This design comes from an exercise in tuning for small area, a short achievable clock period and few clock cycles per item on the open sky130 flow, not from production work. RTL that was checked went through simulation tests only; none was proved equivalent to the original. Some runs may be left out. An edit can pass the tests and still lose a function that they never use. Only the layout flow was run in runs 3 and 4; the RTL was not checked for function there. Power is estimated from default activity; no workload was simulated.

$ cat flow/run.sh
#!/bin/bash
# synth_recipe.tcl (not shown) runs the flow's synth.tcl, then flattens the netlist and writes it again
# the make line also repeats each setting of config.mk as NAME=value (left out here)
make -C /OpenROAD-flow-scripts/flow DESIGN_CONFIG=/design/flow/config.mk WORK_HOME=/design/flow/orfs CLKGATE_MAP_FILE= SYNTH_SCRIPT=/design/flow/synth_recipe.tcl finish
$ cat flow/config.mk
export PLATFORM = sky130hd
export DESIGN_NAME = MDC
export DESIGN_NICKNAME = MDC
export VERILOG_FILES = /design/flow/design.v
export SDC_FILE = /design/flow/constraint.sdc
export NUM_CORES = 4
export LEC_CHECK = 0
export CAP_MARGIN = 20
export CORE_MARGIN = 2
export CORE_UTILIZATION = 40
export SLEW_MARGIN = 20
$ cat flow/design.v
module HAMMING_IP #(parameter IP_BIT = 8) (
    IN_code,
    OUT_code
);
input [IP_BIT+4-1:0]  IN_code;
output reg [IP_BIT-1:0] OUT_code;
reg [3:0] hamming_code;
reg [IP_BIT+4-1:0] true_IN_code;
generate
    case(IP_BIT)
        5:
        begin: HAMMING_5
            always @ (*)
            begin
                hamming_code[0] = IN_code[0] ^ IN_code[2] ^ IN_code[4] ^ IN_code[6] ^ IN_code[8];
                hamming_code[1] = IN_code[2] ^ IN_code[3] ^ IN_code[6] ^ IN_code[7];
                hamming_code[2] = IN_code[2] ^ IN_code[3] ^ IN_code[4] ^ IN_code[5];
                hamming_code[3] = IN_code[0] ^ IN_code[1];
                true_IN_code = IN_code;
                if(hamming_code != 4'd0)
                begin
                    true_IN_code[9-hamming_code] = !IN_code[9-hamming_code];
                end
                OUT_code = {true_IN_code[6], true_IN_code[4:2], true_IN_code[0]};
            end
        end
        6:
        begin: HAMMING_6
            always @ (*)
            begin
                hamming_code[0] = IN_code[1] ^ IN_code[3] ^ IN_code[5] ^ IN_code[7] ^ IN_code[9];
                hamming_code[1] = IN_code[0] ^ IN_code[3] ^ IN_code[4] ^ IN_code[7] ^ IN_code[8];
                hamming_code[2] = IN_code[3] ^ IN_code[4] ^ IN_code[5] ^ IN_code[6];
                hamming_code[3] = IN_code[0] ^ IN_code[1] ^ IN_code[2];
                true_IN_code = IN_code;
                if(hamming_code != 4'd0)
                begin
                    true_IN_code[10-hamming_code] = !IN_code[10-hamming_code];
                end
                OUT_code = {true_IN_code[7], true_IN_code[5:3], true_IN_code[1:0]};
            end
        end
        7:
        begin: HAMMING_7
            always @ (*)
            begin
                hamming_code[0] = IN_code[0] ^ IN_code[2] ^ IN_code[4] ^ IN_code[6] ^ IN_code[8] ^ IN_code[10];
                hamming_code[1] = IN_code[0] ^ IN_code[1] ^ IN_code[4] ^ IN_code[5] ^ IN_code[8] ^ IN_code[9];
                hamming_code[2] = IN_code[4] ^ IN_code[5] ^ IN_code[6] ^ IN_code[7];
                hamming_code[3] = IN_code[0] ^ IN_code[1] ^ IN_code[2] ^ IN_code[3];
                true_IN_code = IN_code;
                if(hamming_code != 4'd0)
                begin
                    true_IN_code[11-hamming_code] = !IN_code[11-hamming_code];
                end
                OUT_code = {true_IN_code[8], true_IN_code[6:4], true_IN_code[2:0]};
            end
        end
        8:
        begin: HAMMING_8
            always @ (*)
            begin
                hamming_code[0] = IN_code[1] ^ IN_code[3] ^ IN_code[5] ^ IN_code[7] ^ IN_code[9] ^ IN_code[11];
                hamming_code[1] = IN_code[1] ^ IN_code[2] ^ IN_code[5] ^ IN_code[6] ^ IN_code[9] ^ IN_code[10];
                hamming_code[2] = IN_code[0] ^ IN_code[5] ^ IN_code[6] ^ IN_code[7] ^ IN_code[8];
                hamming_code[3] = IN_code[0] ^ IN_code[1] ^ IN_code[2] ^ IN_code[3] ^ IN_code[4];
                true_IN_code = IN_code;
                if(hamming_code != 4'd0)
                begin
                    true_IN_code[12-hamming_code] = !IN_code[12-hamming_code];
                end
                OUT_code = {true_IN_code[9], true_IN_code[7:5], true_IN_code[3:0]};
            end
        end
        9:
        begin: HAMMING_9
            always @ (*)
            begin
                hamming_code[0] = IN_code[0] ^ IN_code[2] ^ IN_code[4] ^ IN_code[6] ^ IN_code[8] ^ IN_code[10] ^ IN_code[12];
                hamming_code[1] = IN_code[2] ^ IN_code[3] ^ IN_code[6] ^ IN_code[7] ^ IN_code[10] ^ IN_code[11];
                hamming_code[2] = IN_code[0] ^ IN_code[1] ^ IN_code[6] ^ IN_code[7] ^ IN_code[8] ^ IN_code[9];
                hamming_code[3] = IN_code[0] ^ IN_code[1] ^ IN_code[2] ^ IN_code[3] ^ IN_code[4] ^ IN_code[5];
                true_IN_code = IN_code;
                if(hamming_code != 4'd0)
                begin
                    true_IN_code[13-hamming_code] = !IN_code[13-hamming_code];
                end
                OUT_code = {true_IN_code[10], true_IN_code[8:6], true_IN_code[4:0]};
            end
        end
        10:
        begin: HAMMING_10
            always @ (*)
            begin
                hamming_code[0] = IN_code[1] ^ IN_code[3] ^ IN_code[5] ^ IN_code[7] ^ IN_code[9] ^ IN_code[11] ^ IN_code[13];
                hamming_code[1] = IN_code[0] ^ IN_code[3] ^ IN_code[4] ^ IN_code[7] ^ IN_code[8] ^ IN_code[11] ^ IN_code[12];
                hamming_code[2] = IN_code[0] ^ IN_code[1] ^ IN_code[2] ^ IN_code[7] ^ IN_code[8] ^ IN_code[9] ^ IN_code[10];
                hamming_code[3] = IN_code[0] ^ IN_code[1] ^ IN_code[2] ^ IN_code[3] ^ IN_code[4] ^ IN_code[5] ^ IN_code[6];
                true_IN_code = IN_code;
                if(hamming_code != 4'd0)
                begin
                    true_IN_code[14-hamming_code] = !IN_code[14-hamming_code];
                end
                OUT_code = {true_IN_code[11], true_IN_code[9:7], true_IN_code[5:0]};
            end
        end
        default:
        begin: HAMMING_11
            always @ (*)
            begin
                hamming_code[0] = IN_code[0] ^ IN_code[2] ^ IN_code[4] ^ IN_code[6] ^ IN_code[8] ^ IN_code[10] ^ IN_code[12] ^ IN_code[14];
                hamming_code[1] = IN_code[0] ^ IN_code[1] ^ IN_code[4] ^ IN_code[5] ^ IN_code[8] ^ IN_code[9] ^ IN_code[12] ^ IN_code[13];
                hamming_code[2] = IN_code[0] ^ IN_code[1] ^ IN_code[2] ^ IN_code[3] ^ IN_code[8] ^ IN_code[9] ^ IN_code[10] ^ IN_code[11];
                hamming_code[3] = IN_code[0] ^ IN_code[1] ^ IN_code[2] ^ IN_code[3] ^ IN_code[4] ^ IN_code[5] ^ IN_code[6] ^ IN_code[7];
                true_IN_code = IN_code;
                if(hamming_code != 4'd0)
                begin
                    true_IN_code[15-hamming_code] = !IN_code[15-hamming_code];
                end
                OUT_code = {true_IN_code[12], true_IN_code[10:8], true_IN_code[6:0]};
            end
        end
    endcase
endgenerate
endmodule
module MDC(
    clk,
	rst_n,
	in_valid,
    in_data, 
	in_mode,
    out_valid, 
	out_data
);
input clk, rst_n, in_valid;
input [8:0] in_mode;
input [14:0] in_data;
output reg out_valid;
output reg [206:0] out_data;
parameter IDLE = 2'd0;
parameter CAL = 2'd1;
parameter WAIT = 2'd2;
parameter OUT = 2'd3;
integer i;
reg [1:0] state;
reg [1:0] next_state;
reg [3:0] counter;
reg [3:0] next_counter;
reg [8:0] in_mode_reg;
reg [8:0] next_in_mode_reg;
reg [14:0] in_data_reg;
reg [14:0] next_in_data_reg;
reg [8:0] in_mode_ip_in;
reg [4:0] in_mode_ip_out;
reg [14:0] in_data_ip_in;
reg [10:0] in_data_ip_out;
reg [4:0] true_in_mode_reg;
reg [4:0] next_true_in_mode_reg;
reg [10:0] true_in_data_reg [15:0];
reg [10:0] next_true_in_data_reg [15:0];
reg [10:0] in_0_0, in_0_1, in_0_2, in_1_0, in_1_1, in_1_2, in_2_0, in_2_1, in_2_2;
reg signed [22:0] z_2;
reg signed [35:0] z_3;
reg [35:0] a_mac;
reg [10:0] b_mac;
reg [48:0] c_mac;
reg [48:0] z_mac;
reg [206:0] out_reg;
reg [206:0] next_out_reg;
HAMMING_IP #(.IP_BIT(5)) HAMMING_IP_1 (.IN_code(in_mode_ip_in), .OUT_code(in_mode_ip_out));
HAMMING_IP #(.IP_BIT(11)) HAMMING_IP_0 (.IN_code(in_data_ip_in), .OUT_code(in_data_ip_out));
DET_3 DET_3(.in_0_0(in_0_0), .in_0_1(in_0_1), .in_0_2(in_0_2), 
            .in_1_0(in_1_0), .in_1_1(in_1_1), .in_1_2(in_1_2), 
            .in_2_0(in_2_0), .in_2_1(in_2_1), .in_2_2(in_2_2), 
            .z_2(z_2), .z_3(z_3));
MAC_4 MAC_4(.a_mac(a_mac), .b_mac(b_mac), .c_mac(c_mac), .z_mac(z_mac));
always @ (posedge clk or negedge rst_n)
begin
    if(!rst_n)
    begin
        state <= IDLE;
        counter <= 4'd0;
        true_in_mode_reg <= 5'd0;
        for(i = 0; i < 16; i = i + 1)
        begin
            true_in_data_reg[i] <= 11'd0;
        end
        out_reg <= 207'd0;
    end
    else
    begin
        state <= next_state;
        counter <= next_counter;
        true_in_mode_reg <= next_true_in_mode_reg;
        for(i = 0; i < 16; i = i + 1)
        begin
            true_in_data_reg[i] <= next_true_in_data_reg[i];
        end
        out_reg <= next_out_reg;
    end
end
always @ (*)
begin
    case(state)
    IDLE:
    begin
        if(in_valid) next_state = CAL;
        else next_state = IDLE;
    end
    CAL:
    begin
        if(counter == 4'd15) next_state = WAIT;
        else next_state = CAL;
    end
    WAIT:
    begin
        next_state = OUT;
    end
    OUT:
    begin
        next_state = IDLE;
    end
    default:
    begin
        next_state = IDLE;
    end
    endcase
end
always @ (*)
begin
    if(in_valid) next_counter = counter + 4'd1;
    else next_counter = 4'd0;
end
always @ (*)
begin
    in_mode_ip_in = in_mode;
end
always @ (*)
begin
    in_data_ip_in = in_data;
end
always @ (*)
begin
    if(in_valid && (counter == 4'd0)) next_true_in_mode_reg = in_mode_ip_out;
    else next_true_in_mode_reg = true_in_mode_reg;
end
always @ (*)
begin
    for(i = 0; i < 16; i = i + 1)
    begin
        next_true_in_data_reg[i] = true_in_data_reg[i];
    end
    if(in_valid)
    begin
        next_true_in_data_reg[counter] = in_data_ip_out;
    end
end
always @ (*)
begin
    if(state == WAIT)
    begin
        if(true_in_mode_reg == 5'b00100)  
        begin
            in_0_0 = true_in_data_reg[10];
            in_0_1 = true_in_data_reg[11];
            in_0_2 = 11'd0;
            in_1_0 = true_in_data_reg[14];
            in_1_1 = true_in_data_reg[15];
            in_1_2 = 11'd0;
            in_2_0 = 11'd0;
            in_2_1 = 11'd0;
            in_2_2 = 11'd0;
        end
        else  
        begin
            in_0_0 = true_in_data_reg[5];
            in_0_1 = true_in_data_reg[6];
            in_0_2 = true_in_data_reg[7];
            in_1_0 = true_in_data_reg[9];
            in_1_1 = true_in_data_reg[10];
            in_1_2 = true_in_data_reg[11];
            in_2_0 = true_in_data_reg[13];
            in_2_1 = true_in_data_reg[14];
            in_2_2 = true_in_data_reg[15];
        end
    end
    else
    begin
        case(counter)
        4'd6:  
        begin
            in_0_0 = true_in_data_reg[0];
            in_0_1 = true_in_data_reg[1];
            in_0_2 = 11'd0;
            in_1_0 = true_in_data_reg[4];
            in_1_1 = true_in_data_reg[5];
            in_1_2 = 11'd0;
            in_2_0 = 11'd0;
            in_2_1 = 11'd0;
            in_2_2 = 11'd0;
        end
        4'd7:  
        begin
            in_0_0 = true_in_data_reg[1];
            in_0_1 = true_in_data_reg[2];
            in_0_2 = 11'd0;
            in_1_0 = true_in_data_reg[5];
            in_1_1 = true_in_data_reg[6];
            in_1_2 = 11'd0;
            in_2_0 = 11'd0;
            in_2_1 = 11'd0;
            in_2_2 = 11'd0;
        end
        4'd8:  
        begin
            in_0_0 = true_in_data_reg[2];
            in_0_1 = true_in_data_reg[3];
            in_0_2 = 11'd0;
            in_1_0 = true_in_data_reg[6];
            in_1_1 = true_in_data_reg[7];
            in_1_2 = 11'd0;
            in_2_0 = 11'd0;
            in_2_1 = 11'd0;
            in_2_2 = 11'd0;
        end
        4'd10:  
        begin
            in_0_0 = true_in_data_reg[4];
            in_0_1 = true_in_data_reg[5];
            in_0_2 = 11'd0;
            in_1_0 = true_in_data_reg[8];
            in_1_1 = true_in_data_reg[9];
            in_1_2 = 11'd0;
            in_2_0 = 11'd0;
            in_2_1 = 11'd0;
            in_2_2 = 11'd0;
        end
        4'd11:
        begin
            if(true_in_mode_reg == 5'b00100)  
            begin
                in_0_0 = true_in_data_reg[5];
                in_0_1 = true_in_data_reg[6];
                in_0_2 = 11'd0;
                in_1_0 = true_in_data_reg[9];
                in_1_1 = true_in_data_reg[10];
                in_1_2 = 11'd0;
                in_2_0 = 11'd0;
                in_2_1 = 11'd0;
                in_2_2 = 11'd0;
            end
            else  
            begin
                in_0_0 = true_in_data_reg[0];
                in_0_1 = true_in_data_reg[1];
                in_0_2 = true_in_data_reg[2];
                in_1_0 = true_in_data_reg[4];
                in_1_1 = true_in_data_reg[5];
                in_1_2 = true_in_data_reg[6];
                in_2_0 = true_in_data_reg[8];
                in_2_1 = true_in_data_reg[9];
                in_2_2 = true_in_data_reg[10];
            end
        end
        4'd12:
        begin
            if(true_in_mode_reg == 5'b00100)  
            begin
                in_0_0 = true_in_data_reg[6];
                in_0_1 = true_in_data_reg[7];
                in_0_2 = 11'd0;
                in_1_0 = true_in_data_reg[10];
                in_1_1 = true_in_data_reg[11];
                in_1_2 = 11'd0;
                in_2_0 = 11'd0;
                in_2_1 = 11'd0;
                in_2_2 = 11'd0;
            end
            else if(true_in_mode_reg == 5'b00110)  
            begin
                in_0_0 = true_in_data_reg[1];
                in_0_1 = true_in_data_reg[2];
                in_0_2 = true_in_data_reg[3];
                in_1_0 = true_in_data_reg[5];
                in_1_1 = true_in_data_reg[6];
                in_1_2 = true_in_data_reg[7];
                in_2_0 = true_in_data_reg[9];
                in_2_1 = true_in_data_reg[10];
                in_2_2 = true_in_data_reg[11];
            end
            else  
            begin
                in_0_0 = true_in_data_reg[1];
                in_0_1 = true_in_data_reg[2];
                in_0_2 = true_in_data_reg[3];
                in_1_0 = true_in_data_reg[5];
                in_1_1 = true_in_data_reg[6];
                in_1_2 = true_in_data_reg[7];
                in_2_0 = true_in_data_reg[9];
                in_2_1 = true_in_data_reg[10];
                in_2_2 = true_in_data_reg[11];
            end
        end
        4'd13:  
        begin
            in_0_0 = true_in_data_reg[0];
            in_0_1 = true_in_data_reg[2];
            in_0_2 = true_in_data_reg[3];
            in_1_0 = true_in_data_reg[4];
            in_1_1 = true_in_data_reg[6];
            in_1_2 = true_in_data_reg[7];
            in_2_0 = true_in_data_reg[8];
            in_2_1 = true_in_data_reg[10];
            in_2_2 = true_in_data_reg[11];
        end
        4'd14:
        begin
            if(true_in_mode_reg == 5'b00100)  
            begin
                in_0_0 = true_in_data_reg[8];
                in_0_1 = true_in_data_reg[9];
                in_0_2 = 11'd0;
                in_1_0 = true_in_data_reg[12];
                in_1_1 = true_in_data_reg[13];
                in_1_2 = 11'd0;
                in_2_0 = 11'd0;
                in_2_1 = 11'd0;
                in_2_2 = 11'd0;
            end
            else  
            begin
                in_0_0 = true_in_data_reg[0];
                in_0_1 = true_in_data_reg[1];
                in_0_2 = true_in_data_reg[3];
                in_1_0 = true_in_data_reg[4];
                in_1_1 = true_in_data_reg[5];
                in_1_2 = true_in_data_reg[7];
                in_2_0 = true_in_data_reg[8];
                in_2_1 = true_in_data_reg[9];
                in_2_2 = true_in_data_reg[11];
            end
        end
        4'd15:
        begin
            if(true_in_mode_reg == 5'b00100)  
            begin
                in_0_0 = true_in_data_reg[9];
                in_0_1 = true_in_data_reg[10];
                in_0_2 = 11'd0;
                in_1_0 = true_in_data_reg[13];
                in_1_1 = true_in_data_reg[14];
                in_1_2 = 11'd0;
                in_2_0 = 11'd0;
                in_2_1 = 11'd0;
                in_2_2 = 11'd0;
            end
            else if(true_in_mode_reg == 5'b00110)  
            begin
                in_0_0 = true_in_data_reg[4];
                in_0_1 = true_in_data_reg[5];
                in_0_2 = true_in_data_reg[6];
                in_1_0 = true_in_data_reg[8];
                in_1_1 = true_in_data_reg[9];
                in_1_2 = true_in_data_reg[10];
                in_2_0 = true_in_data_reg[12];
                in_2_1 = true_in_data_reg[13];
                in_2_2 = true_in_data_reg[14];
            end
            else  
            begin
                in_0_0 = true_in_data_reg[0];
                in_0_1 = true_in_data_reg[1];
                in_0_2 = true_in_data_reg[2];
                in_1_0 = true_in_data_reg[4];
                in_1_1 = true_in_data_reg[5];
                in_1_2 = true_in_data_reg[6];
                in_2_0 = true_in_data_reg[8];
                in_2_1 = true_in_data_reg[9];
                in_2_2 = true_in_data_reg[10];
            end
        end
        default:
        begin
            in_0_0 = 11'd0;
            in_0_1 = 11'd0;
            in_0_2 = 11'd0;
            in_1_0 = 11'd0;
            in_1_1 = 11'd0;
            in_1_2 = 11'd0;
            in_2_0 = 11'd0;
            in_2_1 = 11'd0;
            in_2_2 = 11'd0;
        end
        endcase
    end
end
always @ (*)
begin
    if(state == WAIT)
    begin
        a_mac = out_reg[84:49];
    end
    else if(counter == 4'd13)
    begin
        a_mac = ~out_reg[84:49] + 36'd1;
    end
    else if(counter == 4'd14)
    begin
        a_mac = out_reg[84:49];
    end
    else  
    begin
        a_mac = ~out_reg[84:49] + 36'd1;
    end
end
always @ (*)
begin
    if(state == WAIT)
    begin
        b_mac = true_in_data_reg[15];
    end
    else if(counter == 4'd13)
    begin
        b_mac = true_in_data_reg[12];
    end
    else if(counter == 4'd14)
    begin
        b_mac = true_in_data_reg[13];
    end
    else  
    begin
        b_mac = true_in_data_reg[14];
    end
end
always @ (*)
begin
    c_mac = out_reg[48:0];
end
always @ (*)
begin
    if(next_state == IDLE)
    begin
        next_out_reg = 207'd0;
    end
    else
    begin
        next_out_reg = out_reg;
        if(state == WAIT)
        begin
            if(true_in_mode_reg == 5'b00100)  
            begin
                next_out_reg[22:0] = z_2;
            end
            else if(true_in_mode_reg == 5'b00110)  
            begin
                next_out_reg[50:0] = z_3;
            end
            else  
            begin
                next_out_reg[48:0] = z_mac;
            end
        end
        else
        begin
            case(counter)
            4'd6:  
            begin
                if(true_in_mode_reg == 5'b00100)  
                begin
                    next_out_reg[206:184] = z_2;
                end
            end
            4'd7:  
            begin
                if(true_in_mode_reg == 5'b00100)  
                begin
                    next_out_reg[183:161] = z_2;
                end
            end
            4'd8:  
            begin
                if(true_in_mode_reg == 5'b00100)  
                begin
                    next_out_reg[160:138] = z_2;
                end
            end
            4'd10:  
            begin
                if(true_in_mode_reg == 5'b00100)  
                begin
                    next_out_reg[137:115] = z_2;
                end
            end
            4'd11:
            begin
                if(true_in_mode_reg == 5'b00100)  
                begin
                    next_out_reg[114:92] = z_2;
                end
                else if(true_in_mode_reg == 5'b00110)  
                begin
                    next_out_reg[203:153] = z_3;
                end
            end
            4'd12:
            begin
                if(true_in_mode_reg == 5'b00100)  
                begin
                    next_out_reg[91:69] = z_2;
                end
                else if(true_in_mode_reg == 5'b00110)  
                begin
                    next_out_reg[152:102] = z_3;
                end
                else  
                begin
                    next_out_reg[84:49] = z_3;
                end
            end
            4'd13:  
            begin
                if(true_in_mode_reg == 5'b10110)
                begin
                    next_out_reg[84:49] = z_3;
                    next_out_reg[48:0] = z_mac;
                end
            end
            4'd14:
            begin
                if(true_in_mode_reg == 5'b00100)  
                begin
                    next_out_reg[68:46] = z_2;
                end
                else if(true_in_mode_reg == 5'b10110) 
                begin
                    next_out_reg[84:49] = z_3;
                    next_out_reg[48:0] = z_mac;
                end
            end
            4'd15:
            begin
                if(true_in_mode_reg == 5'b00100)  
                begin
                    next_out_reg[45:23] = z_2;
                end
                else if(true_in_mode_reg == 5'b00110)  
                begin
                    next_out_reg[101:51] = z_3;
                end
                else  
                begin
                    next_out_reg[84:49] = z_3;
                    next_out_reg[48:0] = z_mac;
                end
            end
            endcase
        end
    end
end
always @ (*)
begin
    if(state == OUT) out_valid = 1'b1;
    else out_valid = 1'b0;
end
always @ (*)
begin
    if((state == OUT) && (true_in_mode_reg == 5'b10110)) out_data = {{158{out_reg[48]}}, out_reg[48:0]};
    else if(state == OUT) out_data = out_reg;
    else out_data = 207'd0;
end
endmodule
module DET_2(in_0_0, in_0_1, in_1_0, in_1_1, z_2);
    input signed [10:0] in_0_0, in_0_1, in_1_0, in_1_1;
    output reg signed [22:0] z_2;
    reg signed [21:0] net_2 [1:0];
    always @ (*)
    begin
        net_2[0] = in_0_0 * in_1_1;
        net_2[1] = in_0_1 * in_1_0;
        z_2 = net_2[0] - net_2[1];
    end
endmodule
module DET_3(in_0_0, in_0_1, in_0_2, in_1_0, in_1_1, in_1_2, in_2_0, in_2_1, in_2_2, z_2, z_3);
    input signed [10:0] in_0_0, in_0_1, in_0_2, in_1_0, in_1_1, in_1_2, in_2_0, in_2_1, in_2_2;
    output reg signed [22:0] z_2;
    output reg signed [35:0] z_3;
    reg signed [22:0] z_2_0, z_2_1, z_2_2;
    reg signed [33:0] net_3 [2:0];
    reg signed [35:0] net_3_1;
    DET_2 DET_2_0(.in_0_0(in_0_1), .in_0_1(in_0_2), .in_1_0(in_1_1), .in_1_1(in_1_2), .z_2(z_2_0));
    DET_2 DET_2_1(.in_0_0(in_0_0), .in_0_1(in_0_2), .in_1_0(in_1_0), .in_1_1(in_1_2), .z_2(z_2_1));
    DET_2 DET_2_2(.in_0_0(in_0_0), .in_0_1(in_0_1), .in_1_0(in_1_0), .in_1_1(in_1_1), .z_2(z_2_2));
    always @ (*)
    begin
        z_2 = z_2_2;
        net_3[0] = z_2_0 * in_2_0;
        net_3[1] = z_2_1 * in_2_1;
        net_3[2] = z_2_2 * in_2_2;
        net_3_1 = net_3[0] - net_3[1];
        z_3 = net_3_1 + net_3[2];
    end
endmodule
module MAC_4(a_mac, b_mac, c_mac, z_mac);
    input signed [35:0] a_mac;
    input signed [10:0] b_mac;
    input signed [48:0] c_mac;
    output reg signed [48:0] z_mac;
    reg signed [46:0] net;
    always @ (*)
    begin
        net = a_mac * b_mac;
        z_mac = net + c_mac;
    end
endmodule
$ cat flow/constraint.sdc
create_clock -name core_clock -period 22.0 [get_ports {clk}]
set_input_delay 4.4000 -clock core_clock [delete_from_list [all_inputs] [get_ports {clk}]]
set_output_delay 4.4000 -clock core_clock [all_outputs]
set_load 0.01 [all_outputs]
==> results.json, run 1 <==
{
  "status": "finished clean",
  "antenna_found_initial": 5,
  "ys_seq_elements": 394,
  "drt_pass1_iterations": 13,
  "synthArstFlopShare": 1.00,
  "synthCells": 11800,
  "synth.area.mux_share": 0.0137,
  "ioPinCount": 235,
  "drt_iter0_drc": 9012,
  "grt_pass1_wl_mm": 602,
  "clock.fmax_mhz": 47.4,
  "synth_edf_count": 0,
  "largest_reg_flops": 207,
  "crit_slowest_cell": "fa_1",
  "period_minus_slack_ns": 21.12,
  "first_global_vias": 90600,
  "grt_use_met3": 0.0674,
  "cts_tree": "yes",
  "drtAntennaViolNets": 0,
  "syn-num-nets": 14400,
  "final_common_cell": "inv_1",
  "synth_top_area_share": 0.403,
  "final.setup.tns_ns": 0,
  "period_share": 0.960,
  "max-cap-violations": 0,
  "dp_hpwl_mm": 326,
  "grt_remaining_overflow": 0,
  "worstSkewPairLatency_ns": 0.69,
  "seq_area_frac_synth": 0.0988,
  "pwr_density_cell_nw_per_um2": 60.7,
  "worstSetupStartpointType": "flop",
  "clock_tree.root_cell": "clkbuf_16",
  "dpl.cell_count": 15000,
  "synthFlopType": "dfrtp_1",
  "relSlewSlack": 0.172,
  "synth_compound_area_frac": 0.117,
  "finalSetupViolCount": 0,
  "synth_area_um2": 99800,
  "path_clk_slew_ns": 0.07,
  "worst-endpoint-required_ns": 22.54,
  "tightest_slew_ns": 1.24,
  "synth_cell_types": 110,
  "synth_fa_ha_area_frac": 0.477,
  "die_area_um2": 253000,
  "grt_use_total": 0.322,
  "drc_errors": 0,
  "routedWlPerCell_um": 26.8,
  "cts.sinks": 394,
  "synth_top_family_by_area": "adder cells",
  "slew_viol_final": 0,
  "arrival_ns": 21.66,
  "htree_levels": 2,
  "p_leak_uw": 0.0481,
  "numPortBuffers": 234,
  "viasPerCell": 5.68
}
Testbench counts for the RTL of run 1, summed over its fixed seeds: cycles 9,216, items 512.
==> run 1: final timing paths <==
path / from / endpoint / cells past startpoint / slack, ns
worst min-delay path: out_reg[140] / out_reg[140] / 2 / 0.48
worst max register to register: counter[2] / out_reg[45] / 72 / 0.88
min in group asynchronous: rst_n / true_in_data_reg[4][4] / 1 / 3.70
worst max-delay path: counter[2] / out_reg[45] / 72 / 0.88
max in group asynchronous: rst_n / out_reg[52] / 4 / 16.22
worst min register to register: out_reg[140] / out_reg[140] / 2 / 0.48
==> run 1: critical path, delay by kind of cell (launching register included) <==
family / cells / cell delay, ns
buf+inv: 14 / 2.14
flops: 1 / 0.35
simple gates: 14 / 3.54
xor+xnor: 3 / 0.81
fa+ha+maj: 22 / 10.12
compound gates: 19 / 3.96
==> run 1: power by group <==
group	total [µW]	switching, µW	internal (µW)
logic	4410	3010	1400
registers	1270	400	869
clock network	949	397	552
==> run 1: metal layers <==
layer / up-vias / routed length (µm)
li1: 36400 / -
met1: 44000 / 155000
met2: 4409 / 183000
met3: 1120 / 37400
met4: 0 / 31400
met5: - / 0
==> run 1: metrics by stage <==
step	instance area [µm²]	setup slack [ns]	hold WS, ns
floorplan	99800	3.02	0.449
CTS	109000	0.507	0.486
global placement	107000	0.506	0.463
finish	109000	0.882	0.482
global route	109000	-0.00324	0.500
detailed placement	107000	0.560	0.471
==> run 1: cell type report <==
| type | count | area (µm²) | area share |
|---|---|---|---|
| flip-flops and latches | 394 | 9860 | 0.0903 |
| well taps | 3330 | 4170 | 0.0381 |
| diodes | 3 | 7.51 | 0.0000687 |
| repair buffers | 591 | 5090 | 0.0466 |
| clock buffers | 66 | 1450 | 0.0133 |
| multi-input cells | 8532 | 80100 | 0.733 |
| inverters | 2186 | 8210 | 0.0752 |
| clock inverters | 28 | 390 | 0.00357 |
==> run 1: repair_timing <==
action | CTS | global route
endpoints found under the setup margin | 0 | 68
gates resized for setup | 0 | 25
buffers inserted | 0 | 1
==> run 1: cell usage after synthesis (135+ instances only) <==
cell type,number
inv_1,2185
clkbuf_1,530
o21ai_0,488
and2_1,135
dfrtp_1,394
fa_1,2010
xnor2_1,247
ha_1,585
a21oi_1,437
nand2_1,1563
nor2_1,1443
nand2b_1,140
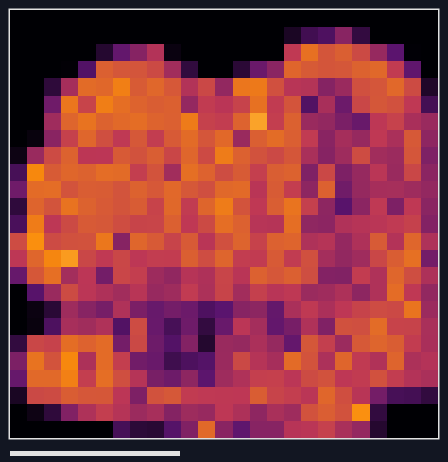
run_1/util_map.png
Bar = 200 µm. 25 x 25 tiles, from black (low) to pale yellow (high), 0 to 100% covered.
fullest tile	80%
tiles over 75% full	0.60%
emptiest ninth of the die	upper left
nearly empty tiles	14%
mean over tiles	42%
Core ar.: 248000 µm²
Finished Core Util: 0.440
initial core utilization: 0.402

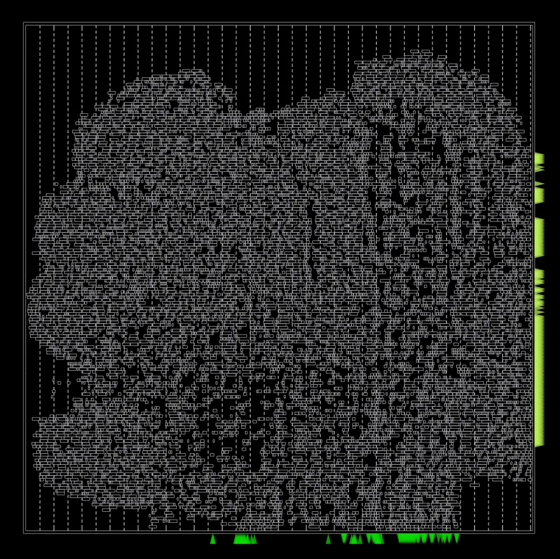
run_1/placed.png
Post-Layout Cell Count: 15100
FF+latch count: 394

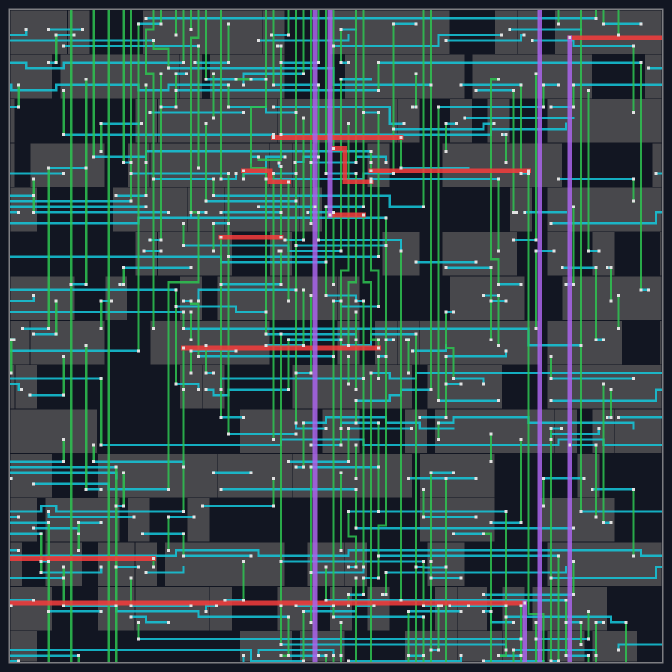
run_1/closeup.png
Region (232, 232) to (272, 272) µm. Cells in grey, sequential cells in the stronger grey; small squares are vias.
colour	layer
red	M3
cyan	M1
green	M2
purple	M4
most frequent	inv_1 (29), fa_1 (24), ha_1 (20)
sequential cells in the window	0
cells with their middle in the window	107

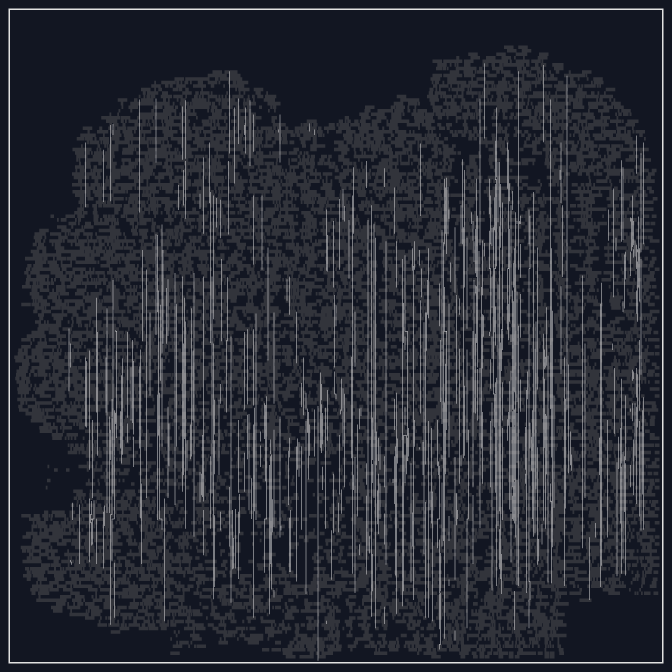
run_1/m4.png
Cells faint in the background.
longest straight run	318 µm
main direction	vertical
share of all routed wire	7.7%
wire length on this layer	31.4 mm
nets with wire on the layer	384
Post-Route WL: 406 mm
routed vias: 86000

--- run 2 (changed files replaced; the others as in run 1) ---
==> flow/design.v <==
module bmac #(parameter YW = 23, parameter AW = 34) (
    input  [10:0]   x,
    input  [YW-1:0] y,
    input           sub,
    input  [AW-1:0] acc,
    output [AW-1:0] z
);
    localparam N = YW + 1;
    wire [12:0] xe = {x[10], x, 1'b0};           
    wire [N-1:0] y1 = {y[YW-1], y};
    wire [N-1:0] y2 = {y, 1'b0};
    wire [AW-1:0] u0, u1, u2, u3, u4, u5;
    wire [5:0] ng;
    genvar i;
    generate for (i = 0; i < 6; i = i + 1) begin : g_pp
        wire b0 = xe[2*i];
        wire b1 = xe[2*i+1];
        wire b2 = xe[2*i+2];
        wire one = b1 ^ b0;
        wire two = (b2 & ~b1 & ~b0) | (~b2 & b1 & b0);
        wire neg = b2 ^ sub;
        wire [N-1:0] mag = ({N{one}} & y1) | ({N{two}} & y2);
        wire [N-1:0] v = mag ^ {N{neg}};
        wire [N-1:0] u = {~v[N-1], v[N-2:0]};
        assign ng[i] = neg;
        wire [AW-1:0] ush = {{AW{1'b0}}, u} << (2*i);
        if (i == 0) assign u0 = ush;
        if (i == 1) assign u1 = ush;
        if (i == 2) assign u2 = ush;
        if (i == 3) assign u3 = ush;
        if (i == 4) assign u4 = ush;
        if (i == 5) assign u5 = ush;
    end endgenerate
    wire [AW-1:0] negs = {{AW{1'b0}}, ng[5], 1'b0, ng[4], 1'b0, ng[3], 1'b0, ng[2], 1'b0, ng[1], 1'b0, ng[0]};
    wire [AW+12:0] kfull = ({{(AW+13){1'b0}}} - ({{(AW+13){1'b0}}, 11'd1365} << (N-1)));
    wire [AW-1:0] kc = kfull[AW-1:0];
    assign z = acc + u0 + u1 + u2 + u3 + u4 + u5 + negs + kc;
endmodule
module MDC(
    clk, rst_n, in_valid, in_data, in_mode,
    out_valid, out_data
);
input clk, rst_n, in_valid;
input [8:0] in_mode;
input [14:0] in_data;
output out_valid;
output [206:0] out_data;
reg [3:0] cnt;           
reg       vr;            
reg [3:0] kr;            
reg [1:0] md;            
reg       ov;            
wire [3:0] msyn;
assign msyn[0] = in_mode[8] ^ in_mode[6] ^ in_mode[4] ^ in_mode[2] ^ in_mode[0];
assign msyn[1] = in_mode[7] ^ in_mode[6] ^ in_mode[3] ^ in_mode[2];
assign msyn[2] = in_mode[5] ^ in_mode[4] ^ in_mode[3] ^ in_mode[2];
assign msyn[3] = in_mode[1] ^ in_mode[0];
wire m_d4 = in_mode[6] ^ (msyn == 4'd3);
wire m_d1 = in_mode[2] ^ (msyn == 4'd7);
always @(posedge clk or negedge rst_n) begin
    if (!rst_n) begin
        cnt <= 4'd0;
        vr  <= 1'b0;
        ov  <= 1'b0;
    end else begin
        cnt <= in_valid ? cnt + 4'd1 : 4'd0;
        vr  <= in_valid;
        ov  <= vr && (kr == 4'd15);
    end
end
always @(posedge clk) begin
    kr <= cnt;
    if (in_valid && cnt == 4'd0) md <= m_d4 ? 2'd2 : (m_d1 ? 2'd1 : 2'd0);
end
wire [14:0] cw = in_data;
reg  [3:0]  syn;
reg  [14:0] fixd;
integer p;
always @(*) begin
    syn = 4'd0;
    for (p = 1; p <= 15; p = p + 1)
        if (cw[15 - p]) syn = syn ^ p[3:0];
    fixd = cw;
    for (p = 1; p <= 15; p = p + 1)
        if (syn == p[3:0]) fixd[15 - p] = ~cw[15 - p];
end
wire [10:0] dec = {fixd[12], fixd[10:8], fixd[6:0]};
reg [10:0] xr, dl1, dl2, dl3, dl4, dl5, dl6, dl7;
reg [10:0] R0, R1, R2, R3;
reg [22:0] P01, P02, P03, P12, P13, P23;
reg [206:0] out_reg;
always @(posedge clk) begin
    xr <= dec;
    dl1 <= xr; dl2 <= dl1; dl3 <= dl2; dl4 <= dl3; dl5 <= dl4; dl6 <= dl5; dl7 <= dl6;
end
assign out_valid = ov;
assign out_data = out_reg & {207{ov}};
reg  [10:0] l1_x;
reg  [33:0] l1_y;
reg  [45:0] l1_acc;
reg  l1_sub;
wire [45:0] l1_z;
bmac #(.YW(34), .AW(46)) u_l1 (.x(l1_x), .y(l1_y), .sub(l1_sub), .acc(l1_acc), .z(l1_z));
always @(*) begin
    l1_x = 11'd0; l1_y = 34'd0; l1_acc = 46'd0; l1_sub = 1'b0;
    case ({md, kr})
    {2'd1, 4'd8}: begin l1_x = xr; l1_y = {{23{dl3[10]}}, dl3}; l1_acc = 46'd0; l1_sub = 1'b1; end
    {2'd1, 4'd9}: begin l1_x = xr; l1_y = {{23{dl5[10]}}, dl5}; l1_acc = {{23{P01[22]}}, P01}; l1_sub = 1'b0; end
    {2'd1, 4'd10}: begin l1_x = xr; l1_y = {{23{dl3[10]}}, dl3}; l1_acc = 46'd0; l1_sub = 1'b1; end
    {2'd1, 4'd11}: begin l1_x = xr; l1_y = {{23{dl5[10]}}, dl5}; l1_acc = {{23{P23[22]}}, P23}; l1_sub = 1'b0; end
    {2'd1, 4'd12}: begin l1_x = R3; l1_y = {{11{P12[22]}}, P12}; l1_acc = 46'd0; l1_sub = 1'b0; end
    {2'd1, 4'd13}: begin l1_x = R1; l1_y = {{11{P23[22]}}, P23}; l1_acc = {{12{out_reg[135]}}, out_reg[135:102]}; l1_sub = 1'b0; end
    {2'd1, 4'd14}: begin l1_x = R2; l1_y = {{11{P13[22]}}, P13}; l1_acc = {{12{out_reg[135]}}, out_reg[135:102]}; l1_sub = 1'b1; end
    {2'd2, 4'd4}: begin l1_x = xr; l1_y = {{23{dl3[10]}}, dl3}; l1_acc = 46'd0; l1_sub = 1'b1; end
    {2'd2, 4'd5}: begin l1_x = xr; l1_y = {{23{dl5[10]}}, dl5}; l1_acc = {{23{P01[22]}}, P01}; l1_sub = 1'b0; end
    {2'd2, 4'd6}: begin l1_x = xr; l1_y = {{23{dl3[10]}}, dl3}; l1_acc = 46'd0; l1_sub = 1'b1; end
    {2'd2, 4'd7}: begin l1_x = xr; l1_y = {{23{dl5[10]}}, dl5}; l1_acc = {{23{P23[22]}}, P23}; l1_sub = 1'b0; end
    {2'd2, 4'd8}: begin l1_x = xr; l1_y = {{11{P23[22]}}, P23}; l1_acc = 46'd0; l1_sub = 1'b0; end
    {2'd2, 4'd9}: begin l1_x = xr; l1_y = {{11{P23[22]}}, P23}; l1_acc = 46'd0; l1_sub = 1'b0; end
    {2'd2, 4'd10}: begin l1_x = xr; l1_y = {{11{P03[22]}}, P03}; l1_acc = {{12{out_reg[135]}}, out_reg[135:102]}; l1_sub = 1'b1; end
    {2'd2, 4'd11}: begin l1_x = xr; l1_y = {{11{P02[22]}}, P02}; l1_acc = {{12{out_reg[135]}}, out_reg[135:102]}; l1_sub = 1'b0; end
    {2'd2, 4'd12}: begin l1_x = xr; l1_y = out_reg[186:153]; l1_acc = 46'd0; l1_sub = 1'b1; end
    {2'd2, 4'd13}: begin l1_x = xr; l1_y = out_reg[135:102]; l1_acc = out_reg[198:153]; l1_sub = 1'b0; end
    {2'd2, 4'd14}: begin l1_x = xr; l1_y = out_reg[84:51]; l1_acc = out_reg[198:153]; l1_sub = 1'b1; end
    {2'd2, 4'd15}: begin l1_x = xr; l1_y = out_reg[33:0]; l1_acc = out_reg[198:153]; l1_sub = 1'b0; end
    default: ;
    endcase
end
reg  [10:0] l2_x;
reg  [22:0] l2_y;
reg  [33:0] l2_acc;
reg  l2_sub;
wire [33:0] l2_z;
bmac #(.YW(23), .AW(34)) u_l2 (.x(l2_x), .y(l2_y), .sub(l2_sub), .acc(l2_acc), .z(l2_z));
always @(*) begin
    l2_x = 11'd0; l2_y = 23'd0; l2_acc = 34'd0; l2_sub = 1'b0;
    case ({md, kr})
    {2'd0, 4'd5}: begin l2_x = xr; l2_y = {{12{dl5[10]}}, dl5}; l2_acc = {{11{P01[22]}}, P01}; l2_sub = 1'b0; end
    {2'd0, 4'd6}: begin l2_x = xr; l2_y = {{12{dl5[10]}}, dl5}; l2_acc = {{11{P01[22]}}, P01}; l2_sub = 1'b0; end
    {2'd0, 4'd7}: begin l2_x = xr; l2_y = {{12{dl5[10]}}, dl5}; l2_acc = {{11{P01[22]}}, P01}; l2_sub = 1'b0; end
    {2'd0, 4'd9}: begin l2_x = xr; l2_y = {{12{dl5[10]}}, dl5}; l2_acc = {{11{P01[22]}}, P01}; l2_sub = 1'b0; end
    {2'd0, 4'd10}: begin l2_x = xr; l2_y = {{12{dl5[10]}}, dl5}; l2_acc = {{11{P01[22]}}, P01}; l2_sub = 1'b0; end
    {2'd0, 4'd11}: begin l2_x = xr; l2_y = {{12{dl5[10]}}, dl5}; l2_acc = {{11{P01[22]}}, P01}; l2_sub = 1'b0; end
    {2'd0, 4'd13}: begin l2_x = xr; l2_y = {{12{dl5[10]}}, dl5}; l2_acc = {{11{P01[22]}}, P01}; l2_sub = 1'b0; end
    {2'd0, 4'd14}: begin l2_x = xr; l2_y = {{12{dl5[10]}}, dl5}; l2_acc = {{11{P01[22]}}, P01}; l2_sub = 1'b0; end
    {2'd0, 4'd15}: begin l2_x = xr; l2_y = {{12{dl5[10]}}, dl5}; l2_acc = {{11{P01[22]}}, P01}; l2_sub = 1'b0; end
    {2'd1, 4'd8}: begin l2_x = xr; l2_y = {{12{dl2[10]}}, dl2}; l2_acc = 34'd0; l2_sub = 1'b1; end
    {2'd1, 4'd9}: begin l2_x = xr; l2_y = {{12{dl2[10]}}, dl2}; l2_acc = 34'd0; l2_sub = 1'b1; end
    {2'd1, 4'd10}: begin l2_x = xr; l2_y = {{12{dl6[10]}}, dl6}; l2_acc = {{11{P02[22]}}, P02}; l2_sub = 1'b0; end
    {2'd1, 4'd11}: begin l2_x = xr; l2_y = {{12{dl6[10]}}, dl6}; l2_acc = {{11{P13[22]}}, P13}; l2_sub = 1'b0; end
    {2'd1, 4'd12}: begin l2_x = xr; l2_y = P12; l2_acc = 34'd0; l2_sub = 1'b0; end
    {2'd1, 4'd13}: begin l2_x = R0; l2_y = P12; l2_acc = out_reg[186:153]; l2_sub = 1'b0; end
    {2'd1, 4'd14}: begin l2_x = xr; l2_y = P01; l2_acc = out_reg[84:51]; l2_sub = 1'b0; end
    {2'd1, 4'd15}: begin l2_x = dl2; l2_y = P02; l2_acc = out_reg[84:51]; l2_sub = 1'b1; end
    {2'd2, 4'd4}: begin l2_x = xr; l2_y = {{12{dl2[10]}}, dl2}; l2_acc = 34'd0; l2_sub = 1'b1; end
    {2'd2, 4'd5}: begin l2_x = xr; l2_y = {{12{dl2[10]}}, dl2}; l2_acc = 34'd0; l2_sub = 1'b1; end
    {2'd2, 4'd6}: begin l2_x = xr; l2_y = {{12{dl6[10]}}, dl6}; l2_acc = {{11{P02[22]}}, P02}; l2_sub = 1'b0; end
    {2'd2, 4'd7}: begin l2_x = xr; l2_y = {{12{dl6[10]}}, dl6}; l2_acc = {{11{P13[22]}}, P13}; l2_sub = 1'b0; end
    {2'd2, 4'd8}: begin l2_x = xr; l2_y = P13; l2_acc = 34'd0; l2_sub = 1'b0; end
    {2'd2, 4'd9}: begin l2_x = xr; l2_y = P03; l2_acc = out_reg[84:51]; l2_sub = 1'b1; end
    {2'd2, 4'd10}: begin l2_x = xr; l2_y = P13; l2_acc = out_reg[186:153]; l2_sub = 1'b1; end
    {2'd2, 4'd11}: begin l2_x = xr; l2_y = P01; l2_acc = out_reg[84:51]; l2_sub = 1'b0; end
    default: ;
    endcase
end
reg  [10:0] l3_x;
reg  [22:0] l3_y;
reg  [33:0] l3_acc;
reg  l3_sub;
wire [33:0] l3_z;
bmac #(.YW(23), .AW(34)) u_l3 (.x(l3_x), .y(l3_y), .sub(l3_sub), .acc(l3_acc), .z(l3_z));
always @(*) begin
    l3_x = 11'd0; l3_y = 23'd0; l3_acc = 34'd0; l3_sub = 1'b0;
    case ({md, kr})
    {2'd0, 4'd4}: begin l3_x = xr; l3_y = {{12{dl3[10]}}, dl3}; l3_acc = 34'd0; l3_sub = 1'b1; end
    {2'd0, 4'd5}: begin l3_x = xr; l3_y = {{12{dl3[10]}}, dl3}; l3_acc = 34'd0; l3_sub = 1'b1; end
    {2'd0, 4'd6}: begin l3_x = xr; l3_y = {{12{dl3[10]}}, dl3}; l3_acc = 34'd0; l3_sub = 1'b1; end
    {2'd0, 4'd8}: begin l3_x = xr; l3_y = {{12{dl3[10]}}, dl3}; l3_acc = 34'd0; l3_sub = 1'b1; end
    {2'd0, 4'd9}: begin l3_x = xr; l3_y = {{12{dl3[10]}}, dl3}; l3_acc = 34'd0; l3_sub = 1'b1; end
    {2'd0, 4'd10}: begin l3_x = xr; l3_y = {{12{dl3[10]}}, dl3}; l3_acc = 34'd0; l3_sub = 1'b1; end
    {2'd0, 4'd12}: begin l3_x = xr; l3_y = {{12{dl3[10]}}, dl3}; l3_acc = 34'd0; l3_sub = 1'b1; end
    {2'd0, 4'd13}: begin l3_x = xr; l3_y = {{12{dl3[10]}}, dl3}; l3_acc = 34'd0; l3_sub = 1'b1; end
    {2'd0, 4'd14}: begin l3_x = xr; l3_y = {{12{dl3[10]}}, dl3}; l3_acc = 34'd0; l3_sub = 1'b1; end
    {2'd1, 4'd9}: begin l3_x = xr; l3_y = {{12{dl3[10]}}, dl3}; l3_acc = 34'd0; l3_sub = 1'b1; end
    {2'd1, 4'd10}: begin l3_x = xr; l3_y = {{12{dl5[10]}}, dl5}; l3_acc = {{11{P12[22]}}, P12}; l3_sub = 1'b0; end
    {2'd1, 4'd11}: begin l3_x = R2; l3_y = P01; l3_acc = 34'd0; l3_sub = 1'b0; end
    {2'd1, 4'd12}: begin l3_x = R1; l3_y = P02; l3_acc = out_reg[186:153]; l3_sub = 1'b1; end
    {2'd1, 4'd13}: begin l3_x = xr; l3_y = P23; l3_acc = 34'd0; l3_sub = 1'b0; end
    {2'd1, 4'd14}: begin l3_x = xr; l3_y = P13; l3_acc = out_reg[33:0]; l3_sub = 1'b1; end
    {2'd1, 4'd15}: begin l3_x = xr; l3_y = P12; l3_acc = out_reg[33:0]; l3_sub = 1'b0; end
    {2'd2, 4'd4}: begin l3_x = xr; l3_y = {{12{dl1[10]}}, dl1}; l3_acc = 34'd0; l3_sub = 1'b1; end
    {2'd2, 4'd5}: begin l3_x = xr; l3_y = {{12{dl3[10]}}, dl3}; l3_acc = 34'd0; l3_sub = 1'b1; end
    {2'd2, 4'd6}: begin l3_x = xr; l3_y = {{12{dl5[10]}}, dl5}; l3_acc = {{11{P12[22]}}, P12}; l3_sub = 1'b0; end
    {2'd2, 4'd7}: begin l3_x = xr; l3_y = {{12{dl7[10]}}, dl7}; l3_acc = {{11{P03[22]}}, P03}; l3_sub = 1'b0; end
    {2'd2, 4'd8}: begin l3_x = xr; l3_y = P12; l3_acc = 34'd0; l3_sub = 1'b0; end
    {2'd2, 4'd9}: begin l3_x = xr; l3_y = P02; l3_acc = out_reg[33:0]; l3_sub = 1'b1; end
    {2'd2, 4'd10}: begin l3_x = xr; l3_y = P01; l3_acc = out_reg[33:0]; l3_sub = 1'b0; end
    {2'd2, 4'd11}: begin l3_x = xr; l3_y = P12; l3_acc = out_reg[186:153]; l3_sub = 1'b0; end
    default: ;
    endcase
end
always @(posedge clk) begin
    if (vr) begin
        case ({md, kr})
        {2'd0, 4'd4}: begin P01 <= l3_z[22:0]; end
        {2'd0, 4'd5}: begin out_reg[206:184] <= l2_z[22:0]; P01 <= l3_z[22:0]; end
        {2'd0, 4'd6}: begin out_reg[183:161] <= l2_z[22:0]; P01 <= l3_z[22:0]; end
        {2'd0, 4'd7}: begin out_reg[160:138] <= l2_z[22:0]; end
        {2'd0, 4'd8}: begin P01 <= l3_z[22:0]; end
        {2'd0, 4'd9}: begin out_reg[137:115] <= l2_z[22:0]; P01 <= l3_z[22:0]; end
        {2'd0, 4'd10}: begin out_reg[114:92] <= l2_z[22:0]; P01 <= l3_z[22:0]; end
        {2'd0, 4'd11}: begin out_reg[91:69] <= l2_z[22:0]; end
        {2'd0, 4'd12}: begin P01 <= l3_z[22:0]; end
        {2'd0, 4'd13}: begin out_reg[68:46] <= l2_z[22:0]; P01 <= l3_z[22:0]; end
        {2'd0, 4'd14}: begin out_reg[45:23] <= l2_z[22:0]; P01 <= l3_z[22:0]; end
        {2'd0, 4'd15}: begin out_reg[22:0] <= l2_z[22:0]; end
        {2'd1, 4'd0}: begin R0 <= xr; end
        {2'd1, 4'd1}: begin R1 <= xr; end
        {2'd1, 4'd2}: begin R2 <= xr; end
        {2'd1, 4'd3}: begin R3 <= xr; end
        {2'd1, 4'd8}: begin P01 <= l1_z[22:0]; P02 <= l2_z[22:0]; end
        {2'd1, 4'd9}: begin P01 <= l1_z[22:0]; P13 <= l2_z[22:0]; P12 <= l3_z[22:0]; end
        {2'd1, 4'd10}: begin P23 <= l1_z[22:0]; P02 <= l2_z[22:0]; P12 <= l3_z[22:0]; end
        {2'd1, 4'd11}: begin P23 <= l1_z[22:0]; P13 <= l2_z[22:0]; out_reg[203:153] <= {{17{l3_z[33]}}, l3_z}; end
        {2'd1, 4'd12}: begin out_reg[152:102] <= {{5{l1_z[45]}}, l1_z}; out_reg[101:51] <= {{17{l2_z[33]}}, l2_z}; out_reg[203:153] <= {{17{l3_z[33]}}, l3_z}; end
        {2'd1, 4'd13}: begin out_reg[152:102] <= {{5{l1_z[45]}}, l1_z}; out_reg[50:0] <= {{17{l3_z[33]}}, l3_z}; out_reg[203:153] <= {{17{l2_z[33]}}, l2_z}; end
        {2'd1, 4'd14}: begin out_reg[152:102] <= {{5{l1_z[45]}}, l1_z}; out_reg[101:51] <= {{17{l2_z[33]}}, l2_z}; out_reg[50:0] <= {{17{l3_z[33]}}, l3_z}; end
        {2'd1, 4'd15}: begin out_reg[101:51] <= {{17{l2_z[33]}}, l2_z}; out_reg[50:0] <= {{17{l3_z[33]}}, l3_z}; out_reg[206:204] <= 3'd0; end
        {2'd2, 4'd4}: begin P01 <= l1_z[22:0]; P02 <= l2_z[22:0]; P03 <= l3_z[22:0]; end
        {2'd2, 4'd5}: begin P01 <= l1_z[22:0]; P13 <= l2_z[22:0]; P12 <= l3_z[22:0]; end
        {2'd2, 4'd6}: begin P23 <= l1_z[22:0]; P02 <= l2_z[22:0]; P12 <= l3_z[22:0]; end
        {2'd2, 4'd7}: begin P23 <= l1_z[22:0]; P13 <= l2_z[22:0]; P03 <= l3_z[22:0]; end
        {2'd2, 4'd8}: begin out_reg[152:102] <= {{5{l1_z[45]}}, l1_z}; out_reg[101:51] <= {{17{l2_z[33]}}, l2_z}; out_reg[50:0] <= {{17{l3_z[33]}}, l3_z}; end
        {2'd2, 4'd9}: begin out_reg[203:153] <= {{5{l1_z[45]}}, l1_z}; out_reg[101:51] <= {{17{l2_z[33]}}, l2_z}; out_reg[50:0] <= {{17{l3_z[33]}}, l3_z}; end
        {2'd2, 4'd10}: begin out_reg[203:153] <= {{17{l2_z[33]}}, l2_z}; out_reg[152:102] <= {{5{l1_z[45]}}, l1_z}; out_reg[50:0] <= {{17{l3_z[33]}}, l3_z}; end
        {2'd2, 4'd11}: begin out_reg[203:153] <= {{17{l3_z[33]}}, l3_z}; out_reg[152:102] <= {{5{l1_z[45]}}, l1_z}; out_reg[101:51] <= {{17{l2_z[33]}}, l2_z}; end
        {2'd2, 4'd12}: begin out_reg[203:153] <= {{5{l1_z[45]}}, l1_z}; end
        {2'd2, 4'd13}: begin out_reg[203:153] <= {{5{l1_z[45]}}, l1_z}; end
        {2'd2, 4'd14}: begin out_reg[203:153] <= {{5{l1_z[45]}}, l1_z}; end
        {2'd2, 4'd15}: begin out_reg <= {{161{l1_z[45]}}, l1_z}; end
        default: ;
        endcase
    end
end
endmodule
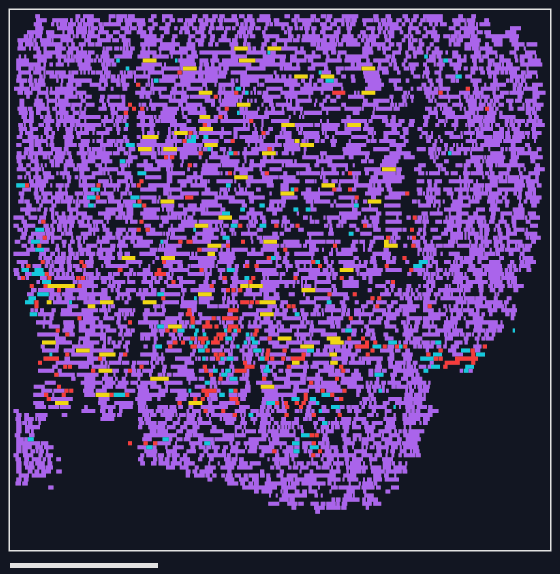
run_2/sizing.png
Bar = 100 µm.
colour	size	cells
red	x3 and x4	260
yellow	x6 and larger	69
purple	x1 and smaller	5303
cyan	x2	141

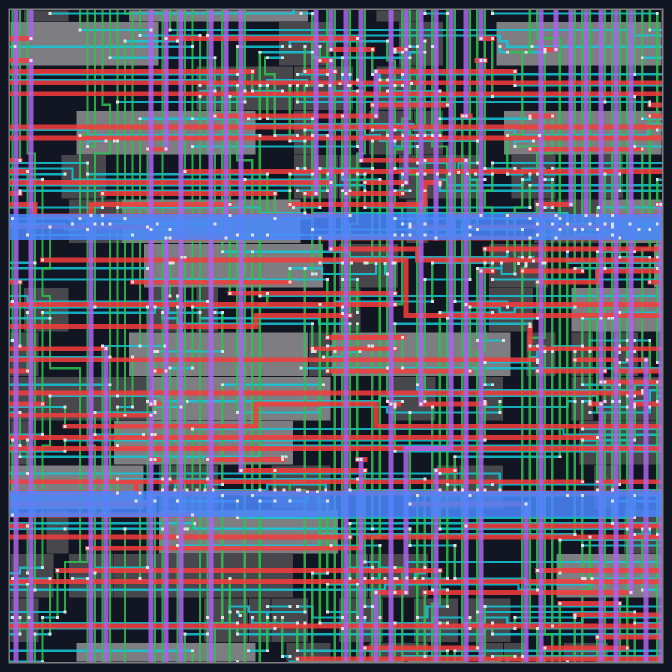
run_2/closeup.png
Region (162, 162) to (202, 202) µm. Cells in grey, sequential cells in the stronger grey; small squares are vias.
colour	layer
green	M2
red	M3
purple	M4
cyan	M1
blue	M5
netlist names of flops here include	`P01` (3), `P12` (3), `P23` (3)
cells with their middle in the window	76
sequential cells in the window	14
most frequent	nand2_1 (21), edfxtp_1 (14), buf_4 (9)

==> run 2 against run 1 <==
Clock skew fell by 0.034 ns. Final cell count down 50%. Non-clock buffer count decreased by 122. Register-to-register slack improved by 10 ns. Power decreased by 43%. Worst setup slack improved by 10 ns. Largest power group unchanged. Worst hold slack worse by 0.16 ns. Sequential share of layout area grew 14 points. Synthesized area decreased by 48%. Combinational power shrank 61%. Clock power fell by 3.4%.
==> results.json, run 2 <==
{
  "status": "finished clean",
  "max-cap-violations": 0,
  "drt_pass1_iterations": 13,
  "cts.sinks": 489,
  "final.setup.tns_ns": 0,
  "endpoint_kind": "flop",
  "viasPerCell": 6.50,
  "cts_tree": "yes",
  "worstSkewPairLatency_ns": 0.66,
  "die_area_um2": 133000,
  "numPortBuffers": 234,
  "arrival_ns": 10.96,
  "synth_area_um2": 52000,
  "drtAntennaViolNets": 0,
  "multiInputGateArea_um2": 35200,
  "grt_pass1_wl_mm": 342,
  "synthCells": 5647,
  "seq_area_frac_synth": 0.264,
  "pwr_density_cell_nw_per_um2": 64.2,
  "period_minus_slack_ns": 10.62,
  "period_share": 0.483,
  "synth_top_area_share": 0.226,
  "whs_ns": 0.325,
  "path_clk_slew_ns": 0.07,
  "slew_viol_final": 0,
  "worstSetupStartpointType": "flop",
  "final_common_cell": "nand2_1",
  "synth_edf_count": 391,
  "setup_ws_ns": 11.38,
  "ys_seq_elements": 489,
  "ioPinCount": 235,
  "cts_setup_buffers": 0,
  "tightest_slew_ns": 1.39,
  "ys_top_cells_by_count": "nand2_1, inv_1, xnor2_1",
  "grt_use_total": 0.356,
  "met3_length_mm": 35.2,
  "clock.fmax_mhz": 94.1,
  "grt_use_met3": 0.142,
  "routedWlPerCell_um": 32.1,
  "synthFlopType": "edfxtp_1",
  "drt_iter0_drc": 8456,
  "met1_length_mm": 87.5,
  "finalSetupViolCount": 0,
  "synth_cell_types": 93,
  "syn-num-nets": 6328,
  "die_h_um": 365,
  "cts_resized": 0,
  "worst-endpoint-required_ns": 22.33,
  "cts_buffers": 54,
  "p_leak_uw": 0.0245,
  "synthArstFlopShare": 0.0123,
  "clock_tree.root_cell": "clkbuf_16",
  "antenna_found_initial": 30,
  "grt_remaining_overflow": 0,
  "drc_errors": 0,
  "crit_path_max_fanout": 40,
  "htree_levels": 2,
  "initial_core_util": 0.402,
  "yosys.cell_count.top_type": "nand2_1",
  "seqCellArea_um2": 13700
}
Testbench counts for the RTL of run 2, summed over its fixed seeds: cycles 9,216, items 512.
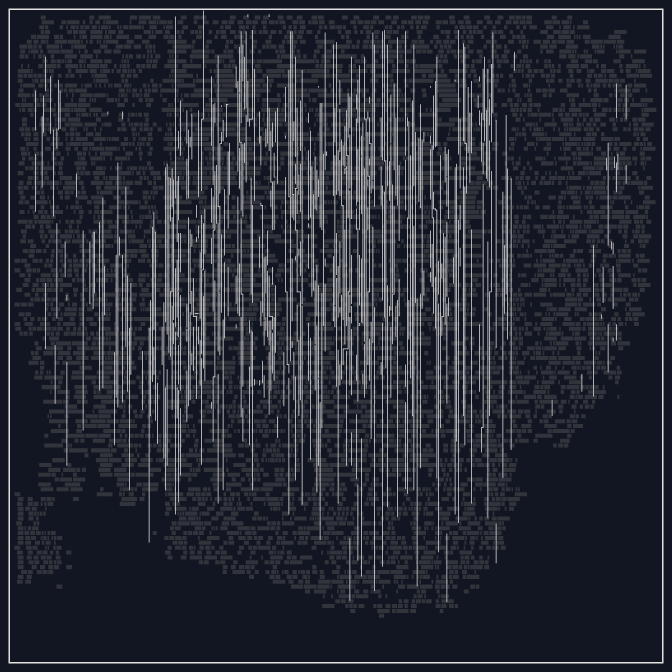
run_2/m4.png
Cells faint in the background.
main direction	vertical
longest straight run	194 µm
share of all routed wire	8.5%
Post-Route WL: 242 mm
routed vias: 49000

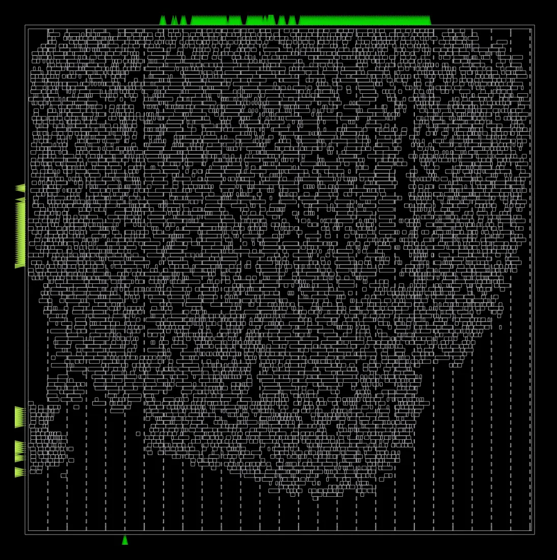
run_2/placed.png
Finished Core Util: 0.456
FF+latch count: 489

## run 2: cell types whose count changed after synthesis, moves of 149 or more
| cell | before | now |
|---|---|---|
| edfxtp_1 | 0 | 391 |
| xnor2_1 | 247 | 396 |
| nor2_1 | 1443 | 215 |
| o21ai_0 | 488 | 125 |
| ha_1 | 585 | 266 |
| a22oi_1 | 21 | 259 |
| a21oi_1 | 437 | 181 |
| fa_1 | 2010 | 388 |
| inv_1 | 2185 | 529 |
| xor2_1 | 116 | 302 |
| clkbuf_1 | 530 | 335 |
| dfrtp_1 | 394 | 6 |
| nand2_1 | 1563 | 552 |
| o22ai_1 | 35 | 322 |
## run 2: path summary, 6_finish.rpt
kind | from | end | slack (ns) | depth (start not counted)
worst max-delay path | kr[3] | out_reg[179] | 11.38 | 28
worst min-delay path | dl4[3] | dl5[3] | 0.32 | 0
worst max register to register | kr[3] | out_reg[179] | 11.38 | 28
worst min register to register | dl4[3] | dl5[3] | 0.32 | 0
max in group asynchronous | rst_n | ov | 17.63 | 1
min in group asynchronous | rst_n | ov | 4.05 | 1
## run 2: worst max-delay path: cells and delay by family (launching register included)
family                   cells  cell delay (ns)
XOR/XNOR                     1             0.21
adder cells (fa/ha/maj)      5             2.40
AO/OA/AOI/OAI                9             2.46
AND/OR/NAND/NOR              6             2.96
flip-flops                   1             0.31
buffers and inverters        7             1.89
## run 2: kinds of logic (layout without fill, tap and decap cells)
group	count (synthesis)	in the layout	share of synthesized area
xor+xnor	702	702	0.119
buf+inv	971	1097	0.0724
simple gates	1320	1320	0.120
fa+ha+maj	654	654	0.213
mux	88	88	0.0172
other cells	0	24	0
flops	489	489	0.264
compound gates	1423	1423	0.194
## run 2: layout make-up
cell class	count	share of cell area
Antenna cell	24	0.00102
Clock buffer	68	0.0246
Clock inverter	29	0.00475
Inverter	531	0.0338
Multi-Input combinational cell	4187	0.596
Sequential cell	489	0.233
Tap cell	1742	0.0369
Timing Repair Buffer	469	0.0697
## run 2: stage by stage
step	cell area [µm²]	std cells
after floorplan	52000	5647
after global placement	57100	7413
after detailed placement	57100	7415
after CTS	58900	7512
after global routing	58900	7515
final	59000	7539
## run 2: power breakdown
| group | total [µW] | internal (µW) | switching, µW |
|---|---|---|---|
| logic | 1720 | 528 | 1190 |
| registers | 1150 | 1110 | 46.8 |
| clock network | 917 | 506 | 411 |
| total | 3790 | 2140 | 1650 |
run_2/util_map.png
Bar = 100 µm. 36 x 36 tiles, from black (low) to pale yellow (high), 0 to 100% covered.
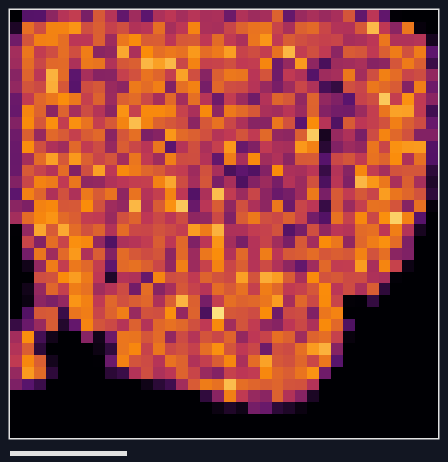

--- run 3: outline of the changes from run 2 ---
flow/design.v: 245 -> 498 lines; modules unchanged: 1
  MDC: edited, 207 -> 460 lines
==> flow/flow/run.sh (new file) <==
#!/bin/bash
# The standard ORFS layout (standard.sh), with repair_timing asked to
# leave 15 ns of setup slack at the design's 22 ns clock, so that it works on
# every register-to-register path longer than 7 ns. The SDC is unchanged.
set -euo pipefail
bash standard.sh SETUP_SLACK_MARGIN=15 finish > orfs_flow.log 2>&1
==> flow/standard.sh (new file) <==
#!/bin/bash
# synth_recipe.tcl (not shown) runs the flow's synth.tcl, then flattens the netlist and writes it again
# the make line also repeats each setting of config.mk as NAME=value (left out here)
make -C /OpenROAD-flow-scripts/flow DESIGN_CONFIG=/design/flow/config.mk WORK_HOME=/design/flow/orfs CLKGATE_MAP_FILE= SYNTH_SCRIPT=/design/flow/synth_recipe.tcl "${@:-finish}"
removed: flow/run.sh
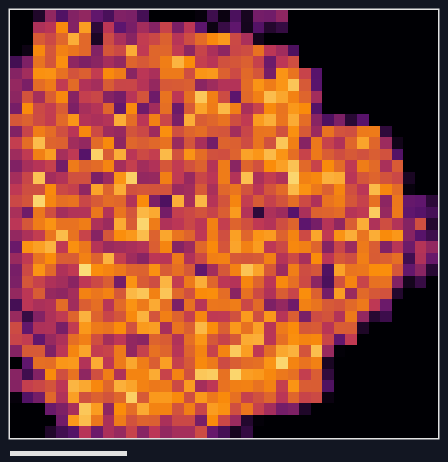
run_3/util_map.png
Bar = 100 µm. 37 x 37 tiles, from black (low) to pale yellow (high), 0 to 100% covered.
fullest tile	93%
emptiest ninth of the die	upper right
mean over tiles	45%
nearly empty tiles	19%

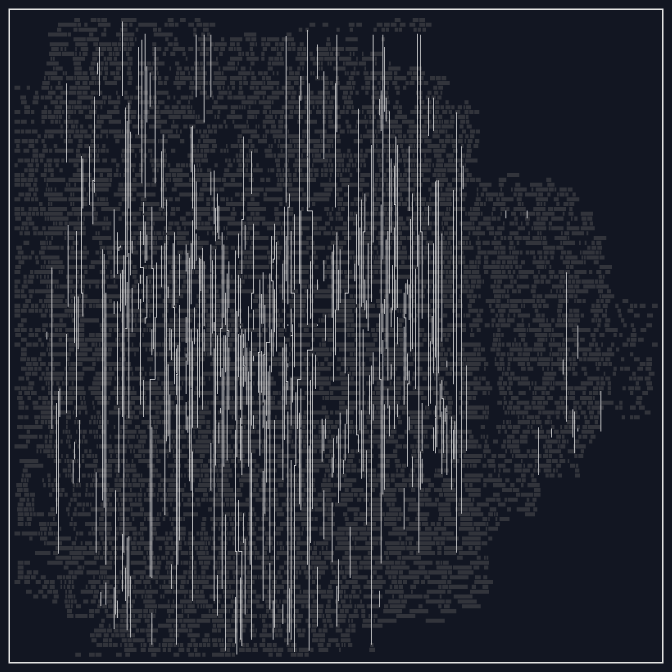
run_3/m4.png
Cells faint in the background.
longest straight run	247 µm
main direction	vertical
share of all routed wire	7.1%
nets with wire on the layer	281
wire length on this layer	17700 µm

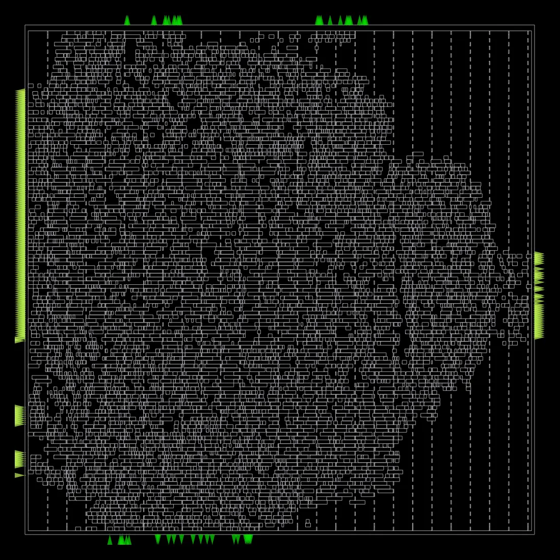
run_3/placed.png
Finished Core Util: 0.486
FF+latch count: 567
fill count: 12200
Tapcells: 1742
Core ar.: 130000 µm²

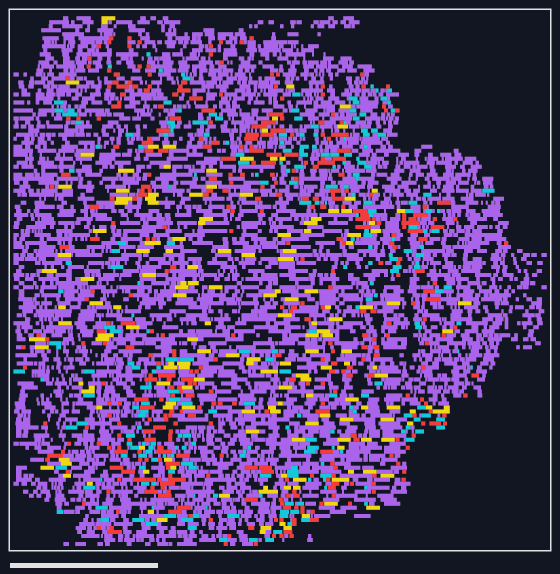
run_3/sizing.png
Bar = 100 µm.
colour	size	cells
red	x3 and x4	410
purple	x1 and smaller	4882
yellow	x6 and larger	170
cyan	x2	257
area delta synth->final: 20.3%
slack of the critical path: 14.74 ns
final instance area: 63100 µm²

==> run 3 against run 2 <==
Still clean on timing, DRC and antenna. Maximum frequency up 46%. Count of clock-buffer cells in the layout up 22. Power down 7.0%. First-iteration DRC count up 4.1%. Sequential power up 9.6%. Sequential share of layout area up 1.1 points. Register-to-register slack better by 3.4 ns. Wire length up 2.2%.
==> results.json, run 3 <==
{
  "synth_area_um2": 52400,
  "initial_core_util": 0.404,
  "crit_path_max_fanout": 6,
  "drt_pass1_iterations": 17,
  "die_h_um": 366,
  "antenna_found_initial": 29,
  "status": "finished clean",
  "seq_area_frac_synth": 0.292,
  "path_clk_slew_ns": 0.07,
  "synth_cell_types": 81,
  "slew_viol_final": 0,
  "numPortBuffers": 234,
  "cts_tree": "yes",
  "cts_buffers": 59,
  "cts.sinks": 567,
  "endpoint_kind": "flop",
  "tightest_slew_ns": 1.32,
  "instances_no_fill": 7475,
  "die_area_um2": 134000,
  "synth_top_area_share": 0.224,
  "drt-total-wl_mm": 247,
  "num_vias": 49100,
  "clock_tree.root_cell": "clkbuf_16",
  "synthCells": 5464,
  "grt_remaining_overflow": 0,
  "final_common_cell": "nand2_1",
  "seqCellArea_um2": 15400,
  "clock.fmax_mhz": 138,
  "whs_ns": 0.327,
  "dpl.cell_count": 7128,
  "arrival_ns": 7.66,
  "max-cap-violations": 0,
  "worstSetupStartpointType": "flop",
  "final.setup.tns_ns": 0,
  "ys_top_cells_by_count": "xnor2_1, nand2_1, inv_1",
  "htree_levels": 2,
  "grt_use_total": 0.346,
  "drtAntennaViolNets": 0,
  "cpLargestDelayFamily": "adder cells",
  "synth_edf_count": 391
}
## run 3: cell count changes after synthesis, sizes merged, moves of 49 or more
cell | before | now
dfxtp | 92 | 170
nand2 | 552 | 453
inv | 531 | 434
xor2 | 304 | 216
buf | 105 | 31
xnor2 | 396 | 461
and2 | 228 | 385
clkbuf | 335 | 418
a222oi | 117 | 173
o211ai | 68 | 12
a22o | 13 | 69
a211oi | 62 | 13
nand3 | 133 | 60
## run 3: layout make-up
cell class,instances,share of cell area
Antenna cell,14,0.000556
Multi-Input combinational cell,4034,0.572
Clock inverter,22,0.00472
Tap cell,1742,0.0346
Inverter,434,0.0258
Clock buffer,90,0.0294
Timing Repair Buffer,572,0.0889
Sequential cell,567,0.244
## run 3: logic make-up after synthesis
family | share of synthesized area
mux | 0.0106
flops | 0.292
buf+inv | 0.0638
fa+ha+maj | 0.213
compound gates | 0.186
simple gates | 0.121
xor+xnor | 0.113
## run 3: routing by layer
metal  global-route usage  share of wire
met2                0.480           0.40
met1                0.455           0.37
met5              0.00570        0.00079
met4                0.183          0.072
met3                0.142           0.16
## run 3: final timing paths
path	slack (ns)	cells past startpoint	start	endpoint
hold reg to reg	0.33	0	dl4[8]	dl5[8]
min in group asynchronous	4.00	1	rst_n	cnt[1]
setup reg to reg	14.74	22	P3[12]	out_reg[94]
max in group asynchronous	17.75	1	rst_n	ov
setup / recovery	14.74	22	P3[12]	out_reg[94]
hold / removal	0.33	0	dl4[8]	dl5[8]
## run 3: timing repair
item	in CTS	in global routing
setup buffers	54	134
cloned	7	24
hold endpoints to repair	0	0
pin swaps	74	153
setup endpoints to repair	370	174
gates resized for setup	228	282
## run 3: metrics by stage
stage	instance area, µm²	util	total power [µW]	worst slack, ns
final	63100	0.486	3520	14.74
after floorplan	52400	-	1730	15.18
after global routing	63000	0.486	3570	14.80
after global placement	56600	0.436	2130	13.48
after detailed placement	56700	0.437	2140	13.35
after CTS	60300	0.465	3300	14.98
## run 3: where the power goes
group,internal [µW],switching [µW]
logic,401,754
clock network,625,486
registers,1190,70.1
total,2210,1310
run_3/closeup.png
Region (163, 163) to (203, 203) µm. Cells in grey, sequential cells in the stronger grey; small squares are vias.
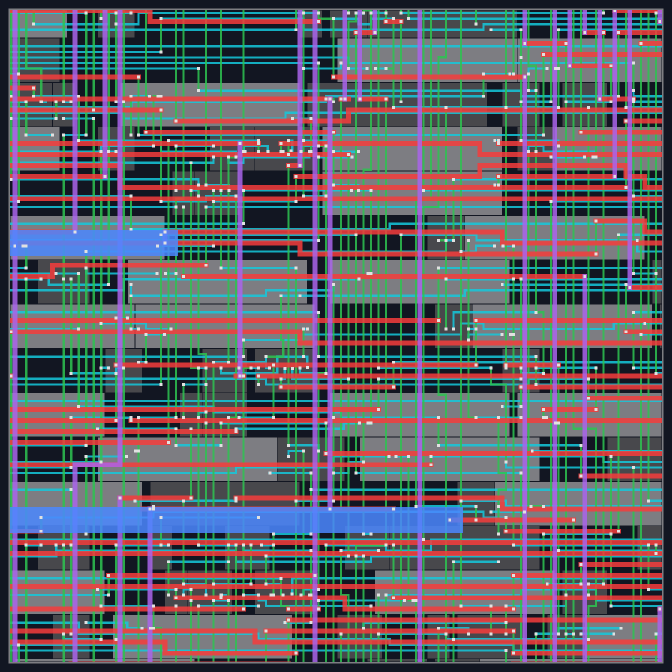

==> run 4: too many edits to list; what changed since run 3 <==
flow/design.v: 498 -> 515 lines; modules unchanged: 0
  bmac: edited, 38 -> 30 lines
  MDC: edited, 460 -> 485 lines
==> module bmac as of run 4 <==
module bmac #(parameter YW = 23, parameter AW = 34) (
    input  [5:0]    one,
    input  [5:0]    two,
    input  [5:0]    neg,
    input  [YW-1:0] y,
    input  [AW-1:0] acc,
    output [AW-1:0] z
);
    localparam N = YW + 1;
    wire [N-1:0] y1 = {y[YW-1], y};
    wire [N-1:0] y2 = {y, 1'b0};
    wire [AW-1:0] u0, u1, u2, u3, u4, u5;
    genvar i;
    generate for (i = 0; i < 6; i = i + 1) begin : g_pp
        wire [N-1:0] mag = ({N{one[i]}} & y1) | ({N{two[i]}} & y2);
        wire [N-1:0] v = mag ^ {N{neg[i]}};
        wire [N-1:0] u = {~v[N-1], v[N-2:0]};
        wire [AW-1:0] ush = {{AW{1'b0}}, u} << (2*i);
        if (i == 0) assign u0 = ush;
        if (i == 1) assign u1 = ush;
        if (i == 2) assign u2 = ush;
        if (i == 3) assign u3 = ush;
        if (i == 4) assign u4 = ush;
        if (i == 5) assign u5 = ush;
    end endgenerate
    wire [AW-1:0] negs = {{AW{1'b0}}, neg[5], 1'b0, neg[4], 1'b0, neg[3], 1'b0, neg[2], 1'b0, neg[1], 1'b0, neg[0]};
    wire [AW+12:0] kfull = ({{(AW+13){1'b0}}} - ({{(AW+13){1'b0}}, 11'd1365} << (N-1)));
    wire [AW-1:0] kc = kfull[AW-1:0];
    assign z = acc + u0 + u1 + u2 + u3 + u4 + u5 + negs + kc;
endmodule
==> flow/flow/run.sh (replaced) <==
#!/bin/bash
# The standard ORFS layout (standard.sh), with repair_timing asked to
# leave 16 ns of setup slack at the design's 22 ns clock, so that it works on
# every register-to-register path longer than 6 ns. The SDC is unchanged.
set -euo pipefail
bash standard.sh SETUP_SLACK_MARGIN=16 finish > orfs_flow.log 2>&1
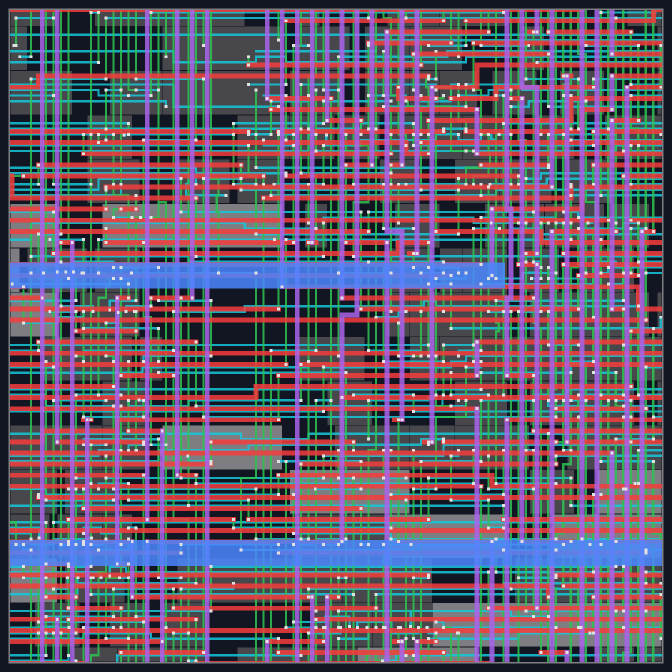
run_4/closeup.png
Region (165, 165) to (205, 205) µm. Cells in grey, sequential cells in the stronger grey; small squares are vias.
colour	layer
red	M3
blue	M5
green	M2
purple	M4
cyan	M1
most frequent	buf_4 (14), a22oi_1 (11)
cells with their middle in the window	87
sequential cells in the window	7
netlist names of flops here include	`P3` (2)

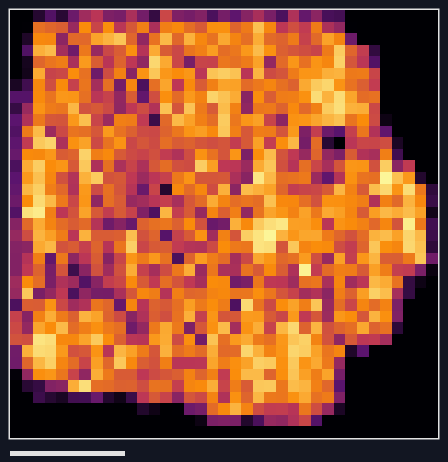
run_4/util_map.png
Bar = 100 µm. 37 x 37 tiles, from black (low) to pale yellow (high), 0 to 100% covered.
mean over tiles	51%
fullest tile	98%
emptiest ninth of the die	lower right
tiles over 75% full	23%
initial core utilization: 0.403
Core ar.: 133000 µm²
Finished Core Util: 0.547

==> run 4 against run 3 <==
Still clean. Non-clock buffer count grew 445. Register-to-register slack better by 0.38 ns. Clock power up 9%. First-iteration DRC count up 4.6%. Largest power group is now combinational cells.
==> results.json, run 4 <==
{
  "status": "finished clean",
  "path_clk_slew_ns": 0.06,
  "ys_top_cells_by_count": "a22oi_1, inv_1, clkbuf_1",
  "die_h_um": 371,
  "r2r_start": "c3",
  "synth_xor_area_frac": 0.110,
  "area_delta_synth_final_pct": 35.5,
  "die_area_um2": 138000,
  "finalPower_uw": 4750,
  "htree_levels": 3,
  "clock.fmax_mhz": 145,
  "slew_viol_final": 0,
  "pwr-share-comb": 0.467,
  "clockPowerShare": 0.254,
  "antenna_found_initial": 26,
  "synth_top_area_share": 0.218,
  "hp-start": "dl4[6]",
  "synth.area.mux_share": 0.00483,
  "endpoint_kind": "flop",
  "seq_power_share": 0.279,
  "cpLargestDelayFamily": "adder cells",
  "fillCellCount": 11600,
  "grt_use_total": 0.381,
  "grt_remaining_overflow": 0,
  "synth_edf_count": 391,
  "arrival_ns": 7.28,
  "drt_pass1_iterations": 13,
  "cts_buffers": 71,
  "swShare": 0.403,
  "yosys.area_share.simple": 0.0814,
  "whs_ns": 0.326,
  "seqCellArea_um2": 16300,
  "synth_fa_ha_area_frac": 0.208,
  "max-cap-violations": 0,
  "worstSetupStartpointType": "flop",
  "final_common_cell": "a22oi_1"
}
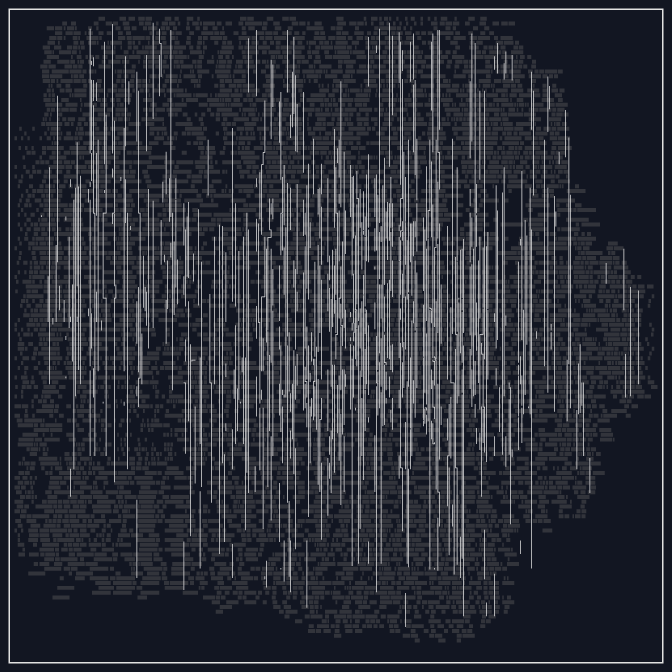
run_4/m4.png
Cells faint in the background.
wire length on this layer	23.1 mm
share of all routed wire	8.5%
longest straight run	192 µm
main direction	vertical
nets with wire on the layer	377
Post-Route WL: 273 mm
routed vias: 52300

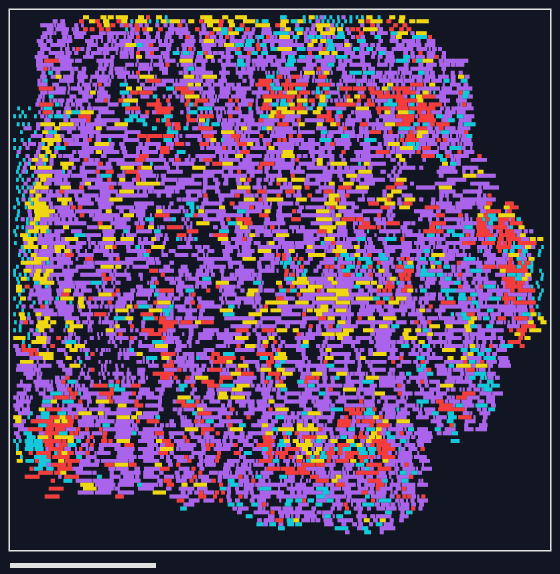
run_4/sizing.png
Bar = 100 µm.
colour	size	cells
red	x3 and x4	810
cyan	x2	622
purple	x1 and smaller	4153
yellow	x6 and larger	531

==> run 4: cell types whose count changed after synthesis, moves of 34 or more <==
cell / change
a22oi_1: +365
o22ai_1: -326
and2_1: -208
o21a_1: +161
xnor2_1: -132
xor2_1: +121
nand2_1: -105
nor2_1: -84
a22o_1: +79
dfxtp_1: +47
mux2i_1: -44
a222oi_1: -41
inv_1: +38
o21ai_0: +34
==> run 4: stage by stage <==
step	std cells	cell area [µm²]	worst slack [ns]
after floorplan	5445	54900	15.69
after global placement	7091	58400	13.96
after detailed placement	7091	58400	13.85
after CTS	7697	68700	15.32
after global routing	7887	72900	14.98
final	7902	73000	15.12
==> run 4: logic make-up (layout without fill, tap and decap cells) <==
logic type      count (synthesis)  after routing
compound gates               1618           1618
buf+inv                       957           1618
simple gates                  901            908
xor+xnor                      670            671
fa+ha+maj                     661            661
flops                         614            614
mux                            24             26
other cells                     0             18
==> run 4: power by group through the flow <==
stage | combinational (µW) | sequential, µW | clock, µW
floorplan | 902 | 1320 | 0
global placement | 1440 | 1350 | 0
detailed placement | 1450 | 1350 | 0
CTS | 1870 | 1320 | 1190
global route | 2300 | 1330 | 1240
finish | 2220 | 1330 | 1210
==> run 4: cell type report <==
class,count,share of cell area
diodes,18,0.000617
clock buffers,99,0.0273
clock inverters,31,0.00413
inverters,471,0.0244
multi-input cells,3884,0.545
flip-flops and latches,614,0.224
well taps,1768,0.0303
repair buffers,1017,0.144
==> run 4: worst paths after layout <==
check,endpoint,slack (ns),cells after the start
setup / recovery,out_reg[79],15.12,24
hold / removal,dl5[6],0.33,0
setup reg to reg,out_reg[79],15.12,24
hold reg to reg,dl5[6],0.33,0
max in group asynchronous,ov,17.77,1
min in group asynchronous,ov,4.00,1
==> run 4: timing repair <==
item / CTS / global route
hold buffers: 0 / 0
setup endpoints to repair: 553 / 499
buffers inserted: 428 / 177
gates resized for setup: 1731 / 550
cloned: 48 / 6
pin swaps: 385 / 295
==> run 4: routing by layer <==
layer  track usage  share of wire  vias up
li1              -              -    20800
met1         0.478           0.36    25700
met2         0.529           0.40     4556
met3         0.164           0.15     1187
met4         0.244          0.085       28
met5        0.0353         0.0025        -

## what the ideal ports hide
How much do the figures lean on ideal ports? The routed layouts below were timed once more, with nothing changed but the port constraints. Step 1 sets driving cells, clkbuf_16 on the clock port and buf_2 on the other inputs (assumed; they add their load-dependent delay and slew). Step 2 moves the port delays by t, midway between the first and last clock arrival at a register: inputs arrive t later, outputs are due t later. That takes back most of the time a late clock gives input paths. Three values: ideal ports, drivers, drivers and shift; two values: the first two.
| run | shift t [ns] | setup WS [ns] | worst setup path after step 2 | clock arrival spread, ns | worst slew at a driven data input, ns |
|---|---|---|---|---|---|
| run 1 | 0.736 | 0.882 / 0.882 / 0.882 | register to register | 0.074 / 0.074 | 0.05 |
| run 2 | 0.703 | 11.376 / 11.376 / 11.376 | register to register | 0.040 / 0.040 | 0.07 |
| run 3 | 0.747 | 14.737 / 14.737 / 14.737 | register to register | 0.081 / 0.080 | 0.05 |
| run 4 | 0.706 | 15.121 / 15.121 / 15.121 | register to register | 0.035 / 0.034 | 0.05 |
After both steps setup and hold are still met in every run listed.
